This is an optimization exercise on Yosys and OpenROAD, whose aim is small area, not a production implementation. Where RTL was checked, it was by simulation tests only, not by an equivalence proof against the original. Some runs may be left out. An edit can pass the tests and still lose a function that they never use. Function not checked in run 3: the RTL went through the layout flow alone. Power is estimated from default activity; no workload was simulated.

### run.sh
#!/bin/bash
# synth_recipe.tcl (not shown) runs the flow's synth.tcl, then flattens the netlist and writes it again
# the make line also repeats each setting of config.mk as NAME=value (left out here)
make -C /OpenROAD-flow-scripts/flow DESIGN_CONFIG=/design/flow/config.mk WORK_HOME=/design/flow/orfs CLKGATE_MAP_FILE= SYNTH_SCRIPT=/design/flow/synth_recipe.tcl finish
### config.mk
export PLATFORM = sky130hd
export DESIGN_NAME = diwall_top
export DESIGN_NICKNAME = diwall_top
export VERILOG_FILES = /design/flow/design.v
export SDC_FILE = /design/flow/constraint.sdc
export NUM_CORES = 4
export LEC_CHECK = 0
export CAP_MARGIN = 20
export CORE_MARGIN = 2
export CORE_UTILIZATION = 40
export SLEW_MARGIN = 20
### constraint.sdc
create_clock -name core_clock -period 5.0 [get_ports {clk}]
set_input_delay 1.0000 -clock core_clock [delete_from_list [all_inputs] [get_ports {clk}]]
set_output_delay 1.0000 -clock core_clock [all_outputs]
set_load 0.01 [all_outputs]
### design.v
module HPMtracer_synth(
    input logic                rst_h,
    input logic                clk_h,
    input logic [11:0]         csr_add,
    input logic [31:0]         csr_data,
    input logic [2:0][63:0]    HPM,
    output logic [2:0][63:0]   HPMout,
    input logic                EndDetect,
    output logic               EnableDetect,
    input logic          [1:0] target
    );
    bit         enableS1;
    bit         disableS1;
    assign enableS1  = (csr_add == 12'h320 )&&(csr_data ==32'h0000);
    assign disableS1 = (csr_add == 12'h320 )&&(csr_data ==32'hFFFFFFFF);
   typedef enum logic [1:0] {M=2'b11, R=2'b01, W=2'b10} state;
   state next_state;
always_ff @(posedge clk_h, negedge rst_h)
begin
  if(rst_h == 1'b0) begin
    EnableDetect <= 0;
    HPMout <= 0;
    next_state <= W;
  end
  else begin
            case(next_state)
             W: begin
                EnableDetect <= 0;
                HPMout <= 0;
                if(enableS1)
                   next_state <= M;
                else
                   next_state <= W;
                end
            M: begin
                if(disableS1) begin
                    next_state <= R;
                    EnableDetect <= 1;
                    HPMout <= HPM;
                end
                else begin
                 next_state <= M;
                 EnableDetect <= 0;
                 HPMout <= 0;
                end
                end
            R: begin
                if(EndDetect) begin
                     EnableDetect <= 0;
                     HPMout <= 0;
                     next_state <= W;
                end
                else begin
                        EnableDetect <= 0;
                        HPMout <= HPM;
                        next_state <= R;
                end
            end
            default: next_state <= W;
            endcase
  end
end
endmodule : HPMtracer_synth
module Detector(
    output logic [1:0]      alert,
    input logic             rst_h,
    input logic             clk_h,
    input  [1:0][63:0]      HPM,
    output logic            endD,
    input logic             enableD
    );
    localparam K1 = 55;
    localparam K2 = 595;
   typedef enum logic [1:0] {Analyze=2'b00, Monitor=2'b10} state;
   state next_state;
    logic  [1:0] alert_test;
    assign alert = alert_test;
  always_ff @(posedge clk_h, negedge rst_h) begin
        if(rst_h == 1'b0)  begin
                 endD <= 0;
                 alert_test <= 2'b00;
                 next_state <= Monitor;
        end
        else begin
          case(next_state)
            Analyze : begin
              endD <= 1;
              next_state <= Monitor;
              if(HPM[0] <= K1)
                alert_test <= 2'b00;       
              else if(HPM[1] <= K2)
                alert_test <= 2'b10;       
              else
                alert_test <= 2'b11;       
            end
            Monitor : begin
              endD <= 0;
              alert_test <= 2'b00;
              if(enableD)
                next_state <= Analyze;
              else
                next_state <= Monitor;
            end
            default : next_state <= Monitor;
          endcase
        end
  end
endmodule
module Ewma_rssi
    (
    input logic                rst_h,
    input logic                clk_h,
    input logic                EnableEwma,
    input logic   [31:0]       rssi,
    output  logic    [31:0]    ewma_rssi,
    output logic               endEwma,
    output logic               EnableDecision
    );
typedef enum logic [1:0] {Monitor =2'b00, Ewma = 2'b01, Init = 2'b10} state;
 state next_state;
  logic   [31:0] state_rssi, state_rssi25, real_rssi, ewmaRSSI, ewma_sum;
  assign ewma_rssi = ewmaRSSI;
  always_comb begin
    ewma_sum = real_rssi + state_rssi + state_rssi25;
    ewma_sum[31] = real_rssi[31];
  end
  always_ff @(posedge clk_h, negedge rst_h) begin
    if(rst_h == 1'b0)  begin
      endEwma <= 0;
      ewmaRSSI <= 0;
      state_rssi <= 0;
      real_rssi <= 0;
      state_rssi25 <= 0;
      EnableDecision <= 0;
      next_state <= Init;
    end
    else begin
      case(next_state)
        Init : begin
          if(EnableEwma) begin
            state_rssi <= {rssi[31], 1'b0, rssi[30:1]};
            state_rssi25 <= {rssi[31], 2'b00, rssi[30:2]};
            endEwma <= 1;
            next_state <= Monitor;
          end
        end
        Ewma: begin
          ewmaRSSI <= ewma_sum;
          state_rssi <= {ewma_sum[31], 1'b0, ewma_sum[30:1]};
          state_rssi25 <= {ewma_sum[31], 2'b00, ewma_sum[30:2]};
          endEwma <= 1;
          EnableDecision <= 1;
          next_state <= Monitor;
        end
        Monitor : begin
          endEwma <= 0;
          EnableDecision <= 0;
          if(EnableEwma) begin
            real_rssi <= {rssi[31], 2'b00, rssi[30:2]};
            next_state <= Ewma;
          end
          else next_state <= Monitor;
        end
        default : next_state <= Init;
      endcase
    end
  end
endmodule
module Ewma_Decision
    (
    input logic                rst_h,
    input logic                clk_h,
    input logic                EnableDecision,
    input logic [31:0]         ewma_rssi,
    output logic               Alert_Jamming
    );
    localparam logic [31:0] UCL = 32'd4294967231;  
    localparam logic [31:0] LCL = 32'd4294967190;  
    logic  [31:0]  ewma_sig;
    logic alert;
    assign Alert_Jamming = alert;
    assign ewma_sig  = ewma_rssi;
always_ff @(posedge clk_h, negedge rst_h) begin
    if(rst_h == 1'b0)  begin
        alert <= 0;
    end
    else begin
        if(EnableDecision) begin
            if(ewma_sig>UCL)
                alert <= 1'b1;
            else if(ewma_sig<LCL)
                alert <= 1'b1;
            else
                alert <= 1'b0;
        end
    end
end
endmodule
module diwall_top (
    input  logic        clk,
    input  logic        rst_n,
    input  logic [11:0] csr_addr,
    input  logic [31:0] csr_wdata,
    input  logic [63:0] hpm0,
    input  logic [63:0] hpm1,
    input  logic [63:0] hpm2,
    output logic [1:0]  alert,
    output logic        alert_jamming,
    output logic        detect_done,
    output logic        ewma_done,
    output logic        enable_detect,
    output logic [31:0] ewma_rssi
);
  logic [2:0][63:0] HPMsig;
  logic [2:0][63:0] HPMio;
  logic enabling;
  logic donee;
  logic donee1;
  logic doneall;
  logic [1:0] alerta;
  logic alert_jamm;
  logic [31:0] ewma_rssi_sig;
  logic EnableEwmaDecision;
  assign HPMsig[0] = hpm0;
  assign HPMsig[1] = hpm1;
  assign HPMsig[2] = hpm2;
  assign doneall = donee | donee1;
  HPMtracer_synth HPMtracer_i (
      .clk_h        (clk),
      .rst_h        (rst_n),
      .csr_add      (csr_addr),
      .csr_data     (csr_wdata),
      .HPM          (HPMsig),
      .HPMout       (HPMio),
      .EndDetect    (doneall),
      .EnableDetect (enabling),
      .target       (alerta + {1'b0, alert_jamm})
  );
  Detector Detector_i (
      .clk_h   (clk),
      .rst_h   (rst_n),
      .HPM     (HPMio[1:0]),
      .endD    (donee),
      .enableD (enabling),
      .alert   (alerta)
  );
  Ewma_rssi Ewma_i (
      .clk_h          (clk),
      .rst_h          (rst_n),
      .EnableEwma     (enabling),
      .rssi           (HPMio[2][31:0]),
      .ewma_rssi      (ewma_rssi_sig),
      .endEwma        (donee1),
      .EnableDecision (EnableEwmaDecision)
  );
  Ewma_Decision Ewma_i_Decision (
      .clk_h          (clk),
      .rst_h          (rst_n),
      .ewma_rssi      (ewma_rssi_sig),
      .EnableDecision (EnableEwmaDecision),
      .Alert_Jamming  (alert_jamm)
  );
  assign alert         = alerta;
  assign alert_jamming = alert_jamm;
  assign detect_done   = donee;
  assign ewma_done     = donee1;
  assign enable_detect = enabling;
  assign ewma_rssi     = ewma_rssi_sig;
endmodule
Fig. 1: run 1, M1 wires
Bar = 50 um.
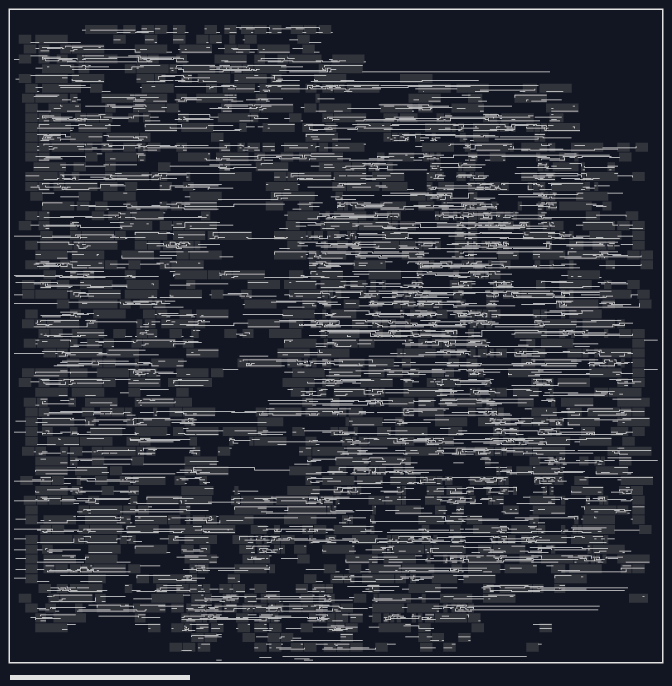
The longest straight run is 67.6 um. The layer holds 45% of the routed length. The wires run mostly horizontal. The layer carries 14700 um of wire.
DRT Wirelength: 32.8 mm
via count: 9682
GR Util met1: 26.8%

Fig. 2: run 1, the metal 2 layer
Bar = 50 um.
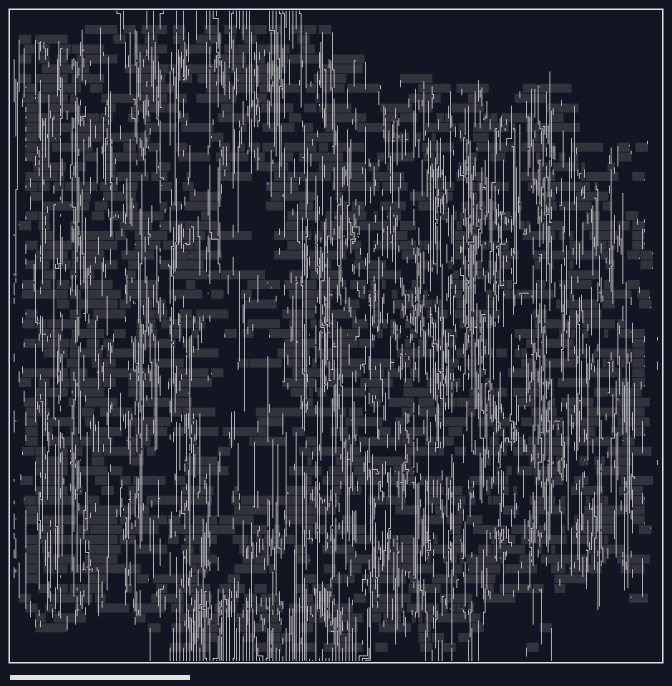
The layer carries 14700 um of wire. The layer holds 45% of the routed length. The wires run mostly vertical. 1333 nets have wire on it. The longest straight run is 84.0 um.
met2 usage: 31.0%

Fig. 3: run 1, metal 3
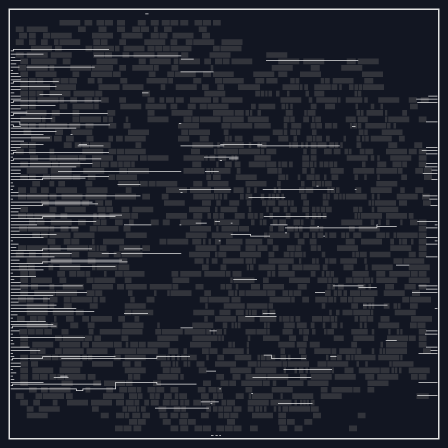
The wires run mostly horizontal. The longest straight run is 54.5 um. 172 nets have wire on it. The layer carries 2670 um of wire. The layer holds 8.1% of the routed length.
GRT met3 Usage: 6.69%

Fig. 4: run 1, signal wires on met4
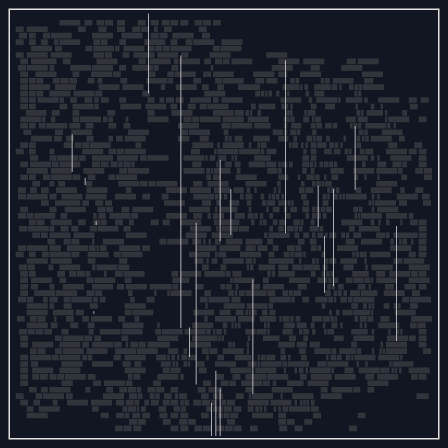
The layer carries 640 um of wire. 15 nets have wire on it. The layer holds 2.0% of the routed length. The wires run mostly vertical.

## run 1: cells in the final DEF (no fill, tap or decap), types with 26 or more instances in the layout
master,instances
a21oi_1,56
a22o_1,154
clkbuf_16,28
clkdlybuf4s50_1,236
dfrtp_1,255
fa_1,30
ha_1,33
mux2_2,34
nand2_1,123
nand3_1,26
nand4_1,28
nor2_1,28
nor4_1,39
o21ai_0,38
## run 1: state kept, by name, summed over array words and instances, names as in the netlist
signal,cells
Detector_i.alert_test,2
Detector_i.endD,1
Detector_i.next_state,1
Ewma_i.EnableDecision,1
Ewma_i.endEwma,1
Ewma_i.ewmaRSSI,32
Ewma_i.next_state,2
Ewma_i.real_rssi,30
Ewma_i.state_rssi,1
Ewma_i.state_rssi25,29
Ewma_i_Decision.alert,1
HPMtracer_i.EnableDetect,1
HPMtracer_i.HPMout,154
HPMtracer_i.next_state,2
## run 1: per-stage QoR
stage	util, %	area, sq um	cells	worst slack, ps
2_1_floorplan	-	12500	1105	2170
3_3_place_gp	49.8	15300	1688	1460
3_5_place_dp	49.8	15300	1688	1440
4_1_cts	53.0	16300	1740	1740
5_1_grt	53.0	16300	1740	1520
6_report	53.1	16300	1741	1710
## run 1: cell families after synthesis
family | Yosys count
fa+ha+maj | 64
buf+inv | 82
flops | 258
simple gates | 301
compound gates | 342
xor+xnor | 18
mux | 40
## run 1: metal layers
| metal | vias to the layer above | GRT usage, % |
|---|---|---|
| met3 | 53 | 6.69 |
| met4 | 8 | 4.26 |
| met1 | 4778 | 26.8 |
| li1 | 4594 | - |
| met5 | - | 0 |
| met2 | 249 | 31.0 |
## run 1: worst max-delay path, delay by kind of cell, from the launching register on
kind	cells	cell delay [ps]
simple gates	3	530
compound gates	2	470
xor+xnor	1	390
fa+ha+maj	3	1130
flops	1	400
buf+inv	1	60
mux	1	230
## run 1: power by group
group             switching [W]  internal [W]
clock network          0.000862       0.00131
registers      0.00000000000936       0.00209
logic                 0.0000679      0.000140
## run 1: path summary, 6_finish.rpt
kind | slack, ps | depth (start not counted) | end
max reg2reg | 1710 | 11 | Ewma_i.ewmaRSSI[21]$_DFFE_PN0P_
min reg2reg | 450 | 1 | Detector_i.endD$_DFF_PN0_
min | 450 | 1 | Detector_i.endD$_DFF_PN0_
max in group asynchronous | 3500 | 2 | HPMtracer_i.HPMout[33]$_DFFE_PN0P_
max | 1710 | 11 | Ewma_i.ewmaRSSI[21]$_DFFE_PN0P_
min in group asynchronous | 480 | 1 | HPMtracer_i.HPMout[136]$_DFFE_PN0P_
## run 1: cell type report
| class | count | share of cell area, % |
|---|---|---|
| inverter | 18 | 0.415 |
| timing repair buffer | 251 | 15.4 |
| tap | 396 | 3.05 |
| clock buffer | 42 | 5.12 |
| clock inverter | 10 | 0.961 |
| multi-input combinational | 765 | 35.3 |
| antenna | 1 | 0.0154 |
| sequential | 258 | 39.7 |
==> impl_metrics.py, run 1 <==
metrics = {
    "status": {
        "outcome": "complete, no violations",
    },
    "floorplan": {
        "start_util_pct": 40.8,
        "die_h_um": 181,
    },
    "synthesis": {
        "synth_nets": 1407,
        "async_flop_share_pct": 100,
        "synth_top_family_by_area": "compound AO/OA/AOI/OAI gates",
        "syn_inst": 1105,
        "synth_compound_area_share_pct": 20.7,
        "synth-edff-count": 0,
        "synth_area_sq_mm": 0.0125,
        "synth_top_cell_area_share_pct": 51.0,
        "yosysMostFrequentCell": "dfrtp_1",
        "synth-xor-area-share_pct": 1.26,
        "postSynthAreaPerCell_sq_um": 11.3,
        "ys_types": 63,
        "synthSimpleGateAreaFrac_pct": 12.0,
    },
    "layout": {
        "final_nets": 1624,
        "fillers": 2747,
        "syn_to_final_growth_pct": 30.1,
        "final-seq-area_sq_mm": 0.00646,
        "drive_gt1_share_pct": 8.56,
    },
    "worst_hold_path": {
        "hold_class": "register to register",
    },
    "clock_tree": {
        "cts.sinks": 258,
        "cts_resized": 0,
        "hold_buffers": 0,
        "cts_root_buf": "clkbuf_16",
        "clock_latency_ps": 570,
        "htreeDepth": 1,
        "clock_path_buffers": 3,
    },
    "worst_setup_path": {
        "worstSetupEndpointType": "register",
        "critical_path.cell_chain": "fa_1, ha_1, inv_1, fa_1, nor2b_4, o211ai_2, a31oi_2, nand3_1, nand3_1, xor2_1, mux2_2",
        "slowest_stage": "fa_1",
        "crit_start": "Ewma_i.state_rssi25[0]$_DFFE_PN0P_",
        "cpPeakStageDelay_ps": 520,
    },
    "routing": {
        "wl_per_cell_um": 18.8,
        "drcViolationCount": 0,
        "drtPass1Iterations": 5,
        "wl_met3_mm": 2.67,
        "drt_iter0_drc": 547,
    },
    "pwr": {
        "irDropWorstVdd_mv": 0.392,
        "leakage_nw": 7.66,
        "p_total_w": 0.00447,
    },
    "sta": {
        "whs_ps": 452,
        "tightest_slew_ps": 1060,
        "period_share_pct": 65.7,
        "clock.fmax_ghz": 0.304,
        "period_needed_ps": 3290,
        "hold_violations": 0,
    },
    "grt": {
        "grt_antenna_before_repair": 5,
    },
    "flow_run": {
        "maxCapViolations": 0,
    },
}
==> run 2: changes to the inputs <==
==> design.v (replaced) <==
module diwall_top (
    input  logic        clk,
    input  logic        rst_n,
    input  logic [11:0] csr_addr,
    input  logic [31:0] csr_wdata,
    input  logic [63:0] hpm0,
    input  logic [63:0] hpm1,
    input  logic [63:0] hpm2,
    output logic [1:0]  alert,
    output logic        alert_jamming,
    output logic        detect_done,
    output logic        ewma_done,
    output logic        enable_detect,
    output logic [31:0] ewma_rssi
);
  logic armed;    
  logic en;       
  logic an;       
  logic dd;       
  logic init;     
  logic valid;    
  logic jam;      
  logic        v0, v1;      
  logic [30:2] rx;          
  logic        rs;          
  logic [30:0] q;           
  logic        qs;          
  logic        cy;          
  localparam int CUT = 16;
  wire csr_hit  = (csr_addr == 12'h320);
  wire arm_wr   = csr_hit & ~|csr_wdata;
  wire disarm_wr= csr_hit & &csr_wdata;
  wire busy     = en | an | (dd & init);    
  wire start    = armed & disarm_wr;
  wire ld_init  = start & ~init;
  wire ld_sum   = an & init;
  wire gt0 = (|hpm0[63:6]) | (&hpm0[5:3]);
  wire gt1 = (|hpm1[63:10]) | (hpm1[9] & (hpm1[8] | hpm1[7] |
             (hpm1[6] & (hpm1[5] | (hpm1[4] & (hpm1[3] | hpm1[2]))))));
  logic [30:0] op_r, op_a, op_b, cs_s, cs_c, sum;
  logic [31:0] k;
  always_comb begin
    op_r = {2'b00, rx[30:2]};
    op_a = {1'b0, q[30:1]};
    op_b = {2'b00, q[30:2]};
    cs_s = op_r ^ op_a ^ op_b;
    cs_c = {(op_r[29:0] & op_a[29:0]) | (op_r[29:0] & op_b[29:0]) | (op_a[29:0] & op_b[29:0]), 1'b0};
    k = '0;
    for (int i = 0; i < 31; i++) begin
      logic ci;
      ci = (i == CUT) ? cy : k[i];
      sum[i]  = cs_s[i] ^ cs_c[i] ^ ci;
      k[i+1]  = (cs_s[i] & cs_c[i]) | (cs_s[i] & ci) | (cs_c[i] & ci);
    end
  end
  wire all_hi = &{qs, q[30:8]};
  wire above  = all_hi & q[7] & q[6];
  wire ge_lcl = all_hi & q[7] & (q[6] | q[5] | (q[4] & (q[3] | (q[2] & q[1]))));
  wire jam_nx = above | ~ge_lcl;
  always_ff @(posedge clk, negedge rst_n) begin
    if (!rst_n) begin
      armed <= 1'b0;
      en    <= 1'b0;
      an    <= 1'b0;
      dd    <= 1'b0;
      init  <= 1'b0;
      valid <= 1'b0;
      jam   <= 1'b0;
      qs    <= 1'b0;
      q[0]  <= 1'b0;
    end else begin
      armed <= ~busy & (armed ? ~disarm_wr : arm_wr);
      en    <= start;
      an    <= en;
      dd    <= an;
      init  <= init | dd;
      valid <= valid | ld_sum;
      if (dd & init) jam <= jam_nx;
      if (ld_sum) begin
        qs   <= rs;
        q[0] <= sum[0];
      end
    end
  end
  always_ff @(posedge clk) begin
    cy <= k[CUT];
    if (en) begin
      v0 <= gt0;
      v1 <= gt1;
    end
    if (start) begin
      rs <= hpm2[31];
      rx <= hpm2[30:2];
    end
    if (ld_sum) q[30:1] <= sum[30:1];
    else if (ld_init) q[30:1] <= hpm2[30:1];
  end
  assign enable_detect = en;
  assign detect_done   = dd;
  assign ewma_done     = init ? dd : an;
  assign alert         = {dd & v0, dd & v0 & v1};
  assign alert_jamming = jam;
  assign ewma_rssi     = {qs, q[30:1] & {30{valid}}, q[0]};
endmodule
Fig. 5: run 2, the metal 2 layer
Bar = 20 um.
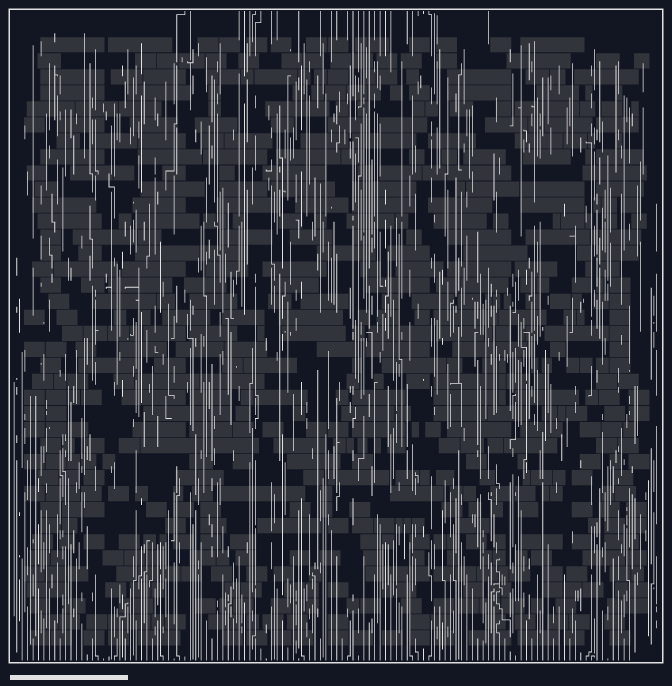
The wires run mostly vertical. 755 nets have wire on it.

Fig. 6: run 2, M1 wires
Bar = 20 um.
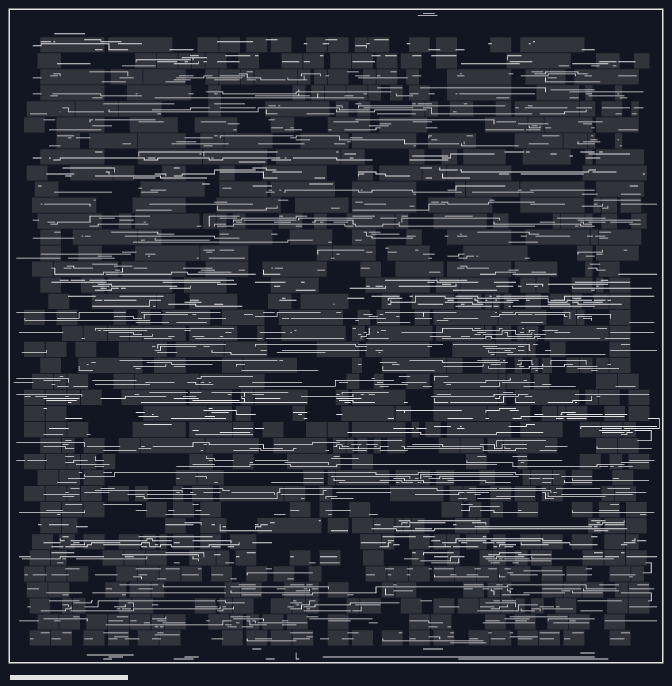
The layer holds 41% of the routed length. The layer carries 5790 um of wire.

Fig. 7: run 2, signal wires on met4
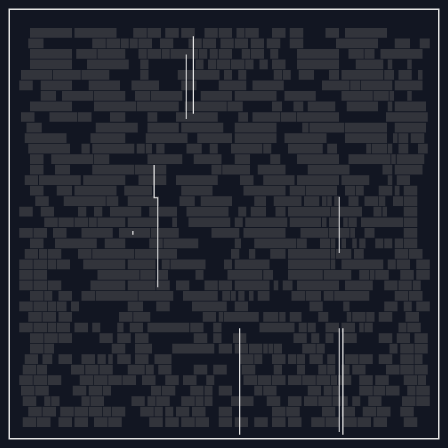
The wires run mostly vertical. The longest straight run is 27.2 um.

==> run 2 against run 1 <==
  * Cell count down 58%
  * Critical endpoint is now q[15]$_DFFE_PP_
  * Critical path depth increased by 8
  * Now fails the layout checks on setup timing
  * Highest routed layer unchanged
  * Area after synthesis shrank 64%
  * Clock-buffer cell count decreased by 33
==> impl_metrics.py, run 2 <==
metrics = {
    "status": {
        "so_faults": "setup timing",
        "outcome": "finished with violations",
    },
    "grt": {
        "met1_usage_pct": 29.5,
        "grt_antenna_before_repair": 2,
        "grt_use_met2_pct": 39.6,
        "grt_use_met3_pct": 7.85,
    },
    "layout": {
        "syn_to_final_growth_pct": 67.4,
        "fin_area_sq_mm": 0.00761,
        "layout_common_cells": "clkdlybuf4s50_1, edfxtp_1, nor4_1",
        "largest_registers": "q x31, rx x29",
        "final_nets": 885,
        "mostFrequentLayoutCell": "clkdlybuf4s50_1",
        "post-route-util_pct": 69.3,
    },
    "pwr": {
        "p_total_w": 0.00142,
        "power.internal_w": 0.00114,
        "leakage_nw": 2.72,
        "combPwrFrac_pct": 13.5,
        "irDropWorstVdd_mv": 0.214,
        "power_frac_clock_pct": 40.6,
        "swShare_pct": 20.1,
    },
    "worst_setup_path": {
        "critPathTopFamily": "adder cells",
        "reg2reg_slack_ps": -1580,
        "rr_endpoint": "q[15]$_DFFE_PP_",
        "slowest_stage": "fa_1",
        "reg2regPathDepth": 19,
        "critPathCapture": "q[15]$_DFFE_PP_",
        "cpPeakStageDelay_ps": 500,
        "cp.depth": 19,
        "worstSetupEndpointType": "register",
    },
    "sta": {
        "tightest_slew_ps": 967,
        "clock.fmax_ghz": 0.152,
        "hold_violations": 0,
        "period_share_pct": 132,
        "fin_ws_ps": -1580,
        "finalSetupViolations": 11,
        "period_needed_ps": 6580,
    },
    "synthesis": {
        "ys_types": 33,
        "synth-edff-count": 62,
        "async_flop_share_pct": 12.5,
        "synth_area_sq_mm": 0.00455,
        "syn_inst": 322,
        "synth_nets": 618,
        "synth_top_cell_area_share_pct": 40.9,
        "yosysMostFrequentCell": "edfxtp_1",
    },
    "routing": {
        "drtPass1Iterations": 4,
        "wl_per_cell_um": 19.2,
        "drt_iter0_drc": 143,
        "drcViolationCount": 0,
    },
    "floorplan": {
        "start_util_pct": 41.4,
        "die_h_um": 111,
    },
    "placed_design": {
        "dpl_cell_area_sq_mm": 0.00729,
    },
    "clock_tree": {
        "clock_path_buffers": 2,
        "clock_latency_ps": 330,
        "cts_root_buf": "clkbuf_16",
        "cts.sinks": 72,
    },
}
-- run 2: cell types whose count changed after synthesis, moves of 34 or more --
cell and change:
dfrtp_1 -246, a21oi_1 -54, nand2_1 -119, a22o_1 -154, o21ai_0 -34, clkbuf_1 -36
edfxtp_1 +62
-- run 2: routing by layer --
layer,part of all wire (%),vias up
met5,0.21,-
met4,1.2,4
met3,6.8,20
met2,51,134
met1,41,1826
li1,-,1726
-- run 2: power by group through the flow --
stage               Combinational (W)  Sequential, W  Clock (W)
finish                       0.000192       0.000652   0.000577
global route                 0.000203       0.000652   0.000616
CTS                          0.000192       0.000652   0.000593
global placement             0.000187       0.000664          0
floorplan                   0.0000194       0.000665          0
detailed placement           0.000191       0.000664          0
-- run 2: worst min path at each step --
| stage | start | endpoint | slack [ps] | cells after the start |
|---|---|---|---|---|
| after floorplan | an$_DFF_PN0_ | dd$_DFF_PN0_ | 410 | 0 |
| after global placement | an$_DFF_PN0_ | dd$_DFF_PN0_ | 420 | 0 |
| after detailed placement | an$_DFF_PN0_ | dd$_DFF_PN0_ | 420 | 0 |
| after CTS | an$_DFF_PN0_ | dd$_DFF_PN0_ | 440 | 0 |
| after global routing | an$_DFF_PN0_ | dd$_DFF_PN0_ | 470 | 0 |
| final | an$_DFF_PN0_ | dd$_DFF_PN0_ | 440 | 0 |
-- run 2: timing repair --
item                       CTS  global route
buffers inserted             3             3
setup endpoints to repair   11            12
pin swaps                    1             0
cloned                       0             0
resized for setup            4             2
-- run 2: per-stage QoR --
step	worst slack [ps]	cells	hold slack [ps]	setup TNS, ps
2_1_floorplan	-1400	322	412	-8080
3_3_place_gp	-1450	712	421	-8840
3_5_place_dp	-1600	712	424	-10180
4_1_cts	-1560	731	438	-9620
5_1_grt	-1720	734	474	-11170
6_report	-1580	734	439	-9550
-- run 2: cells by family (layout without fill, tap and decap cells) --
kind of cell | after synthesis | count (layout) | share of synthesized area (%)
buffers and inverters | 34 | 306 | 2.97
muxes | 30 | 30 | 7.43
and+or+nand+nor | 116 | 116 | 16.2
DFF | 72 | 72 | 46.3
adders and majority gates | 58 | 58 | 25.4
AOI/OAI and AO/OA | 12 | 12 | 1.71
-- run 2: area by class of cell --
cell class	count	area (sq um)
Clock buffer	9	225
Clock inverter	7	48.8
Fill cell	805	3370
Inverter	27	101
Multi-Input combinational cell	216	2390
Sequential cell	72	2110
Tap cell	140	175
Timing Repair Buffer	263	2570
Fig. 8: run 2, metal 3
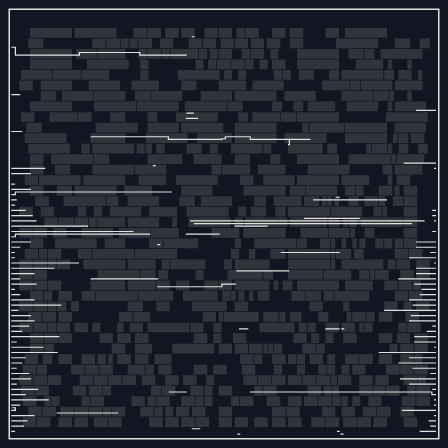

==> run 3: changes to the inputs <==
--- a/design.v
+++ b/design.v
@@ -37,21 +37,19 @@
   wire gt0 = (|hpm0[63:6]) | (&hpm0[5:3]);
   wire gt1 = (|hpm1[63:10]) | (hpm1[9] & (hpm1[8] | hpm1[7] |
              (hpm1[6] & (hpm1[5] | (hpm1[4] & (hpm1[3] | hpm1[2]))))));
-  logic [30:0] op_r, op_a, op_b, cs_s, cs_c, sum;
+  logic [30:0] op_r, op_a, op_b, s, c, sum;
   logic [31:0] k;
+  logic        k_cut;
   always_comb begin
     op_r = {2'b00, rx[30:2]};
     op_a = {1'b0, q[30:1]};
     op_b = {2'b00, q[30:2]};
-    cs_s = op_r ^ op_a ^ op_b;
-    cs_c = {(op_r[29:0] & op_a[29:0]) | (op_r[29:0] & op_b[29:0]) | (op_a[29:0] & op_b[29:0]), 1'b0};
+    s = op_r ^ op_a ^ op_b;
+    c = {(op_r[29:0] & op_a[29:0]) | (op_r[29:0] & op_b[29:0]) | (op_a[29:0] & op_b[29:0]), 1'b0};
+    {k_cut, sum[CUT-1:0]} = {1'b0, s[CUT-1:0]} + {1'b0, c[CUT-1:0]};
+    sum[30:CUT] = s[30:CUT] + c[30:CUT] + {{(30-CUT){1'b0}}, cy};
     k = '0;
-    for (int i = 0; i < 31; i++) begin
-      logic ci;
-      ci = (i == CUT) ? cy : k[i];
-      sum[i]  = cs_s[i] ^ cs_c[i] ^ ci;
-      k[i+1]  = (cs_s[i] & cs_c[i]) | (cs_s[i] & ci) | (cs_c[i] & ci);
-    end
+    k[CUT] = k_cut;
   end
   wire all_hi = &{qs, q[30:8]};
   wire above  = all_hi & q[7] & q[6];
Fig. 9: run 3, metal 3
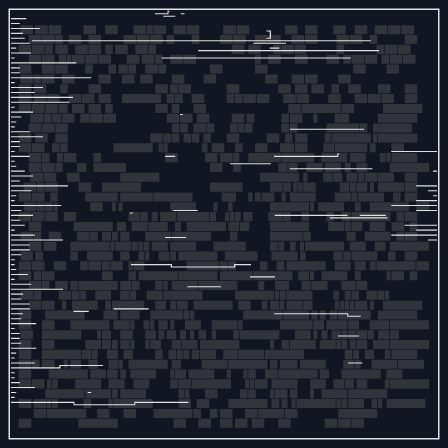
The wires run mostly horizontal. 110 nets have wire on it.
GRT met3 Usage: 4.54%
via count: 4792
DRT Wirelength: 17.7 mm

Fig. 10: run 3, M1 wires
Bar = 20 um.
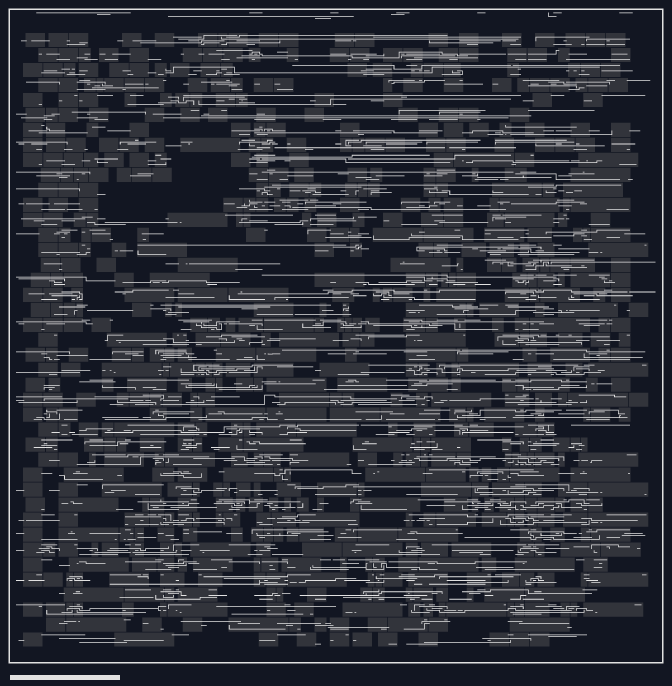
The wires run mostly horizontal. The layer carries 7330 um of wire. 888 nets have wire on it. The longest straight run is 62.6 um. The layer holds 41% of the routed length.
GR Util met1: 33.2%

Fig. 11: run 3, the metal 2 layer
Bar = 20 um.
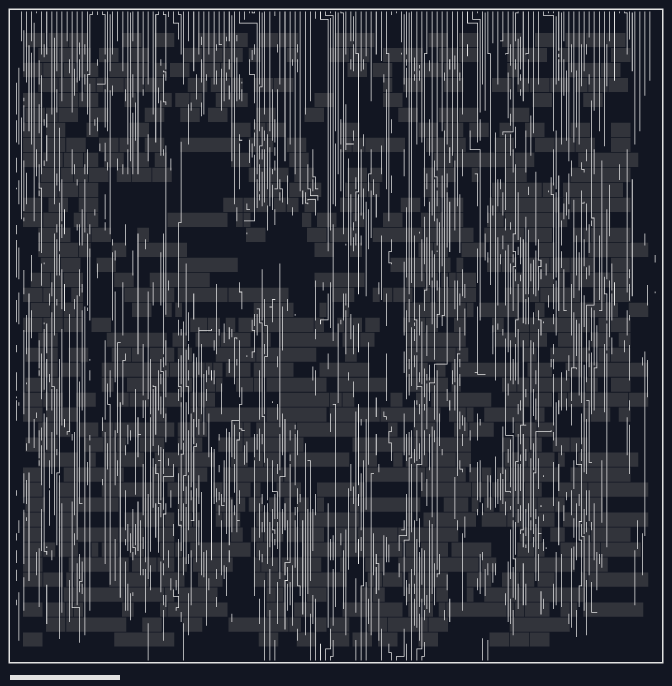
The wires run mostly vertical. The layer carries 9280 um of wire. The layer holds 52% of the routed length. 856 nets have wire on it. The longest straight run is 59.5 um.

==> run 3 against run 2 <==
  * Design area up 5.8%
  * Global-route usage up 2.5 points
  * Critical path type is now input port to register
  * Via count up 29%
  * Core utilization down 5.8 points
  * Cell count up 21%
  * The run now finishes clean
  * Die area up 14%
==> impl_metrics.py, run 3 <==
metrics = {
    "layout": {
        "final_nets": 1008,
        "fillers": 1005,
        "drive_gt1_share_pct": 4.90,
        "mostFrequentLayoutCell": "clkdlybuf4s50_1",
        "diodes": 0,
        "largest_registers": "q x31, rx x29",
        "layout_common_cells": "clkdlybuf4s50_1, edfxtp_1, nor4_1",
        "syn_to_final_growth_pct": 54.0,
    },
    "placed_design": {
        "dpl_cell_area_sq_mm": 0.00776,
        "place_ws_ps": 1170,
    },
    "worst_setup_path": {
        "slowest_stage": "inv_1",
        "cp_num_buf_inv": 3,
        "cpPeakStageDelay_ps": 600,
        "critical_path.cell_chain": "clkdlybuf4s50_1, nor4b_1, nand3_1, nor4_1, nand3_1, inv_1, buf_4",
    },
    "synthesis": {
        "synth_compound_area_share_pct": 13.5,
        "synthAdderAreaFrac_pct": 19.0,
        "muxShareOfSynthArea_pct": 1.05,
        "synth-edff-count": 62,
        "yosysMostFrequentCell": "edfxtp_1",
        "async_flop_share_pct": 12.5,
        "synth_top_cell_area_share_pct": 35.6,
        "synth_area_sq_mm": 0.00523,
        "synth_top_family_by_area": "simple AND/OR/NAND/NOR gates",
    },
    "sta": {
        "period_share_pct": 68.7,
        "clock.fmax_ghz": 0.291,
        "period_needed_ps": 3440,
    },
    "grt": {
        "grt_antenna_before_repair": 0,
    },
    "clock_tree": {
        "cts_root_buf": "clkbuf_16",
        "cts.sinks": 72,
        "clock_latency_ps": 340,
        "hold_buffers": 0,
    },
    "status": {
        "outcome": "complete, no violations",
    },
    "flow_run": {
        "maxCapViolations": 0,
    },
    "floorplan": {
        "die_h_um": 118,
    },
    "pwr": {
        "irDropWorstVdd_mv": 0.152,
    },
}
run 3: cell count changes in the layout (fill, tap and decap cells not counted), moves of 9 or more:
cell / delta
o21ai_0: +25
nand2_1: +30
xor2_1: +9
buf_4: -24
fa_2: -28
a21oi_1: +16
xnor2_1: +11
a21o_1: +10
mux2_2: -24
ha_1: +28
run 3: report_power, final:
group          internal [W]  leakage (nW)  switching, W  total [W]
clock              0.000397         0.138      0.000243   0.000640
combinational      0.000146          2.12     0.0000466   0.000193
sequential         0.000652         0.697             0   0.000652
run 3: kinds of logic after synthesis:
logic type,Yosys count
xor+xnor,20
compound gates,102
simple gates,182
mux,5
fa+ha+maj,60
buf+inv,32
flops,72
run 3: path summary, 6_finish.rpt:
path                            slack (ps)            from         endpoint  cells past startpoint
min in group asynchronous             1030           rst_n     en$_DFF_PN0_                      1
worst min register to register         470    an$_DFF_PN0_     dd$_DFF_PN0_                      0
worst min-delay path                   470    an$_DFF_PN0_     dd$_DFF_PN0_                      0
worst max-delay path                  1560     csr_addr[1]  rx[4]$_DFFE_PP_                      7
worst max register to register        1580  q[3]$_DFFE_PP_  q[11]$_DFFE_PP_                      9
max in group asynchronous             3590           rst_n     dd$_DFF_PN0_                      1
run 3: layer usage:
metal / track usage [%] / up-vias / part of all wire (%)
met4: 4.82 / 0 / 1.1
li1: - / 2297 / -
met1: 33.2 / 2338 / 41
met3: 4.54 / 15 / 5.3
met5: 0 / - / 0
met2: 46.1 / 142 / 52
run 3: cell type report:
class	instances	area, sq um	share of cell area, %
Clock buffer	12	246	3.06
Inverter	18	67.6	0.839
Clock inverter	4	45.0	0.559
Tap cell	172	215	2.67
Multi-Input combinational cell	369	2970	36.8
Sequential cell	72	2110	26.2
Timing Repair Buffer	240	2410	29.9
run 3: stage by stage:
step | utilization, % | std cells
after global routing | 63.6 | 887
after global placement | 61.3 | 871
after floorplan | - | 473
after CTS | 63.6 | 887
final | 63.6 | 887
after detailed placement | 61.3 | 871
Fig. 12: run 3, signal wires on met4
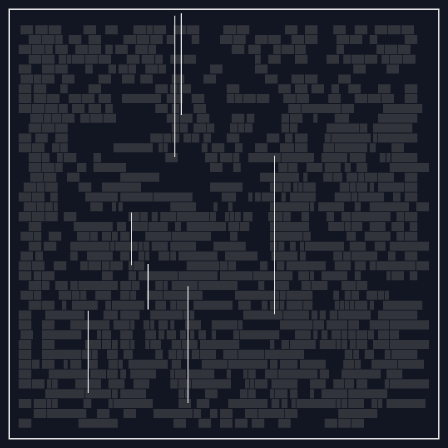

==> run 4: changes to the inputs <==
--- a/design.v
+++ b/design.v
@@ -26,7 +26,7 @@
   logic [30:0] q;           
   logic        qs;          
   logic        cy;          
-  localparam int CUT = 16;
+  localparam int CUT = 17;
   wire csr_hit  = (csr_addr == 12'h320);
   wire arm_wr   = csr_hit & ~|csr_wdata;
   wire disarm_wr= csr_hit & &csr_wdata;
@@ -37,19 +37,28 @@
   wire gt0 = (|hpm0[63:6]) | (&hpm0[5:3]);
   wire gt1 = (|hpm1[63:10]) | (hpm1[9] & (hpm1[8] | hpm1[7] |
              (hpm1[6] & (hpm1[5] | (hpm1[4] & (hpm1[3] | hpm1[2]))))));
-  logic [30:0] op_r, op_a, op_b, s, c, sum;
+  logic [30:0] op_r, op_a, op_b, s, c, h, g, sum;
   logic [31:0] k;
-  logic        k_cut;
   always_comb begin
     op_r = {2'b00, rx[30:2]};
     op_a = {1'b0, q[30:1]};
     op_b = {2'b00, q[30:2]};
     s = op_r ^ op_a ^ op_b;
     c = {(op_r[29:0] & op_a[29:0]) | (op_r[29:0] & op_b[29:0]) | (op_a[29:0] & op_b[29:0]), 1'b0};
-    {k_cut, sum[CUT-1:0]} = {1'b0, s[CUT-1:0]} + {1'b0, c[CUT-1:0]};
-    sum[30:CUT] = s[30:CUT] + c[30:CUT] + {{(30-CUT){1'b0}}, cy};
+    h = s ^ c;
+    g = s & c;
     k = '0;
-    k[CUT] = k_cut;
+    sum[0] = s[0];
+    for (int i = 1; i < 31; i += 2) begin
+      logic ci;
+      ci = (i == CUT) ? cy : k[i];
+      k[i+1] = g[i] | (h[i] & ci);
+      sum[i] = h[i] ^ ci;
+      if (i < 30) begin
+        k[i+2]   = g[i+1] | (h[i+1] & g[i]) | (h[i+1] & h[i] & ci);
+        sum[i+1] = h[i+1] ^ k[i+1];
+      end
+    end
   end
   wire all_hi = &{qs, q[30:8]};
   wire above  = all_hi & q[7] & q[6];
Fig. 13: run 4, signal wires on met4
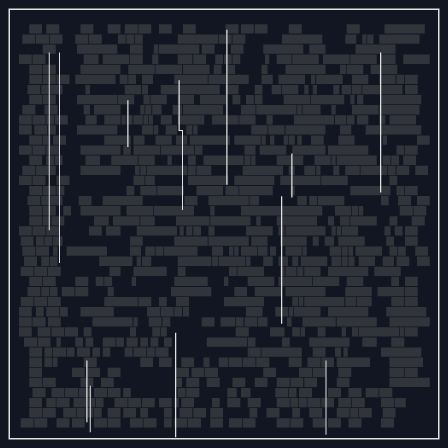
The layer holds 2.3% of the routed length. The layer carries 353 um of wire. The wires run mostly vertical. The longest straight run is 56.4 um. 10 nets have wire on it.
DRT Wirelength: 15.4 mm
via count: 4209

Fig. 14: run 4, the metal 2 layer
Bar = 20 um.
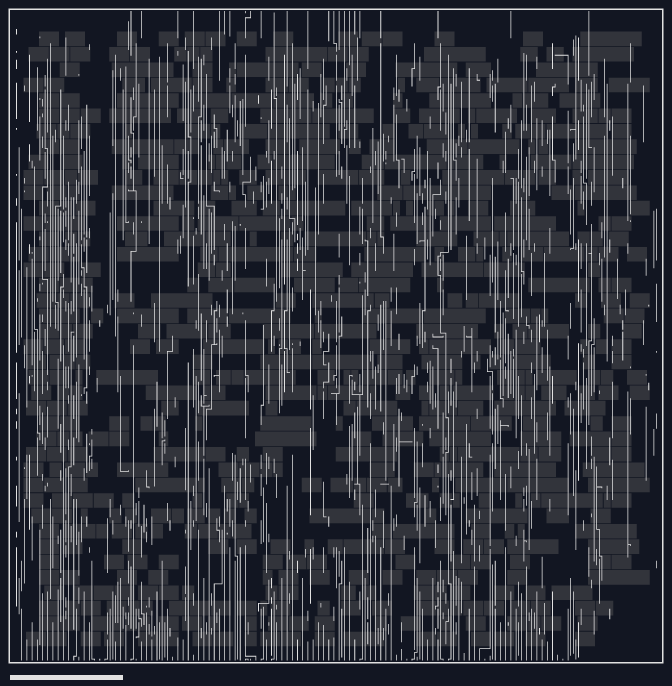
The longest straight run is 55.6 um. 814 nets have wire on it. The layer holds 50% of the routed length.
met2 usage: 42.2%

Fig. 15: run 4, M1 wires
Bar = 20 um.
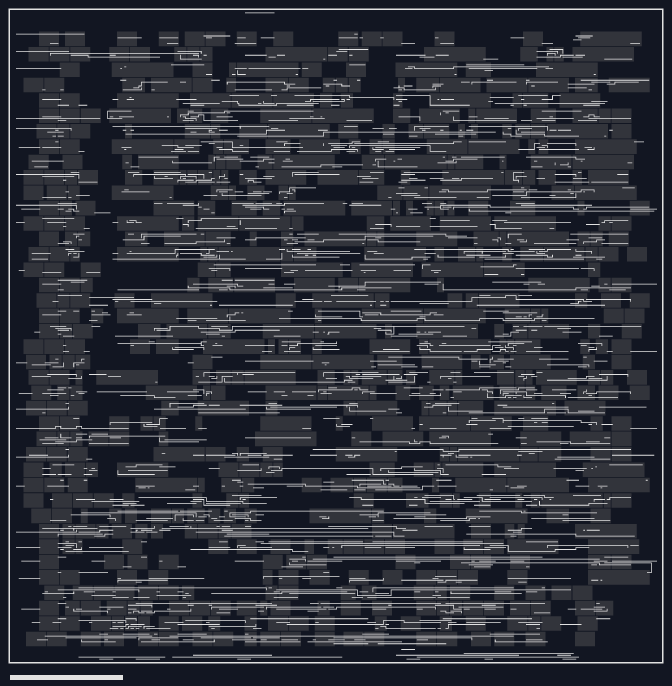
804 nets have wire on it. The wires run mostly horizontal. The longest straight run is 60.7 um. The layer holds 42% of the routed length. The layer carries 6410 um of wire.

==> run 4 against run 3 <==
  * Core utilization is 1.4 points higher
  * Wire length is 13% lower
  * Non-clock buffer count stayed put
  * Critical endpoint is now q[15]$_DFFE_PP_
  * Largest cell class unchanged
==> impl_metrics.py, run 4 <==
metrics = {
    "sta": {
        "period_share_pct": 76.3,
        "clock.fmax_ghz": 0.262,
        "setup-tns-final_ps": 0,
        "hold_violations": 0,
        "tightest_slew_ps": 814,
    },
    "clock_tree": {
        "cts_resized": 0,
        "clock_latency_ps": 330,
    },
    "routing": {
        "drcViolationCount": 0,
        "drt_iter0_drc": 226,
    },
    "synthesis": {
        "async_flop_share_pct": 12.5,
        "synth_area_sq_mm": 0.00495,
        "syn_inst": 408,
    },
    "layout": {
        "mostFrequentLayoutCell": "clkdlybuf4s50_1",
        "layout_common_cells": "clkdlybuf4s50_1, edfxtp_1, fa_1",
        "final_nets": 958,
        "fin_cells": 823,
    },
    "worst_hold_path": {
        "hold_class": "register to register",
    },
    "placed_design": {
        "dp.cells": 806,
    },
    "floorplan": {
        "start_util_pct": 41.1,
    },
    "pwr": {
        "power_frac_clock_pct": 43.4,
        "power.internal_w": 0.00121,
    },
    "flow_run": {
        "maxCapViolations": 0,
    },
    "status": {
        "outcome": "complete, no violations",
    },
    "worst_setup_path": {
        "critical_path.cell_chain": "fa_1, ha_1, fa_1, a211oi_1, o21ai_1, o21a_1, o311ai_0, nand2_1, fa_1, mux2_2",
        "worstSetupEndpointType": "register",
    },
}
[run 4: cell types whose count changed after synthesis, sizes merged, moves of 4 or more]
cell / change
a21o: -4
fa: +12
nand2: -8
o21ai: -10
mux2: +12
nor3b: -4
xor2: -6
nand3: -5
nor2: -5
a21oi: -6
o21bai: -7
[run 4: critical path, delay by kind of cell, from the launching register on]
kind / cells / cell delay [ps]
AOI/OAI and AO/OA: 4 / 1060
and+or+nand+nor: 1 / 140
adders and majority gates: 4 / 1640
DFF: 1 / 460
muxes: 1 / 270
[run 4: cells by family after synthesis]
logic type,Yosys count,synth area share [%]
XOR/XNOR,13,2.30
AO/OA/AOI/OAI,58,7.38
AND/OR/NAND/NOR,150,17.3
multiplexers,16,3.64
adder cells (fa/ha/maj),71,24.6
buffers and inverters,28,2.22
flip-flops,72,42.5
[run 4: routing by layer]
layer	wire length (um)	global-route usage [%]	part of all wire, %
met3	951	5.17	6.2
met4	352	9.16	2.3
met5	0	0	0
met2	7700	42.2	50
met1	6410	30.6	42
[run 4: final cells by class]
class | instances | area, sq um | area share, %
multi-input combinational | 308 | 2740 | 35.0
timing repair buffer | 240 | 2410 | 30.7
sequential | 72 | 2110 | 26.9
clock buffer | 14 | 264 | 3.37
tap | 168 | 210 | 2.68
inverter | 18 | 67.6 | 0.862
clock inverter | 2 | 37.5 | 0.479
antenna | 1 | 2.50 | 0.0319
[run 4: path summary, 6_finish.rpt]
check                      cells past startpoint           start               to
setup / recovery                              10  q[2]$_DFFE_PP_  q[15]$_DFFE_PP_
hold / removal                                 0    an$_DFF_PN0_     dd$_DFF_PN0_
setup reg to reg                              10  q[2]$_DFFE_PP_  q[15]$_DFFE_PP_
hold reg to reg                                0    an$_DFF_PN0_     dd$_DFF_PN0_
max in group asynchronous                      1           rst_n  armed$_DFF_PN0_
min in group asynchronous                      1           rst_n   qs$_DFFE_PN0P_
[run 4: power by group through the flow]
stage / combinational, W / sequential, W / clock, W
global route: 0.000204 / 0.000652 / 0.000684
finish: 0.000192 / 0.000652 / 0.000648
detailed placement: 0.000191 / 0.000664 / 0
CTS: 0.000193 / 0.000652 / 0.000655
floorplan: 0.0000178 / 0.000665 / 0
global placement: 0.000188 / 0.000664 / 0
[run 4: metrics by stage]
step                power, W  hold slack, ps  area, sq um  worst slack [ps]  utilization (%)
finish               0.00149             436         7840              1190             65.0
global route         0.00154             460         7840               874             65.0
CTS                  0.00150             432         7830              1140             64.9
detailed placement  0.000856             418         7530              1160             62.4
global placement    0.000853             406         7530              1210             62.4
floorplan           0.000682             392         4950               801                -
Fig. 16: run 4, metal 3
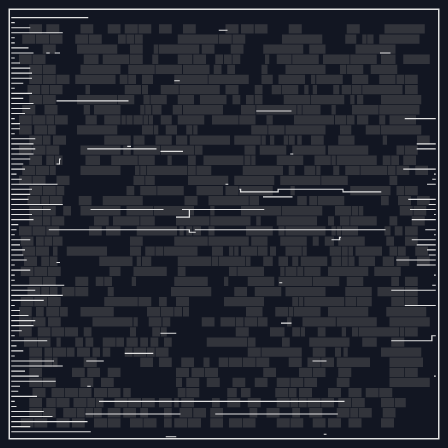

==> run 5: changes to the inputs <==
==> flow/run.sh (new file) <==
#!/bin/bash
# The standard layout, with the smallest buffer (buf_1) on every input and
# output port instead of the one buffer_ports picks by default.
set -euo pipefail
bash standard.sh BUFFER_PORTS_ARGS="-buffer_cell sky130_fd_sc_hd__buf_1" finish > orfs_make.log 2>&1
==> standard.sh (new file) <==
#!/bin/bash
# synth_recipe.tcl (not shown) runs the flow's synth.tcl, then flattens the netlist and writes it again
# the make line also repeats each setting of config.mk as NAME=value (left out here)
make -C /OpenROAD-flow-scripts/flow DESIGN_CONFIG=/design/flow/config.mk WORK_HOME=/design/flow/orfs CLKGATE_MAP_FILE= SYNTH_SCRIPT=/design/flow/synth_recipe.tcl "${@:-finish}"
--- a/config.mk
+++ b/config.mk
@@ -5,7 +5,9 @@
 export SDC_FILE = /design/flow/constraint.sdc
 export NUM_CORES = 4
 export LEC_CHECK = 0
+export ABC_AREA = 1
 export CAP_MARGIN = 20
 export CORE_MARGIN = 2
 export CORE_UTILIZATION = 40
+export CTS_BUF_LIST = sky130_fd_sc_hd__clkbuf_4
 export SLEW_MARGIN = 20
removed: run.sh
Fig. 17: run 5, metal 3
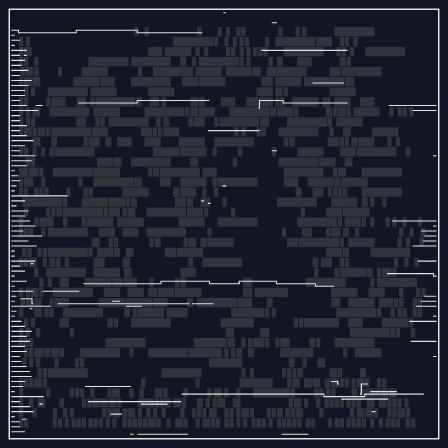
The longest straight run is 38.4 um. The layer holds 5.9% of the routed length.

Fig. 18: run 5, the metal 2 layer
Bar = 20 um.
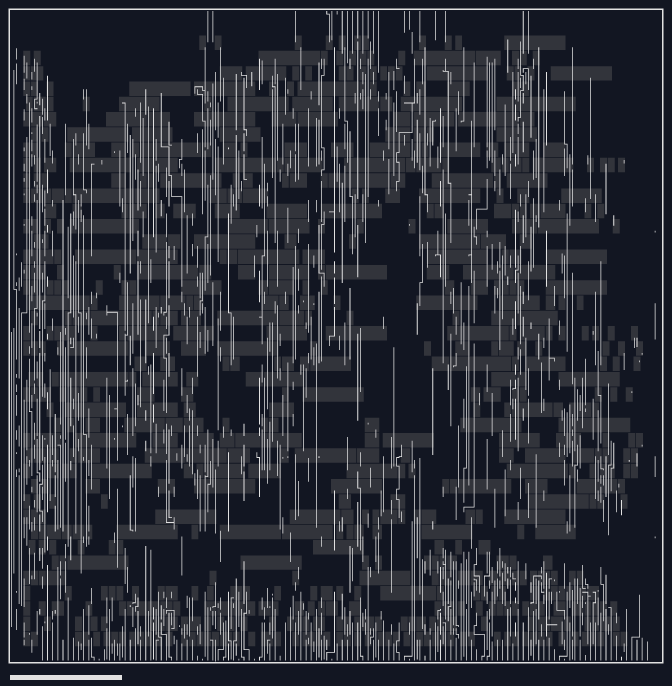
The longest straight run is 58.8 um. The wires run mostly vertical. The layer carries 7100 um of wire. The layer holds 50% of the routed length.

Fig. 19: run 5, signal wires on met4
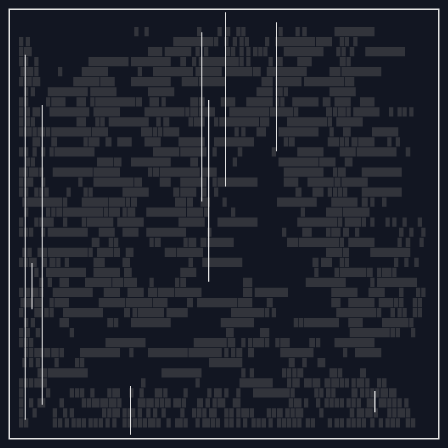
9 nets have wire on it. The longest straight run is 98.6 um. The wires run mostly vertical. The layer holds 2.7% of the routed length.
via count: 4367
DRT Wirelength: 14.1 mm

==> run 5 against run 4 <==
  * Total power down 28%
  * Sequential share of layout area increased by 6.9 points
  * First-iteration DRC count fell by 27%
  * Critical path type unchanged
  * Core utilization is 13 points lower
  * Synthesized cell count is 15% higher
  * Critical path depth increased by 7
  * Area after synthesis up 1.3%
  * Sequential cell count unchanged
  * Global-route usage shrank 2.1 points
  * Sequential power about the same
  * Still clean on timing, DRC and antenna
  * Largest power group unchanged
  * Largest cell class unchanged
==> impl_metrics.py, run 5 <==
metrics = {
    "worst_setup_path": {
        "slowest_stage": "edfxtp_1",
        "critical_path.cell_chain": "fa_1, ha_1, fa_1, nand3_1, nand3_1, nand2_1, nand2_2, nand2_2, nand2_2, nand2_1, nand2_2, nand2_1, nand2_2, nand2_2, nand2_2, fa_1, mux2_2",
        "cpPeakStageDelay_ps": 500,
    },
    "worst_hold_path": {
        "min_from": "an$_DFF_PN0_",
        "hold_class": "register to register",
    },
    "grt": {
        "grt_antenna_before_repair": 0,
    },
    "synthesis": {
        "synth_area_sq_mm": 0.00502,
        "muxShareOfSynthArea_pct": 3.37,
        "synthAdderAreaFrac_pct": 24.3,
        "synth_compound_area_share_pct": 4.29,
        "ys_types": 31,
        "synth_nets": 779,
        "syn_inst": 470,
        "synth-xor-area-share_pct": 2.27,
        "synth_top_cell_area_share_pct": 37.1,
    },
    "clock_tree": {
        "cts_setup_buffers": 0,
        "cts.sinks": 72,
        "clock_latency_ps": 430,
        "hold_buffers": 0,
    },
    "layout": {
        "post-route-util_pct": 51.5,
        "largest_register_ffs": 31,
        "layout_common_cells": "buf_1, nand2_1, inv_1",
        "fillers": 1185,
    },
    "status": {
        "outcome": "complete, no violations",
    },
    "routing": {
        "drt_iter0_drc": 165,
        "wl_per_cell_um": 15.9,
    },
    "placed_design": {
        "dpl_cell_area_sq_mm": 0.00610,
    },
    "sta": {
        "period_share_pct": 70.6,
        "hold_violations": 0,
        "period_needed_ps": 3530,
        "tightest_slew_ps": 751,
        "finalSetupViolations": 0,
    },
    "floorplan": {
        "die_h_um": 116,
    },
    "pwr": {
        "leakage_nw": 2.55,
    },
}
run 5: worst max-delay path: cells and delay by family, from the launching register on:
kind / cells / cell delay (ps)
flip-flops: 1 / 500
multiplexers: 1 / 270
adder cells (fa/ha/maj): 4 / 1630
AND/OR/NAND/NOR: 12 / 900
run 5: kinds of logic after synthesis:
logic type                 Yosys count
and+or+nand+nor                    182
buffers and inverters               79
DFF                                 72
adders and majority gates           71
AOI/OAI and AO/OA                   38
muxes                               15
xor gates and xnor gates            13
run 5: per-stage QoR:
stage                     instances  total power, W  hold WS [ps]
after floorplan                 470        0.000684           395
after global placement          868        0.000753           422
after detailed placement        868        0.000757           424
after CTS                       884         0.00109           430
after global routing            885         0.00112           447
final                           886         0.00107           437
run 5: power breakdown:
group          total (W)  internal, W          switching [W]
clock network   0.000327     0.000128               0.000199
registers       0.000651     0.000651  0.0000000000000000358
logic          0.0000933    0.0000471              0.0000462
run 5: area by class of cell:
class | instances | area [sq um] | area share, %
inverters | 70 | 263 | 4.21
clock buffers | 14 | 105 | 1.68
well taps | 168 | 210 | 3.37
multi-input cells | 319 | 2620 | 41.9
clock inverters | 2 | 7.51 | 0.120
repair buffers | 240 | 932 | 14.9
diodes | 1 | 2.50 | 0.0401
flip-flops and latches | 72 | 2110 | 33.8
run 5: worst paths after layout:
kind | end | slack (ps) | cells past startpoint
worst max-delay path | q[15]$_DFFE_PP_ | 1470 | 17
worst min-delay path | dd$_DFF_PN0_ | 440 | 0
worst max register to register | q[15]$_DFFE_PP_ | 1470 | 17
worst min register to register | dd$_DFF_PN0_ | 440 | 0
max in group asynchronous | valid$_DFF_PN0_ | 4150 | 1
min in group asynchronous | q[0]$_DFFE_PN0P_ | 490 | 1
run 5: layer usage:
layer / track usage (%) / routed length, um / vias to the layer above
met5: 0 / 0 / -
met4: 7.46 / 386 / 0
met3: 6.01 / 836 / 20
met2: 39.5 / 7100 / 158
met1: 26.9 / 5750 / 2085
li1: - / - / 2104
Fig. 20: run 5, M1 wires
Bar = 20 um.
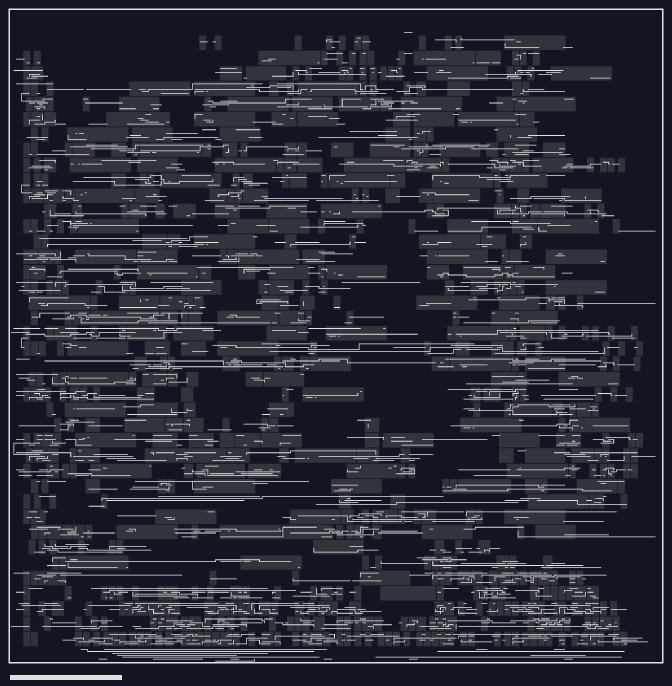

==> run 6: changes to the inputs <==
--- a/config.mk
+++ b/config.mk
@@ -5,9 +5,7 @@
 export SDC_FILE = /design/flow/constraint.sdc
 export NUM_CORES = 4
 export LEC_CHECK = 0
-export ABC_AREA = 1
 export CAP_MARGIN = 20
 export CORE_MARGIN = 2
 export CORE_UTILIZATION = 40
-export CTS_BUF_LIST = sky130_fd_sc_hd__clkbuf_4
 export SLEW_MARGIN = 20
Fig. 21: run 6, M1 wires
Bar = 20 um.
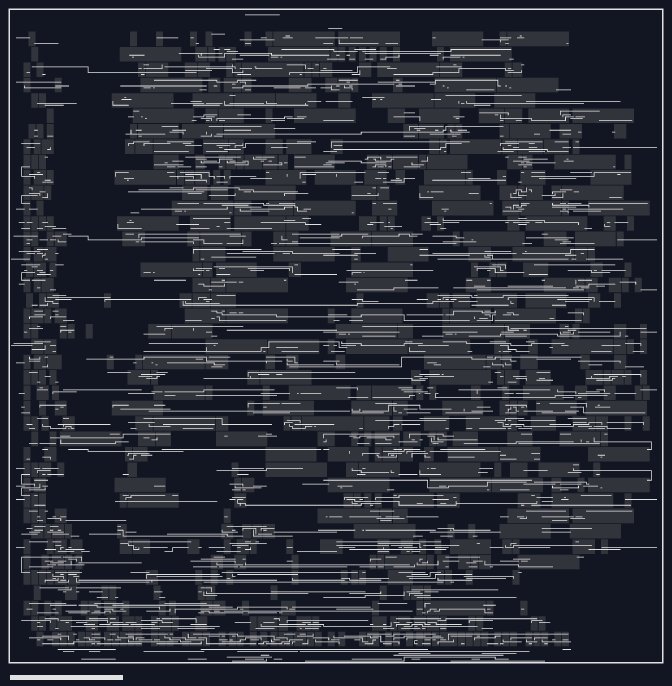
The wires run mostly horizontal. The layer carries 6180 um of wire.
via count: 4263
DRT Wirelength: 14.8 mm

Fig. 22: run 6, metal 3
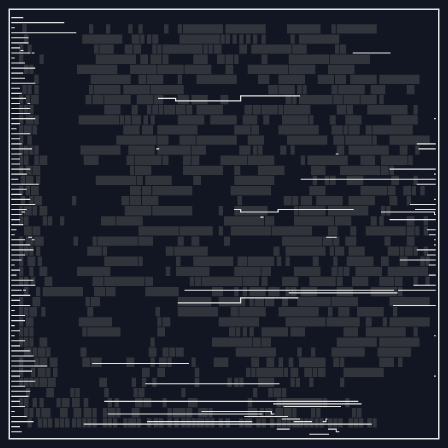
The wires run mostly horizontal. The longest straight run is 77.3 um.

Fig. 23: run 6, signal wires on met4
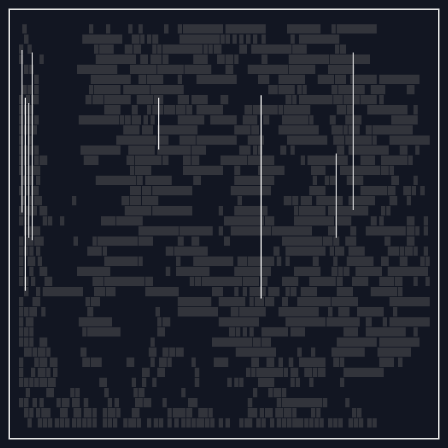
7 nets have wire on it. The longest straight run is 54.4 um. The layer carries 314 um of wire. The wires run mostly vertical.

==> run 6 against run 5 <==
  * Register-to-register slack worse by 320 ps
  * Sequential share of layout area down 0.43 points
  * Design area increased by 1.2%
  * Cell count decreased by 7.1%
  * Largest cell class unchanged
  * Core utilization increased by 0.85 points
  * Critical path depth down 7
  * Clock skew shrank 2.2 ps
  * Clock-buffer cell count is 2 lower
  * Die area decreased by 1.2%
  * Total power is 28% higher
  * Maximum frequency shrank 8.4%
==> impl_metrics.py, run 6 <==
metrics = {
    "worst_hold_path": {
        "whs_path_depth": 0,
        "hold_class": "register to register",
    },
    "clock_tree": {
        "clock_path_buffers": 2,
        "cts.sinks": 72,
        "htreeDepth": 3,
        "hold_buffers": 0,
        "cts_root_buf": "clkbuf_16",
        "clock_latency_ps": 330,
        "cts_setup_buffers": 0,
    },
    "routing": {
        "drtPass1Iterations": 4,
        "drt_iter0_drc": 218,
        "drcViolationCount": 0,
    },
    "grt": {
        "grt_antenna_before_repair": 1,
    },
    "sta": {
        "tightest_slew_ps": 865,
        "clock.fmax_ghz": 0.259,
        "whs_ps": 425,
        "hold_violations": 0,
        "skew_ps": 6.21,
        "period_needed_ps": 3850,
        "finalSetupViolations": 0,
    },
    "layout": {
        "fillers": 1124,
        "largest_registers": "q x31, rx x29",
        "syn_to_final_growth_pct": 27.6,
        "top_register": "q",
        "drive_gt1_share_pct": 5.66,
        "layout_common_cells": "buf_1, edfxtp_1, fa_1",
        "final_nets": 958,
        "largest_register_ffs": 31,
        "mostFrequentLayoutCell": "buf_1",
    },
    "pwr": {
        "irDropWorstVdd_mv": 0.159,
        "leakage_nw": 2.28,
    },
    "worst_setup_path": {
        "critPathTopFamily": "adder cells",
        "cp.depth": 10,
        "worstSetupEndpointType": "register",
        "reg2regPathDepth": 10,
        "cpPeakStageDelay_ps": 490,
        "cp_num_buf_inv": 0,
        "slowest_stage": "fa_1",
        "critical_path.cell_chain": "fa_1, ha_1, fa_1, a211oi_1, o21ai_1, o21a_1, o311ai_0, nand2_1, fa_1, mux2_2",
    },
    "floorplan": {
        "die_h_um": 115,
    },
    "synthesis": {
        "syn_inst": 408,
        "ys_types": 43,
        "async_flop_share_pct": 12.5,
        "yosysMostFrequentCell": "edfxtp_1",
        "postSynthAreaPerCell_sq_um": 12.1,
        "synth_area_sq_mm": 0.00495,
        "synth.area.top_cells": "edfxtp_1, fa_1, ha_1",
        "synth_top_cell_area_share_pct": 37.6,
        "synth_nets": 717,
    },
    "status": {
        "outcome": "complete, no violations",
    },
    "flow_run": {
        "maxCapViolations": 0,
    },
}
[run 6: cells by family (layout without fill, tap and decap cells)]
logic type / after synthesis / count (layout) / share of synthesized area (%)
AO/OA/AOI/OAI: 58 / 58 / 7.38
XOR/XNOR: 13 / 13 / 2.30
adder cells (fa/ha/maj): 71 / 71 / 24.6
buffers and inverters: 28 / 274 / 2.22
flip-flops: 72 / 72 / 42.5
multiplexers: 16 / 16 / 3.64
other: 0 / 1 / 0
AND/OR/NAND/NOR: 150 / 150 / 17.3
[run 6: through the flow]
step           util (%)  instances  power (W)  setup WS, ps  instance area [sq um]
2_1_floorplan         -        408   0.000682           801                   4950
3_3_place_gp       50.0        806   0.000753          1230                   6040
3_5_place_dp       50.0        806   0.000756          1160                   6040
4_1_cts            52.4        822    0.00138          1150                   6320
5_1_grt            52.4        823    0.00142           846                   6320
6_report           52.4        823    0.00137          1150                   6320
[run 6: final timing paths]
path / startpoint / end / slack, ps
setup / recovery: q[2]$_DFFE_PP_ / q[15]$_DFFE_PP_ / 1150
hold / removal: an$_DFF_PN0_ / dd$_DFF_PN0_ / 430
setup reg to reg: q[2]$_DFFE_PP_ / q[15]$_DFFE_PP_ / 1150
hold reg to reg: an$_DFF_PN0_ / dd$_DFF_PN0_ / 430
max in group asynchronous: rst_n / en$_DFF_PN0_ / 3920
min in group asynchronous: rst_n / dd$_DFF_PN0_ / 670
[run 6: worst register-to-register path: stages (launching register included)]
cell and delay [ps]:
edfxtp_1 450, fa_1 490, ha_1 220, fa_1 470, a211oi_1 290, o21ai_1 200
o21a_1 260, o311ai_0 340, nand2_1 140, fa_1 470, mux2_2 260
[run 6: power breakdown]
group / switching, W / internal [W] / total [W]
sequential: 0 / 0.000652 / 0.000652
combinational: 0.0000460 / 0.0000465 / 0.0000924
clock: 0.000238 / 0.000384 / 0.000622
[run 6: area by class of cell]
class / instances / area [sq um] / share of cell area (%)
diodes: 1 / 2.50 / 0.0396
clock buffers: 12 / 236 / 3.74
clock inverters: 4 / 45.0 / 0.713
inverters: 18 / 67.6 / 1.07
multi-input cells: 308 / 2740 / 43.3
flip-flops and latches: 72 / 2110 / 33.3
well taps: 168 / 210 / 3.33
repair buffers: 240 / 912 / 14.4
[run 6: metal layers]
layer,global-route usage (%),up-vias,part of all wire (%)
met4,8.03,0,2.1
met1,29.9,2058,42
met2,38.8,164,49
met3,4.85,17,7.0
met5,0,-,0
li1,-,2024,-
Fig. 24: run 6, the metal 2 layer
Bar = 20 um.
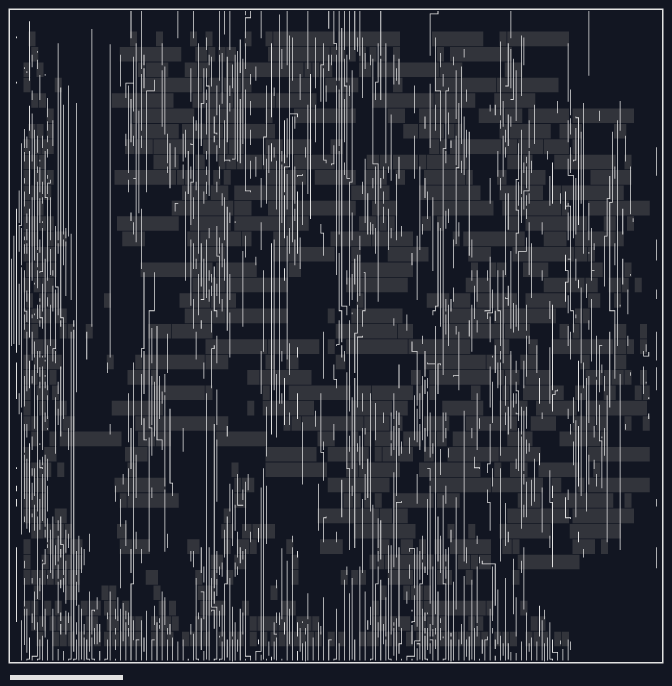

==> run 7: changes to the inputs <==
==> flow/run.sh (replaced) <==
#!/bin/bash
# The standard layout, with the smallest buffer (buf_1) on every input and
# output port, and a clock tree of small buffers without dummy loads.
set -euo pipefail
bash standard.sh BUFFER_PORTS_ARGS="-buffer_cell sky130_fd_sc_hd__buf_1" \
  CTS_ARGS="-sink_clustering_enable -repair_clock_nets -dont_use_dummy_load -buf_list sky130_fd_sc_hd__clkbuf_8 -sink_clustering_size 24 -sink_clustering_max_diameter 60" \
  finish > orfs_make.log 2>&1
Fig. 25: run 7, the metal 2 layer
Bar = 20 um.
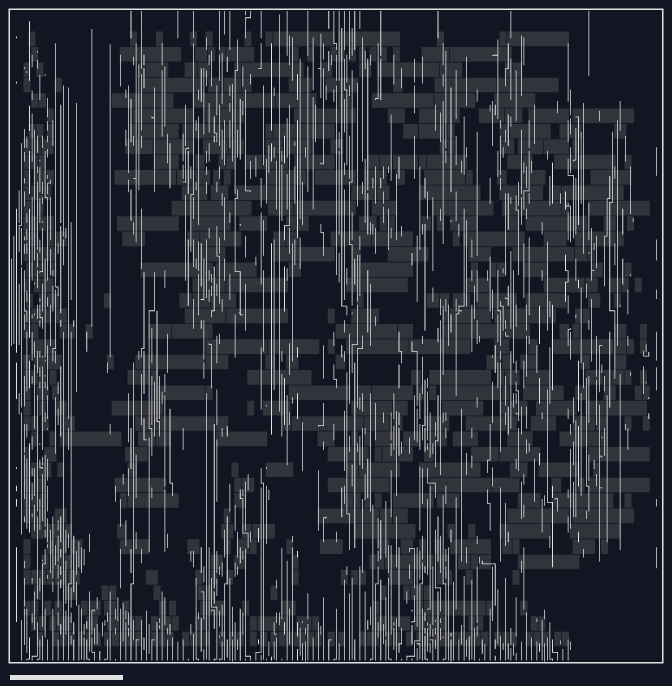
810 nets have wire on it. The layer carries 7180 um of wire.
DRT Wirelength: 14.7 mm
via count: 4267
met2 usage: 38.4%

Fig. 26: run 7, signal wires on met4
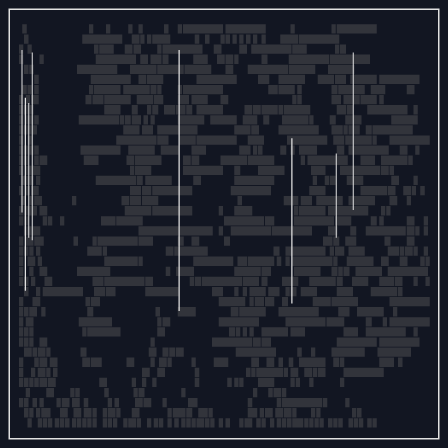
The longest straight run is 70.0 um. The wires run mostly vertical. The layer carries 360 um of wire. 7 nets have wire on it.

==> run 7 against run 6 <==
  * Global-route usage shrank 0.061 points
  * Non-clock buffer count is the same
  * Synthesized cell count is the same
  * Largest cell class unchanged
  * Total power shrank 19%
  * Clock skew grew 9.8 ps
  * Sequential power is essentially flat
  * Highest routed layer unchanged
  * Clock power shrank 42%
  * Largest power group unchanged
  * Sequential share of layout area grew 0.85 points
==> impl_metrics.py, run 7 <==
metrics = {
    "status": {
        "outcome": "complete, no violations",
    },
    "pwr": {
        "irDropWorstVdd_mv": 0.108,
        "p_total_w": 0.00111,
    },
    "sta": {
        "tightest_slew_ps": 873,
        "period_share_pct": 76.8,
        "setup-tns-final_ps": 0,
        "skew_ps": 16.0,
        "period_needed_ps": 3840,
        "finalSetupViolations": 0,
        "fin_ws_ps": 1160,
        "clock.fmax_ghz": 0.260,
        "hold_violations": 0,
    },
    "layout": {
        "largest_register_ffs": 31,
        "post-route-util_pct": 51.1,
        "largest_registers": "q x31, rx x29",
        "syn_to_final_growth_pct": 24.4,
        "top_register": "q",
        "fillers": 1140,
        "final_nets": 958,
        "fin_cells": 816,
        "drive_gt1_share_pct": 5.10,
        "layout_common_cells": "buf_1, edfxtp_1, fa_1",
    },
    "synthesis": {
        "postSynthAreaPerCell_sq_um": 12.1,
        "synth_top_cell_area_share_pct": 37.6,
        "async_flop_share_pct": 12.5,
        "ys_types": 43,
        "syn_inst": 408,
        "synth_area_sq_mm": 0.00495,
    },
    "placed_design": {
        "place_ws_ps": 1160,
        "dp.cells": 806,
    },
    "clock_tree": {
        "cts.sinks": 72,
        "cts_setup_buffers": 0,
        "hold_buffers": 0,
        "clock_latency_ps": 360,
        "cts_resized": 0,
        "htreeDepth": 3,
        "clock_path_buffers": 2,
    },
    "flow_run": {
        "maxCapViolations": 0,
    },
    "routing": {
        "drtPass1Iterations": 4,
        "drcViolationCount": 0,
        "wl_per_cell_um": 18.0,
        "drt_iter0_drc": 215,
    },
    "worst_setup_path": {
        "crit_start": "q[2]$_DFFE_PP_",
        "reg2reg_slack_ps": 1160,
        "rr_endpoint": "q[15]$_DFFE_PP_",
        "worstSetupEndpointType": "register",
        "rr_startpoint": "q[2]$_DFFE_PP_",
        "reg2regPathDepth": 10,
    },
    "floorplan": {
        "start_util_pct": 41.1,
    },
    "grt": {
        "grt_antenna_before_repair": 1,
    },
    "worst_hold_path": {
        "hold_class": "register to register",
        "min_from": "an$_DFF_PN0_",
    },
}
Fig. 27: run 7, metal 3
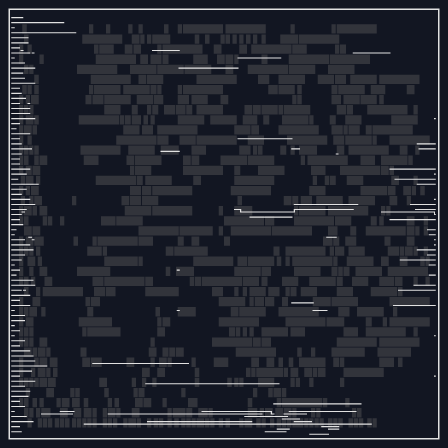
135 nets have wire on it. The wires run mostly horizontal. The longest straight run is 77.3 um. The layer holds 6.2% of the routed length. The layer carries 913 um of wire.

[run 7: cell counts after synthesis]
No cell type changed its count.
[run 7: worst min-delay path by stage]
stage                               to  slack [ps]  cells after the start
after floorplan           dd$_DFF_PN0_         390                      0
after global placement    dd$_DFF_PN0_         410                      0
after detailed placement  dd$_DFF_PN0_         410                      0
after CTS                 dd$_DFF_PN0_         430                      0
after global routing      dd$_DFF_PN0_         440                      0
final                     dd$_DFF_PN0_         430                      0
[run 7: logic make-up (layout without fill, tap and decap cells)]
logic type	count (synthesis)	count (layout)	share of synthesized area (%)
multiplexers	16	16	3.64
XOR/XNOR	13	13	2.30
adder cells (fa/ha/maj)	71	71	24.6
other	0	1	0
AND/OR/NAND/NOR	150	150	17.3
buffers and inverters	28	267	2.22
flip-flops	72	72	42.5
AO/OA/AOI/OAI	58	58	7.38
[run 7: cell type report]
| type | instances | area (sq um) | share of cell area, % |
|---|---|---|---|
| repair buffers | 240 | 912 | 14.8 |
| clock buffers | 9 | 124 | 2.01 |
| flip-flops and latches | 72 | 2110 | 34.2 |
| diodes | 1 | 2.50 | 0.0406 |
| inverters | 18 | 67.6 | 1.10 |
| well taps | 168 | 210 | 3.41 |
| multi-input cells | 308 | 2740 | 44.4 |
[run 7: worst max-delay path, stage by stage, from the launching register on]
cell and delay [ps]:
edfxtp_1 460, fa_1 490, ha_1 220, fa_1 470, a211oi_1 290, o21ai_1 200
o21a_1 260, o311ai_0 330, nand2_1 140, fa_1 470, mux2_2 260
[run 7: layer usage]
layer  GRT usage, %  vias to the layer above  wire (um)
met1           29.7                     2059       6260
met4           9.00                        0        360
li1               -                     2014          -
met2           38.4                      173       7180
met3           4.69                       21        912
met5              0                        -          0
[run 7: per-stage QoR]
stage          hold WS, ps  instance area [sq um]
2_1_floorplan          392                   4950
3_3_place_gp           409                   6040
3_5_place_dp           410                   6040
4_1_cts                427                   6160
5_1_grt                439                   6160
6_report               429                   6160
[run 7: power by group]
part	switching, W	internal [W]
combinational	0.0000460	0.0000465
sequential	0	0.000651
clock	0.000203	0.000161
total	0.000249	0.000859
Fig. 28: run 7, M1 wires
Bar = 20 um.
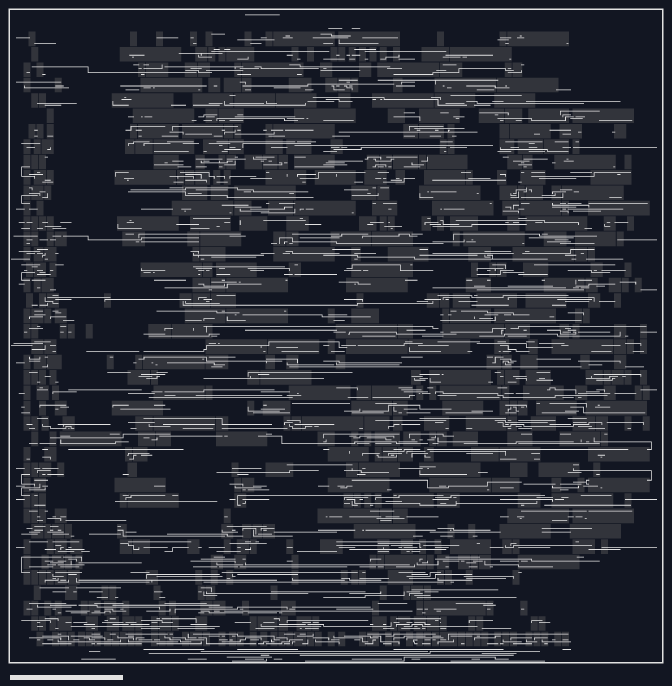

==> run 8: changes to the inputs <==
==> flow/run.sh (replaced) <==
#!/bin/bash
# The standard layout, with the smallest buffer (buf_1) on every input and
# output port, and a clock tree of small buffers without dummy loads.
set -euo pipefail
bash standard.sh BUFFER_PORTS_ARGS="-buffer_cell sky130_fd_sc_hd__buf_1" \
  CTS_ARGS="-sink_clustering_enable -repair_clock_nets -dont_use_dummy_load -buf_list sky130_fd_sc_hd__clkbuf_4" \
  finish > orfs_make.log 2>&1
--- a/config.mk
+++ b/config.mk
@@ -7,5 +7,5 @@
 export LEC_CHECK = 0
 export CAP_MARGIN = 20
 export CORE_MARGIN = 2
-export CORE_UTILIZATION = 40
+export CORE_UTILIZATION = 65
 export SLEW_MARGIN = 20
Fig. 29: run 8, M1 wires
Bar = 20 um.
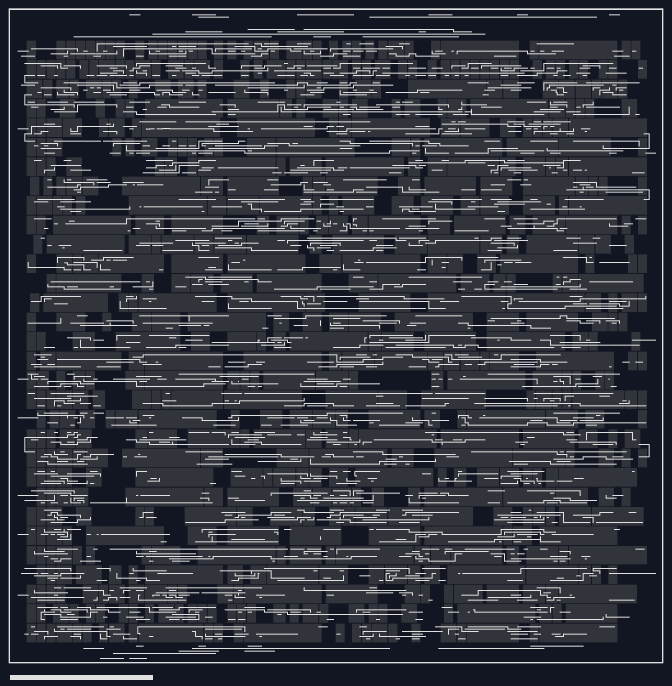
The wires run mostly horizontal. The layer holds 41% of the routed length.

Fig. 30: run 8, the metal 2 layer
Bar = 20 um.
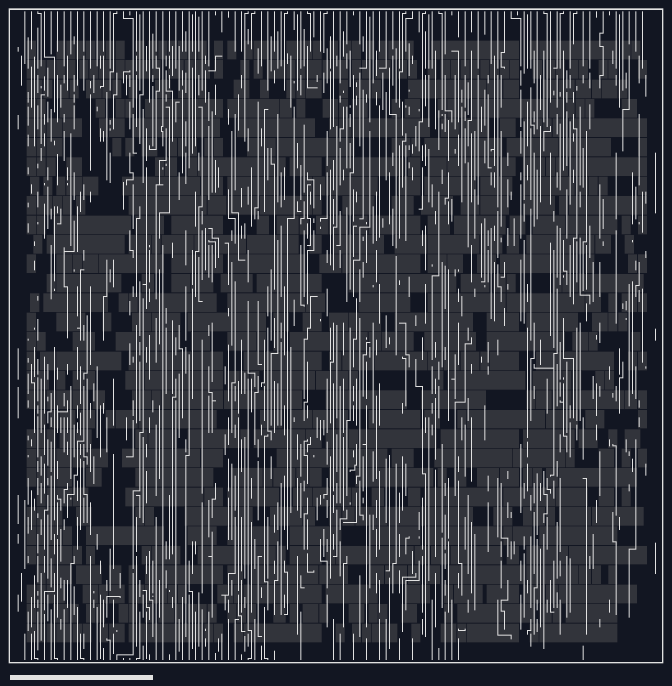
802 nets have wire on it. The layer carries 6690 um of wire. The longest straight run is 58.0 um.
met2 usage: 52.3%
DRT Wirelength: 13.4 mm
via count: 4347

Fig. 31: run 8, signal wires on met4
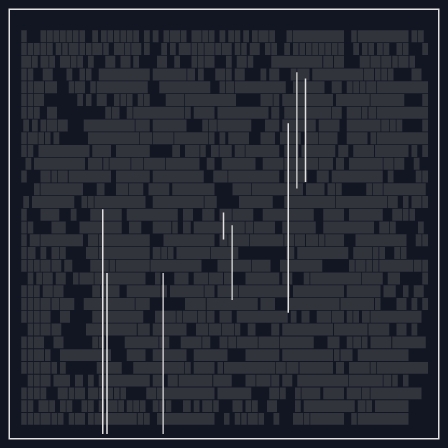
The layer holds 1.7% of the routed length. 7 nets have wire on it.

==> run 8 against run 7 <==
  * Still clean on timing, DRC and antenna
  * Hold slack improved by 8.3 ps
  * Wire length fell by 9.3%
  * First-iteration DRC count rose by 43%
  * Via count rose by 1.9%
  * Clock power fell by 27%
  * Largest power group unchanged
==> impl_metrics.py, run 8 <==
metrics = {
    "pwr": {
        "p_total_w": 0.00100,
    },
    "worst_setup_path": {
        "slowest_stage": "edfxtp_1",
        "worst_path_most_repeated_cell": "fa_1",
        "cp_num_buf_inv": 0,
        "reg2regPathDepth": 11,
        "cpPeakStageDelay_ps": 490,
        "critical_path.cell_chain": "fa_1, ha_1, fa_1, a211oi_1, o21ai_1, o21a_1, o311ai_0, nand2_1, fa_1, xnor2_1, o21ai_0",
        "reg2reg_slack_ps": 1140,
        "cp.depth": 11,
        "critPathTopFamily": "adder cells",
        "rr_startpoint": "q[3]$_DFFE_PP_",
        "worstSetupEndpointType": "register",
        "crit_start": "q[3]$_DFFE_PP_",
    },
    "sta": {
        "hold_violations": 0,
        "skew_ps": 31.5,
        "finalSetupViolations": 0,
        "clock.fmax_ghz": 0.259,
        "tightest_slew_ps": 855,
        "setup-tns-final_ps": 0,
        "period_share_pct": 77.2,
    },
    "clock_tree": {
        "cts.sinks": 72,
        "cts_resized": 0,
        "cts_setup_buffers": 0,
        "clock_path_buffers": 2,
        "clock_latency_ps": 420,
        "hold_buffers": 0,
    },
    "routing": {
        "drtPass1Iterations": 5,
        "wl_per_cell_um": 17.9,
        "drt_iter0_drc": 307,
    },
    "layout": {
        "mostFrequentLayoutCell": "buf_1",
        "fin_area_sq_mm": 0.00602,
        "fillers": 441,
        "final_nets": 958,
        "fin_cells": 746,
        "largest_registers": "q x31, rx x29",
        "syn_to_final_growth_pct": 21.5,
        "layout_common_cells": "buf_1, edfxtp_1, fa_1",
        "top_register": "q",
    },
    "worst_hold_path": {
        "hold_class": "register to register",
        "whs_path_depth": 0,
    },
    "synthesis": {
        "synth.area.top_cells": "edfxtp_1, fa_1, ha_1",
        "syn_inst": 408,
        "postSynthAreaPerCell_sq_um": 12.1,
        "ys_types": 43,
        "synth_nets": 717,
        "synth_top_cell_area_share_pct": 37.6,
        "yosysMostFrequentCell": "edfxtp_1",
        "synth-edff-count": 62,
    },
    "flow_run": {
        "maxCapViolations": 0,
    },
    "status": {
        "outcome": "complete, no violations",
    },
    "placed_design": {
        "dpl_cell_area_sq_mm": 0.00595,
        "dp.cells": 737,
    },
    "grt": {
        "grt_antenna_before_repair": 0,
    },
}
==> run 8: layout make-up <==
| class | instances | area (sq um) | area share [%] |
|---|---|---|---|
| repair buffers | 240 | 912 | 15.2 |
| well taps | 99 | 124 | 2.06 |
| clock buffers | 9 | 67.6 | 1.12 |
| flip-flops and latches | 72 | 2110 | 35.0 |
| multi-input cells | 308 | 2740 | 45.5 |
| inverters | 18 | 67.6 | 1.12 |
==> run 8: report_power, final <==
group | internal, W | leakage (nW) | switching (W)
clock | 0.0000838 | 0.0414 | 0.000182
sequential | 0.000651 | 0.697 | 0
combinational | 0.0000465 | 1.45 | 0.0000417
total | 0.000781 | 2.19 | 0.000223
==> run 8: per-stage QoR <==
step	utilization (%)	setup WS [ps]	hold slack, ps
floorplan	-	801	392
global placement	81.2	1280	400
detailed placement	81.2	1120	412
CTS	82.1	1120	437
global route	82.1	934	474
finish	82.1	1140	437
==> run 8: layer usage <==
metal | track usage (%) | part of all wire (%) | vias up
met5 | 0 | 0 | -
met4 | 8.71 | 1.7 | 0
met3 | 4.56 | 7.6 | 18
met2 | 52.3 | 50 | 215
met1 | 46.1 | 41 | 2103
li1 | - | - | 2011
==> run 8: logic make-up after synthesis <==
group           synth area share (%)
fa+ha+maj                       24.6
compound gates                  7.38
buf+inv                         2.22
simple gates                    17.3
mux                             3.64
flops                           42.5
xor+xnor                        2.30
==> run 8: path summary, 6_finish.rpt <==
check                                       end
worst min-delay path               dd$_DFF_PN0_
worst min register to register     dd$_DFF_PN0_
max in group asynchronous       armed$_DFF_PN0_
worst max register to register  q[16]$_DFFE_PP_
worst max-delay path            q[16]$_DFFE_PP_
min in group asynchronous        init$_DFF_PN0_
Fig. 32: run 8, metal 3
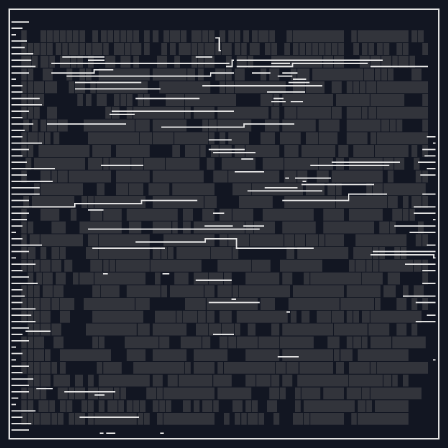

==> run 9: changes to the inputs <==
--- a/config.mk
+++ b/config.mk
@@ -7,5 +7,5 @@
 export LEC_CHECK = 0
 export CAP_MARGIN = 20
 export CORE_MARGIN = 2
-export CORE_UTILIZATION = 65
+export CORE_UTILIZATION = 40
 export SLEW_MARGIN = 20
Fig. 33: run 9, metal 3
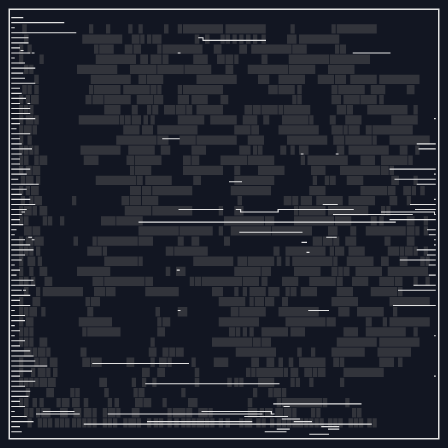
137 nets have wire on it. The layer holds 6.6% of the routed length. The wires run mostly horizontal.
GRT met3 Usage: 4.69%
via count: 4259
DRT Wirelength: 14.6 mm

Fig. 34: run 9, M1 wires
Bar = 20 um.
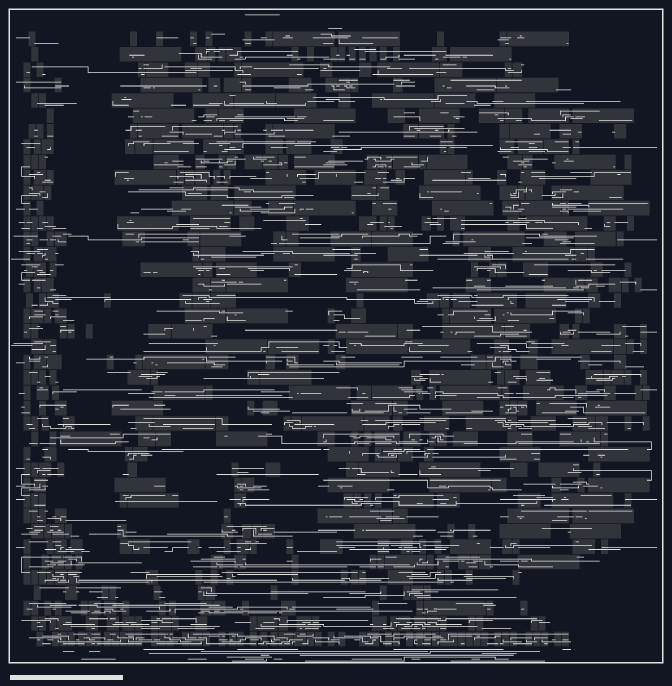
The longest straight run is 49.7 um. The layer holds 42% of the routed length. The wires run mostly horizontal. The layer carries 6150 um of wire. 800 nets have wire on it.
GR Util met1: 29.7%

==> run 9 against run 8 <==
  * Highest routed layer unchanged
  * Clock-buffer cell count unchanged
  * Critical endpoint is now q[15]$_DFFE_PP_
  * Still clean on timing, DRC and antenna
  * Synthesized cell count unchanged
  * Via count decreased by 2.0%
==> impl_metrics.py, run 9 <==
metrics = {
    "floorplan": {
        "die_h_um": 115,
    },
    "clock_tree": {
        "clock_latency_ps": 430,
        "clock_path_buffers": 2,
        "cts_setup_buffers": 0,
        "cts_root_buf": "clkbuf_4",
    },
    "layout": {
        "fin_area_sq_mm": 0.00611,
        "layout_common_cells": "buf_1, edfxtp_1, fa_1",
        "drive_gt1_share_pct": 5.10,
        "largest_registers": "q x31, rx x29",
        "post-route-util_pct": 50.6,
        "fin_cells": 816,
        "final_nets": 958,
        "largest_register_ffs": 31,
        "mostFrequentLayoutCell": "buf_1",
        "syn_to_final_growth_pct": 23.3,
        "top_register": "q",
    },
    "synthesis": {
        "synth-edff-count": 62,
        "syn_inst": 408,
        "yosysMostFrequentCell": "edfxtp_1",
        "ys_types": 43,
        "synth_area_sq_mm": 0.00495,
        "synth_nets": 717,
        "async_flop_share_pct": 12.5,
    },
    "placed_design": {
        "dpl_cell_area_sq_mm": 0.00604,
    },
    "worst_setup_path": {
        "worstSetupEndpointType": "register",
        "cpPeakStageDelay_ps": 490,
    },
    "sta": {
        "period_share_pct": 76.9,
        "period_needed_ps": 3850,
        "tightest_slew_ps": 858,
        "skew_ps": 23.9,
        "finalSetupViolations": 0,
        "hold_violations": 0,
        "setup-tns-final_ps": 0,
        "clock.fmax_ghz": 0.260,
    },
    "pwr": {
        "power.internal_w": 0.000781,
        "power_frac_clock_pct": 26.8,
        "irDropWorstVdd_mv": 0.0701,
    },
    "routing": {
        "drcViolationCount": 0,
        "drt_iter0_drc": 216,
        "wl_per_cell_um": 18.0,
    },
    "status": {
        "outcome": "complete, no violations",
    },
    "grt": {
        "grt_antenna_before_repair": 1,
    },
    "worst_hold_path": {
        "hold_class": "register to register",
    },
}
Fig. 35: run 9, the metal 2 layer
Bar = 20 um.
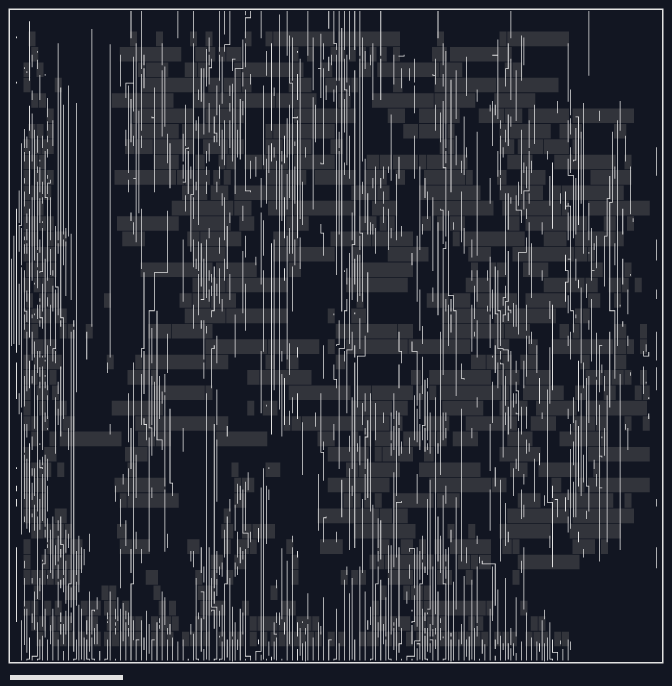
The layer holds 49% of the routed length. The wires run mostly vertical. The layer carries 7190 um of wire.

[run 9: cell counts after synthesis]
No cell type changed its count.
[run 9: cell type report]
cell class | count | area [sq um] | area share (%)
multi-input combinational | 308 | 2740 | 44.9
sequential | 72 | 2110 | 34.5
inverter | 18 | 67.6 | 1.11
timing repair buffer | 240 | 912 | 14.9
clock buffer | 9 | 67.6 | 1.11
tap | 168 | 210 | 3.44
antenna | 1 | 2.50 | 0.0410
[run 9: path summary, 6_finish.rpt]
path                                 from         endpoint  slack [ps]  cells past startpoint
setup / recovery           q[2]$_DFFE_PP_  q[15]$_DFFE_PP_        1150                     10
setup reg to reg           q[2]$_DFFE_PP_  q[15]$_DFFE_PP_        1150                     10
hold reg to reg              an$_DFF_PN0_     dd$_DFF_PN0_         440                      0
max in group asynchronous           rst_n     en$_DFF_PN0_        4000                      1
min in group asynchronous           rst_n     dd$_DFF_PN0_         560                      1
hold / removal               an$_DFF_PN0_     dd$_DFF_PN0_         440                      0
[run 9: cells by family (layout without fill, tap and decap cells)]
logic type / count (synthesis) / after routing / share of synthesized area [%]
xor gates and xnor gates: 13 / 13 / 2.30
buffers and inverters: 28 / 267 / 2.22
DFF: 72 / 72 / 42.5
adders and majority gates: 71 / 71 / 24.6
muxes: 16 / 16 / 3.64
other: 0 / 1 / 0
and+or+nand+nor: 150 / 150 / 17.3
AOI/OAI and AO/OA: 58 / 58 / 7.38
[run 9: worst max-delay path, delay by kind of cell (launching register included)]
| kind | cells | cell delay (ps) |
|---|---|---|
| AO/OA/AOI/OAI | 4 | 1070 |
| adder cells (fa/ha/maj) | 4 | 1650 |
| flip-flops | 1 | 470 |
| multiplexers | 1 | 260 |
| AND/OR/NAND/NOR | 1 | 140 |
[run 9: power by group through the flow]
stage	Clock, W	Sequential (W)	Combinational, W
finish	0.000273	0.000651	0.0000925
global route	0.000308	0.000651	0.000102
CTS	0.000286	0.000651	0.0000916
detailed placement	0	0.000664	0.0000910
global placement	0	0.000664	0.0000883
floorplan	0	0.000665	0.0000178
[run 9: per-layer routing]
metal / routed length (um) / GRT usage (%)
met5: 0 / 0
met3: 959 / 4.69
met1: 6150 / 29.7
met2: 7190 / 38.4
met4: 354 / 9.00
[run 9: metrics by stage]
stage          setup slack (ps)  hold WS (ps)
2_1_floorplan               801           392
3_3_place_gp               1230           409
3_5_place_dp               1160           410
4_1_cts                    1130           436
5_1_grt                     821           450
6_report                   1150           438
Fig. 36: run 9, signal wires on met4
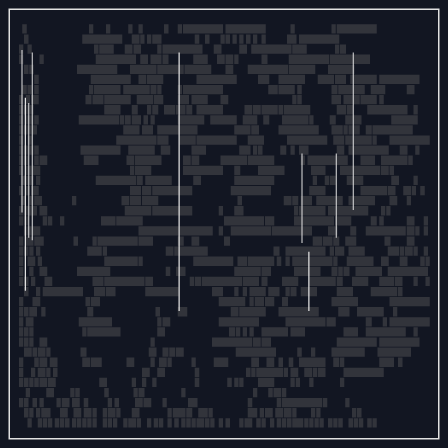

==> run 10: changes to the inputs <==
==> flow/run.sh (replaced) <==
#!/bin/bash
# The standard layout, with the smallest buffer (buf_1) on every input and
# output port, and a clock tree of small buffers without dummy loads.
set -euo pipefail
bash standard.sh RECOVER_POWER=100 BUFFER_PORTS_ARGS="-buffer_cell sky130_fd_sc_hd__buf_1" \
  CTS_ARGS="-sink_clustering_enable -repair_clock_nets -dont_use_dummy_load -buf_list sky130_fd_sc_hd__clkbuf_4" \
  finish > orfs_make.log 2>&1
Fig. 37: run 10, signal wires on met4
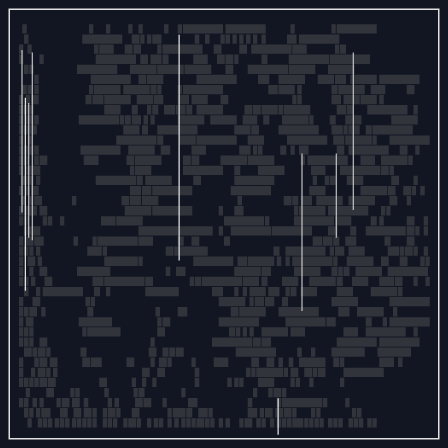
8 nets have wire on it. The layer holds 2.4% of the routed length. The longest straight run is 60.5 um. The wires run mostly vertical.
via count: 4267
DRT Wirelength: 14.7 mm

Fig. 38: run 10, the metal 2 layer
Bar = 20 um.
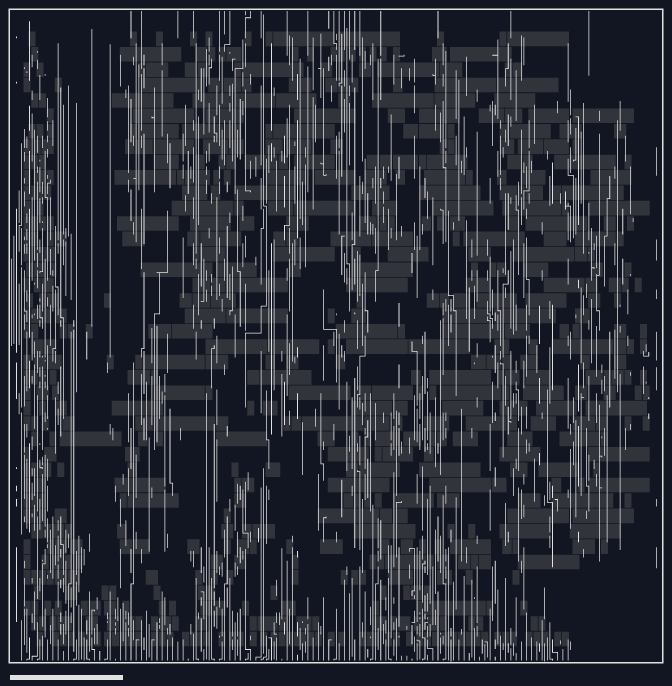
The layer holds 49% of the routed length. The layer carries 7140 um of wire. The wires run mostly vertical. The longest straight run is 56.8 um. 812 nets have wire on it.
met2 usage: 38.4%

Fig. 39: run 10, M1 wires
Bar = 20 um.
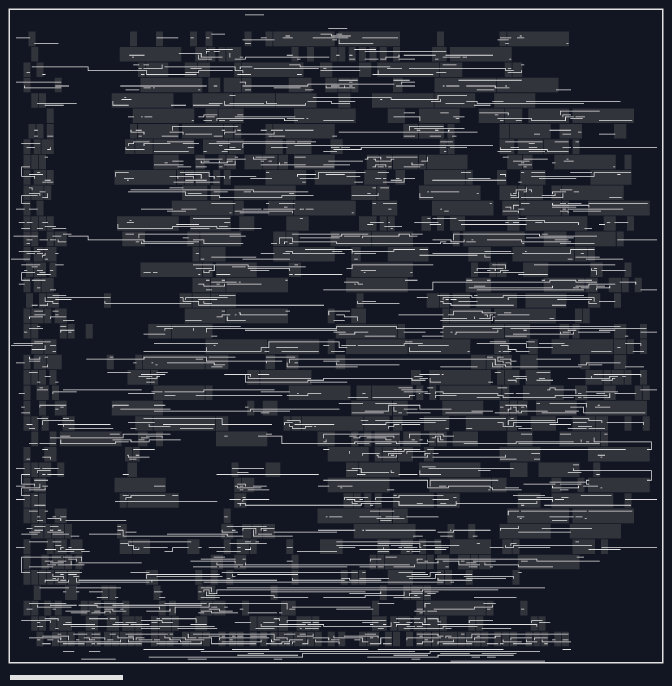
The wires run mostly horizontal. The layer holds 43% of the routed length. 797 nets have wire on it. The longest straight run is 56.1 um. The layer carries 6270 um of wire.

==> run 10 against run 9 <==
  * Now fails the layout checks on capacitance limit, slew limit
  * Area after synthesis unchanged
  * Maximum frequency down 2.4%
  * Critical path depth rose by 1
  * Wire length is 0.16% higher
  * Sequential power hardly changed
  * First-iteration DRC count decreased by 17%
  * Via count up 0.19%
  * Hold slack worse by 1.7 ps
  * Non-clock buffer count did not move
  * Combinational power is essentially flat
  * Synthesized cell count unchanged
  * Critical path type unchanged
  * Critical endpoint is now q[16]$_DFFE_PP_
  * Largest cell class unchanged
  * Highest routed layer unchanged
==> impl_metrics.py, run 10 <==
metrics = {
    "floorplan": {
        "die_h_um": 115,
        "start_util_pct": 41.1,
    },
    "worst_setup_path": {
        "cpPeakStageDelay_ps": 490,
        "worstSetupEndpointType": "register",
        "worst_path_most_repeated_cell": "fa_1",
        "reg2regPathDepth": 11,
        "cp_num_buf_inv": 0,
        "slowest_stage": "fa_1",
        "reg2reg_slack_ps": 1060,
        "rr_startpoint": "q[2]$_DFFE_PP_",
        "critical_path.cell_chain": "fa_1, ha_1, fa_1, a211oi_1, o21ai_0, o21a_1, o311ai_0, nand2_1, fa_1, xnor2_1, o21ai_0",
        "rr_endpoint": "q[16]$_DFFE_PP_",
    },
    "synthesis": {
        "postSynthAreaPerCell_sq_um": 12.1,
        "syn_inst": 408,
        "async_flop_share_pct": 12.5,
        "ys_types": 43,
        "synth-edff-count": 62,
        "synth.area.top_cells": "edfxtp_1, fa_1, ha_1",
        "synth_area_sq_mm": 0.00495,
        "yosysMostFrequentCell": "edfxtp_1",
        "synth_top_cell_area_share_pct": 37.6,
    },
    "layout": {
        "fin_cells": 816,
        "final_nets": 958,
        "mostFrequentLayoutCell": "buf_1",
        "largest_register_ffs": 31,
        "largest_registers": "q x31, rx x29",
        "layout_common_cells": "buf_1, edfxtp_1, fa_1",
    },
    "clock_tree": {
        "clock_path_buffers": 2,
        "hold_buffers": 0,
        "htreeDepth": 3,
        "clock_latency_ps": 440,
        "cts_setup_buffers": 0,
        "cts_root_buf": "clkbuf_4",
        "cts.sinks": 72,
        "cts_resized": 0,
    },
    "flow_run": {
        "maxCapViolations": 2,
    },
    "status": {
        "outcome": "finished with violations",
        "so_faults": "capacitance limit, slew limit",
    },
    "sta": {
        "skew_ps": 27.6,
        "setup-tns-final_ps": 0,
        "tightest_slew_ps": 2020,
        "slew_viol_final": 62,
        "hold_violations": 0,
        "clock.fmax_ghz": 0.254,
        "period_share_pct": 78.8,
    },
    "routing": {
        "drtPass1Iterations": 4,
        "drcViolationCount": 0,
        "drt_iter0_drc": 180,
    },
    "worst_hold_path": {
        "min_from": "an$_DFF_PN0_",
        "min_to": "dd$_DFF_PN0_",
        "whs_path_depth": 0,
        "hold_class": "register to register",
    },
    "grt": {
        "grt_antenna_before_repair": 1,
    },
    "pwr": {
        "irDropWorstVdd_mv": 0.0703,
    },
}
run 10: area by class of cell:
class / count / area, sq um
multi-input cells: 308 / 2730
flip-flops and latches: 72 / 2110
inverters: 18 / 67.6
clock buffers: 9 / 67.6
diodes: 1 / 2.50
well taps: 168 / 210
fillers: 1155 / 5980
repair buffers: 240 / 901
run 10: per-stage QoR:
step	utilization [%]	setup WS [ps]	hold slack, ps	area [sq um]	total power, W
after floorplan	-	801	392	4950	0.000682
after global placement	50.0	1230	409	6040	0.000753
after detailed placement	50.0	1160	410	6040	0.000756
after CTS	50.6	1130	436	6100	0.00103
after global routing	50.4	671	450	6080	0.00106
final	50.4	1060	436	6080	0.00102
run 10: layer usage:
metal  share of wire [%]  routed length, um  track usage, %
met3                 6.2                904            4.69
met5                   0                  0               0
met4                 2.4                358            9.00
met1                  43               6270            29.7
met2                  49               7140            38.4
run 10: how the worst max path moves through the flow:
stage / depth (start not counted) / to
3_5_place_dp: 10 / q[15]$_DFFE_PP_
3_3_place_gp: 10 / q[15]$_DFFE_PP_
5_1_grt: 11 / q[16]$_DFFE_PP_
4_1_cts: 10 / q[15]$_DFFE_PP_
2_1_floorplan: 4 / q[10]$_DFFE_PP_
6_report: 11 / q[16]$_DFFE_PP_
run 10: power by group:
part / switching [W] / internal [W]
combinational: 0.0000460 / 0.0000464
sequential: 0 / 0.000651
clock: 0.000192 / 0.0000837
run 10: cell families after synthesis:
group | share of synthesized area [%]
buf+inv | 2.22
xor+xnor | 2.30
fa+ha+maj | 24.6
compound gates | 7.38
mux | 3.64
flops | 42.5
simple gates | 17.3
run 10: worst register-to-register path, stage by stage, from the launching register on:
cell and delay (ps):
edfxtp_1 470, fa_1 490, ha_1 220, fa_1 470, a211oi_1 270, o21ai_0 270
o21a_1 290, o311ai_0 330, nand2_1 140, fa_1 440, xnor2_1 160, o21ai_0 90
Fig. 40: run 10, metal 3
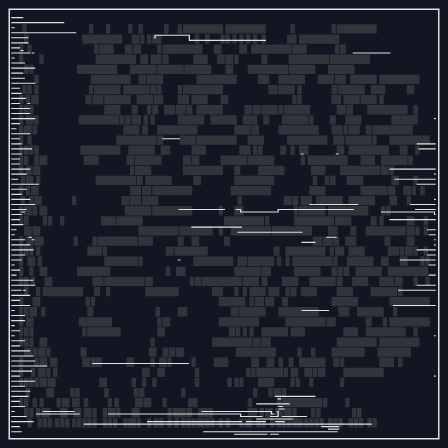

==> run 11: changes to the inputs <==
==> flow/run.sh (replaced) <==
#!/bin/bash
# The standard layout, with the smallest buffer (buf_1) on every input and
# output port, and a clock tree of small buffers without dummy loads.
set -euo pipefail
bash standard.sh RECOVER_POWER=30 BUFFER_PORTS_ARGS="-buffer_cell sky130_fd_sc_hd__buf_1" \
  CTS_ARGS="-sink_clustering_enable -repair_clock_nets -dont_use_dummy_load -buf_list sky130_fd_sc_hd__clkbuf_4" \
  finish > orfs_make.log 2>&1
Fig. 41: run 11, metal 3
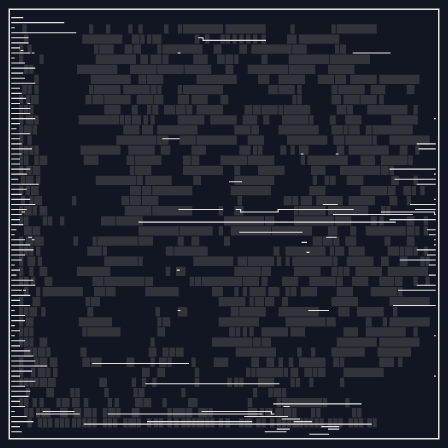
The longest straight run is 77.3 um. The layer carries 959 um of wire. The wires run mostly horizontal.

Fig. 42: run 11, M1 wires
Bar = 20 um.
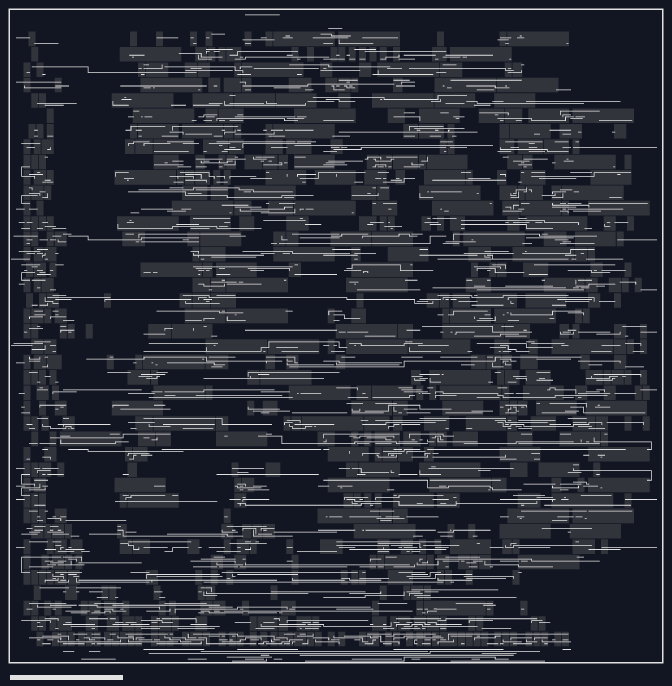
The wires run mostly horizontal. The layer holds 42% of the routed length.
via count: 4259
DRT Wirelength: 14.6 mm

Fig. 43: run 11, the metal 2 layer
Bar = 20 um.
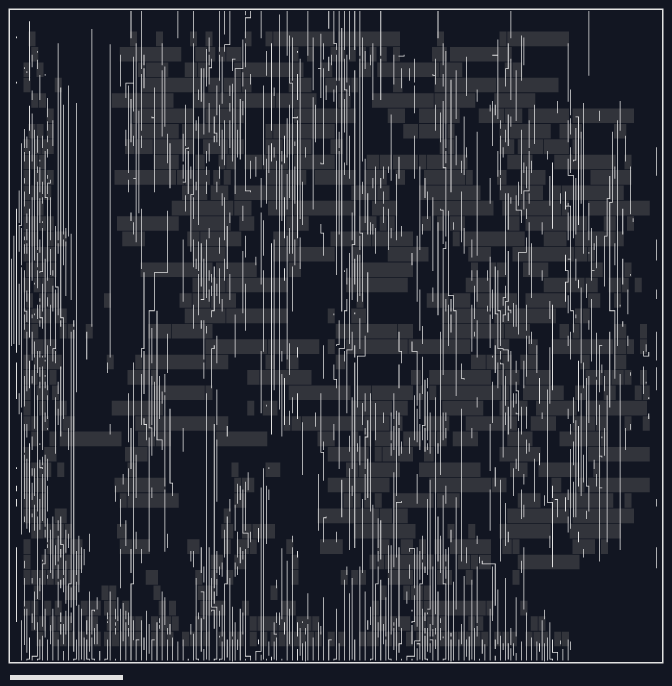
The layer carries 7190 um of wire. 809 nets have wire on it. The layer holds 49% of the routed length. The longest straight run is 69.7 um.

==> run 11 against run 10 <==
  * The run now finishes clean
  * Cell count unchanged
  * First-iteration DRC count up 20%
  * Design area rose by 0.37%
  * Setup slack better by 93 ps
  * Via count shrank 0.19%
  * Total power decreased by 0.29%
  * Sequential share of layout area down 0.13 points
  * Critical path type unchanged
  * Largest power group unchanged
==> impl_metrics.py, run 11 <==
metrics = {
    "synthesis": {
        "postSynthAreaPerCell_sq_um": 12.1,
        "async_flop_share_pct": 12.5,
        "synthAdderAreaFrac_pct": 24.6,
        "synth_compound_area_share_pct": 7.38,
        "ys_types": 43,
        "synth_area_sq_mm": 0.00495,
        "yosysMostFrequentCell": "edfxtp_1",
        "synth-edff-count": 62,
        "syn_inst": 408,
        "synthSimpleGateAreaFrac_pct": 17.3,
        "synth-xor-area-share_pct": 2.30,
        "muxShareOfSynthArea_pct": 3.64,
        "synth_nets": 717,
    },
    "worst_hold_path": {
        "hold_class": "register to register",
    },
    "sta": {
        "whs_ps": 438,
        "skew_ps": 23.9,
        "hold_violations": 0,
        "period_needed_ps": 3850,
        "slew_viol_final": 0,
        "finalSetupViolations": 0,
        "clock.fmax_ghz": 0.260,
        "period_share_pct": 76.9,
    },
    "placed_design": {
        "dpl_cell_area_sq_mm": 0.00604,
        "place_ws_ps": 1160,
    },
    "worst_setup_path": {
        "worstSetupEndpointType": "register",
        "critPathTopFamily": "adder cells",
        "slowest_stage": "fa_1",
        "critical_path.cell_chain": "fa_1, ha_1, fa_1, a211oi_1, o21ai_1, o21a_1, o311ai_0, nand2_1, fa_1, mux2_2",
        "worst_path_most_repeated_cell": "fa_1",
    },
    "layout": {
        "drive_gt1_share_pct": 5.10,
        "largest_registers": "q x31, rx x29",
        "mostFrequentLayoutCell": "buf_1",
        "largest_register_ffs": 31,
        "fin_area_sq_mm": 0.00611,
        "syn_to_final_growth_pct": 23.3,
        "fillers": 1148,
        "layout_common_cells": "buf_1, edfxtp_1, fa_1",
    },
    "routing": {
        "drt_iter0_drc": 216,
        "drtPass1Iterations": 4,
        "wl_per_cell_um": 18.0,
    },
    "clock_tree": {
        "cts_root_buf": "clkbuf_4",
        "cts_setup_buffers": 0,
        "clock_latency_ps": 430,
        "cts.sinks": 72,
    },
    "floorplan": {
        "die_h_um": 115,
        "start_util_pct": 41.1,
    },
    "grt": {
        "grt_antenna_before_repair": 1,
    },
    "status": {
        "outcome": "complete, no violations",
    },
    "pwr": {
        "leakage_nw": 2.19,
    },
}
-- run 11: cell counts after synthesis --
No cell type changed its count.
-- run 11: through the flow --
stage	total power (W)	utilization (%)	instances
after CTS	0.00103	50.6	815
after global routing	0.00106	50.6	816
final	0.00102	50.6	816
after global placement	0.000753	50.0	806
after detailed placement	0.000756	50.0	806
after floorplan	0.000682	-	408
-- run 11: cell type report --
cell class	count	area, sq um	share of cell area [%]
clock buffers	9	67.6	1.11
repair buffers	240	912	14.9
multi-input cells	308	2740	44.9
flip-flops and latches	72	2110	34.5
diodes	1	2.50	0.0410
inverters	18	67.6	1.11
well taps	168	210	3.44
-- run 11: cells by family after synthesis --
group           Yosys count
compound gates           58
xor+xnor                 13
fa+ha+maj                71
buf+inv                  28
flops                    72
mux                      16
simple gates            150
-- run 11: metal layers --
metal / global-route usage [%] / part of all wire (%) / vias up
li1: - / - / 2017
met1: 29.7 / 42 / 2045
met3: 4.69 / 6.5 / 22
met2: 38.4 / 49 / 175
met4: 9.00 / 2.4 / 0
met5: 0 / 0 / -
-- run 11: path summary, 6_finish.rpt --
| check | endpoint | from | slack [ps] | cells past startpoint |
|---|---|---|---|---|
| worst max-delay path | q[15]$_DFFE_PP_ | q[2]$_DFFE_PP_ | 1150 | 10 |
| worst min-delay path | dd$_DFF_PN0_ | an$_DFF_PN0_ | 440 | 0 |
| worst max register to register | q[15]$_DFFE_PP_ | q[2]$_DFFE_PP_ | 1150 | 10 |
| worst min register to register | dd$_DFF_PN0_ | an$_DFF_PN0_ | 440 | 0 |
| max in group asynchronous | en$_DFF_PN0_ | rst_n | 4000 | 1 |
| min in group asynchronous | dd$_DFF_PN0_ | rst_n | 560 | 1 |
-- run 11: power by group --
group | switching, W | total [W] | internal (W)
sequential | 0 | 0.000651 | 0.000651
clock | 0.000189 | 0.000273 | 0.0000837
combinational | 0.0000460 | 0.0000925 | 0.0000465
total | 0.000235 | 0.00102 | 0.000781
==> run 12: changes to the inputs <==
==> flow/run.sh (replaced) <==
#!/bin/bash
# The standard layout, with the smallest buffer (buf_1) on every input and
# output port, and a clock tree of small buffers without dummy loads.
set -euo pipefail
bash standard.sh BUFFER_PORTS_ARGS="-buffer_cell sky130_fd_sc_hd__buf_1" \
  CTS_ARGS="-sink_clustering_enable -repair_clock_nets -dont_use_dummy_load -buf_list sky130_fd_sc_hd__clkbuf_4 -root_buf sky130_fd_sc_hd__clkbuf_8 -sink_clustering_size 20" \
  finish > orfs_make.log 2>&1
==> run 12 against run 11 <==
  * Still clean on timing, DRC and antenna
  * Sequential power is essentially flat
  * Setup slack gained 5.1 ps
  * Cell count is the same
  * First-iteration DRC count is 0.46% lower
  * Clock power increased by 33%
  * Non-clock buffer count did not move
  * Core utilization up 0.47 points
  * Area after synthesis unchanged
  * Wire length increased by 0.46%
  * Synthesized cell count unchanged
  * Total power grew 9.0%
  * Largest cell class unchanged
==> impl_metrics.py, run 12 <==
metrics = {
    "status": {
        "outcome": "complete, no violations",
    },
    "layout": {
        "fillers": 1140,
        "syn_to_final_growth_pct": 24.4,
        "mostFrequentLayoutCell": "buf_1",
        "top_register": "q",
    },
    "pwr": {
        "irDropWorstVdd_mv": 0.108,
    },
    "sta": {
        "slew_viol_final": 0,
        "clock.fmax_ghz": 0.260,
        "setup-tns-final_ps": 0,
        "skew_ps": 16.0,
        "period_needed_ps": 3840,
        "finalSetupViolations": 0,
    },
    "synthesis": {
        "postSynthAreaPerCell_sq_um": 12.1,
        "synth-edff-count": 62,
        "async_flop_share_pct": 12.5,
        "synth_top_cell_area_share_pct": 37.6,
        "synth_area_sq_mm": 0.00495,
    },
    "worst_setup_path": {
        "rr_startpoint": "q[2]$_DFFE_PP_",
        "slowest_stage": "fa_1",
        "critical_path.cell_chain": "fa_1, ha_1, fa_1, a211oi_1, o21ai_1, o21a_1, o311ai_0, nand2_1, fa_1, mux2_2",
        "worst_path_most_repeated_cell": "fa_1",
    },
    "routing": {
        "num_vias": 4267,
        "wl_mm": 14.7,
        "drcViolationCount": 0,
        "wl_per_cell_um": 18.0,
    },
    "floorplan": {
        "start_util_pct": 41.1,
        "die_h_um": 115,
    },
    "worst_hold_path": {
        "hold_class": "register to register",
        "whs_path_depth": 0,
        "min_from": "an$_DFF_PN0_",
    },
    "clock_tree": {
        "cts_setup_buffers": 0,
        "clock_path_buffers": 2,
        "clock_latency_ps": 360,
    },
    "placed_design": {
        "dpl_cell_area_sq_mm": 0.00604,
        "place_ws_ps": 1160,
    },
}
==> run 12: cell count changes in the layout (fill, tap and decap cells not counted) <==
cell / delta
clkbuf_1: -1
clkbuf_4: -9
clkbuf_8: +9
buf_1: +1
==> run 12: logic make-up after synthesis <==
| kind of cell | synth area share (%) |
|---|---|
| AND/OR/NAND/NOR | 17.3 |
| flip-flops | 42.5 |
| adder cells (fa/ha/maj) | 24.6 |
| AO/OA/AOI/OAI | 7.38 |
| buffers and inverters | 2.22 |
| multiplexers | 3.64 |
| XOR/XNOR | 2.30 |
==> run 12: power by group <==
| part | internal [W] | total [W] | switching [W] |
|---|---|---|---|
| combinational | 0.0000465 | 0.0000925 | 0.0000460 |
| sequential | 0.000651 | 0.000651 | 0 |
| clock | 0.000161 | 0.000363 | 0.000203 |
==> run 12: final timing paths <==
path,to,slack [ps]
worst max-delay path,q[15]$_DFFE_PP_,1160
worst min-delay path,dd$_DFF_PN0_,430
worst max register to register,q[15]$_DFFE_PP_,1160
worst min register to register,dd$_DFF_PN0_,430
max in group asynchronous,en$_DFF_PN0_,3920
min in group asynchronous,dd$_DFF_PN0_,640
==> run 12: cell type report <==
cell class | instances | area (sq um) | share of cell area [%]
multi-input cells | 308 | 2740 | 44.4
flip-flops and latches | 72 | 2110 | 34.2
repair buffers | 240 | 912 | 14.8
well taps | 168 | 210 | 3.41
clock buffers | 9 | 124 | 2.01
inverters | 18 | 67.6 | 1.10
diodes | 1 | 2.50 | 0.0406
==> run 12: stage by stage <==
step	instances	total power [W]	util [%]
finish	816	0.00111	51.1
global route	816	0.00115	51.1
CTS	815	0.00112	51.1
detailed placement	806	0.000756	50.0
global placement	806	0.000753	50.0
floorplan	408	0.000682	-
==> run 12: layer usage <==
layer  routed length, um  vias up  global-route usage [%]
met5                   0        -                       0
met4                 360        0                    9.00
met3                 912       21                    4.69
met2                7180      173                    38.4
met1                6260     2059                    29.7
li1                    -     2014                       -
==> run 12: critical path: cells and delay by family, from the launching register on <==
family          cells  cell delay (ps)
simple gates        1              140
flops               1              460
fa+ha+maj           4             1650
mux                 1              260
compound gates      4             1080

[re-timing with driven ports]
The results above use ideal ports. As a check the final layouts listed here were re-extracted and re-timed, cells and wires unchanged. Step 1 assumes that a clkbuf_16 drives the clock port and a buf_2 every other input. Step 2 moves the port delays by t, midway between the first and last clock arrival at a register: inputs arrive t later, outputs are due t later. That takes back most of the time a late clock gives input paths. Slacks: ideal ports / drivers / drivers and shift; pairs: ideal ports / drivers.
run | shift t [ns] | setup slack, ns | worst setup path at the end
run 1 | 0.598 | 1.713 / 1.713 / 1.432 | input to register
run 2 | 0.358 | -1.577 / -1.577 / -1.577 | register to register
run 3 | 0.373 | 1.564 / 1.578 / 1.205 | input to register
run 4 | 0.363 | 1.186 / 1.186 / 1.186 | register to register
run 5 | 0.453 | 1.468 / 1.468 / 1.468 | register to register
run 6 | 0.364 | 1.146 / 1.146 / 1.146 | register to register
run 7 | 0.386 | 1.158 / 1.158 / 1.158 | register to register
run 8 | 0.424 | 1.139 / 1.139 / 1.139 | register to register
run 9 | 0.449 | 1.153 / 1.153 / 1.153 | register to register
run 10 | 0.452 | 1.060 / 1.060 / 0.910 | input to register
run 11 | 0.449 | 1.153 / 1.153 / 1.153 | register to register
run 12 | 0.386 | 1.158 / 1.158 / 1.158 | register to register
The setup slack of run 3, which loses most, moves by +0.014 ns with the drivers and by -0.359 ns with both steps.
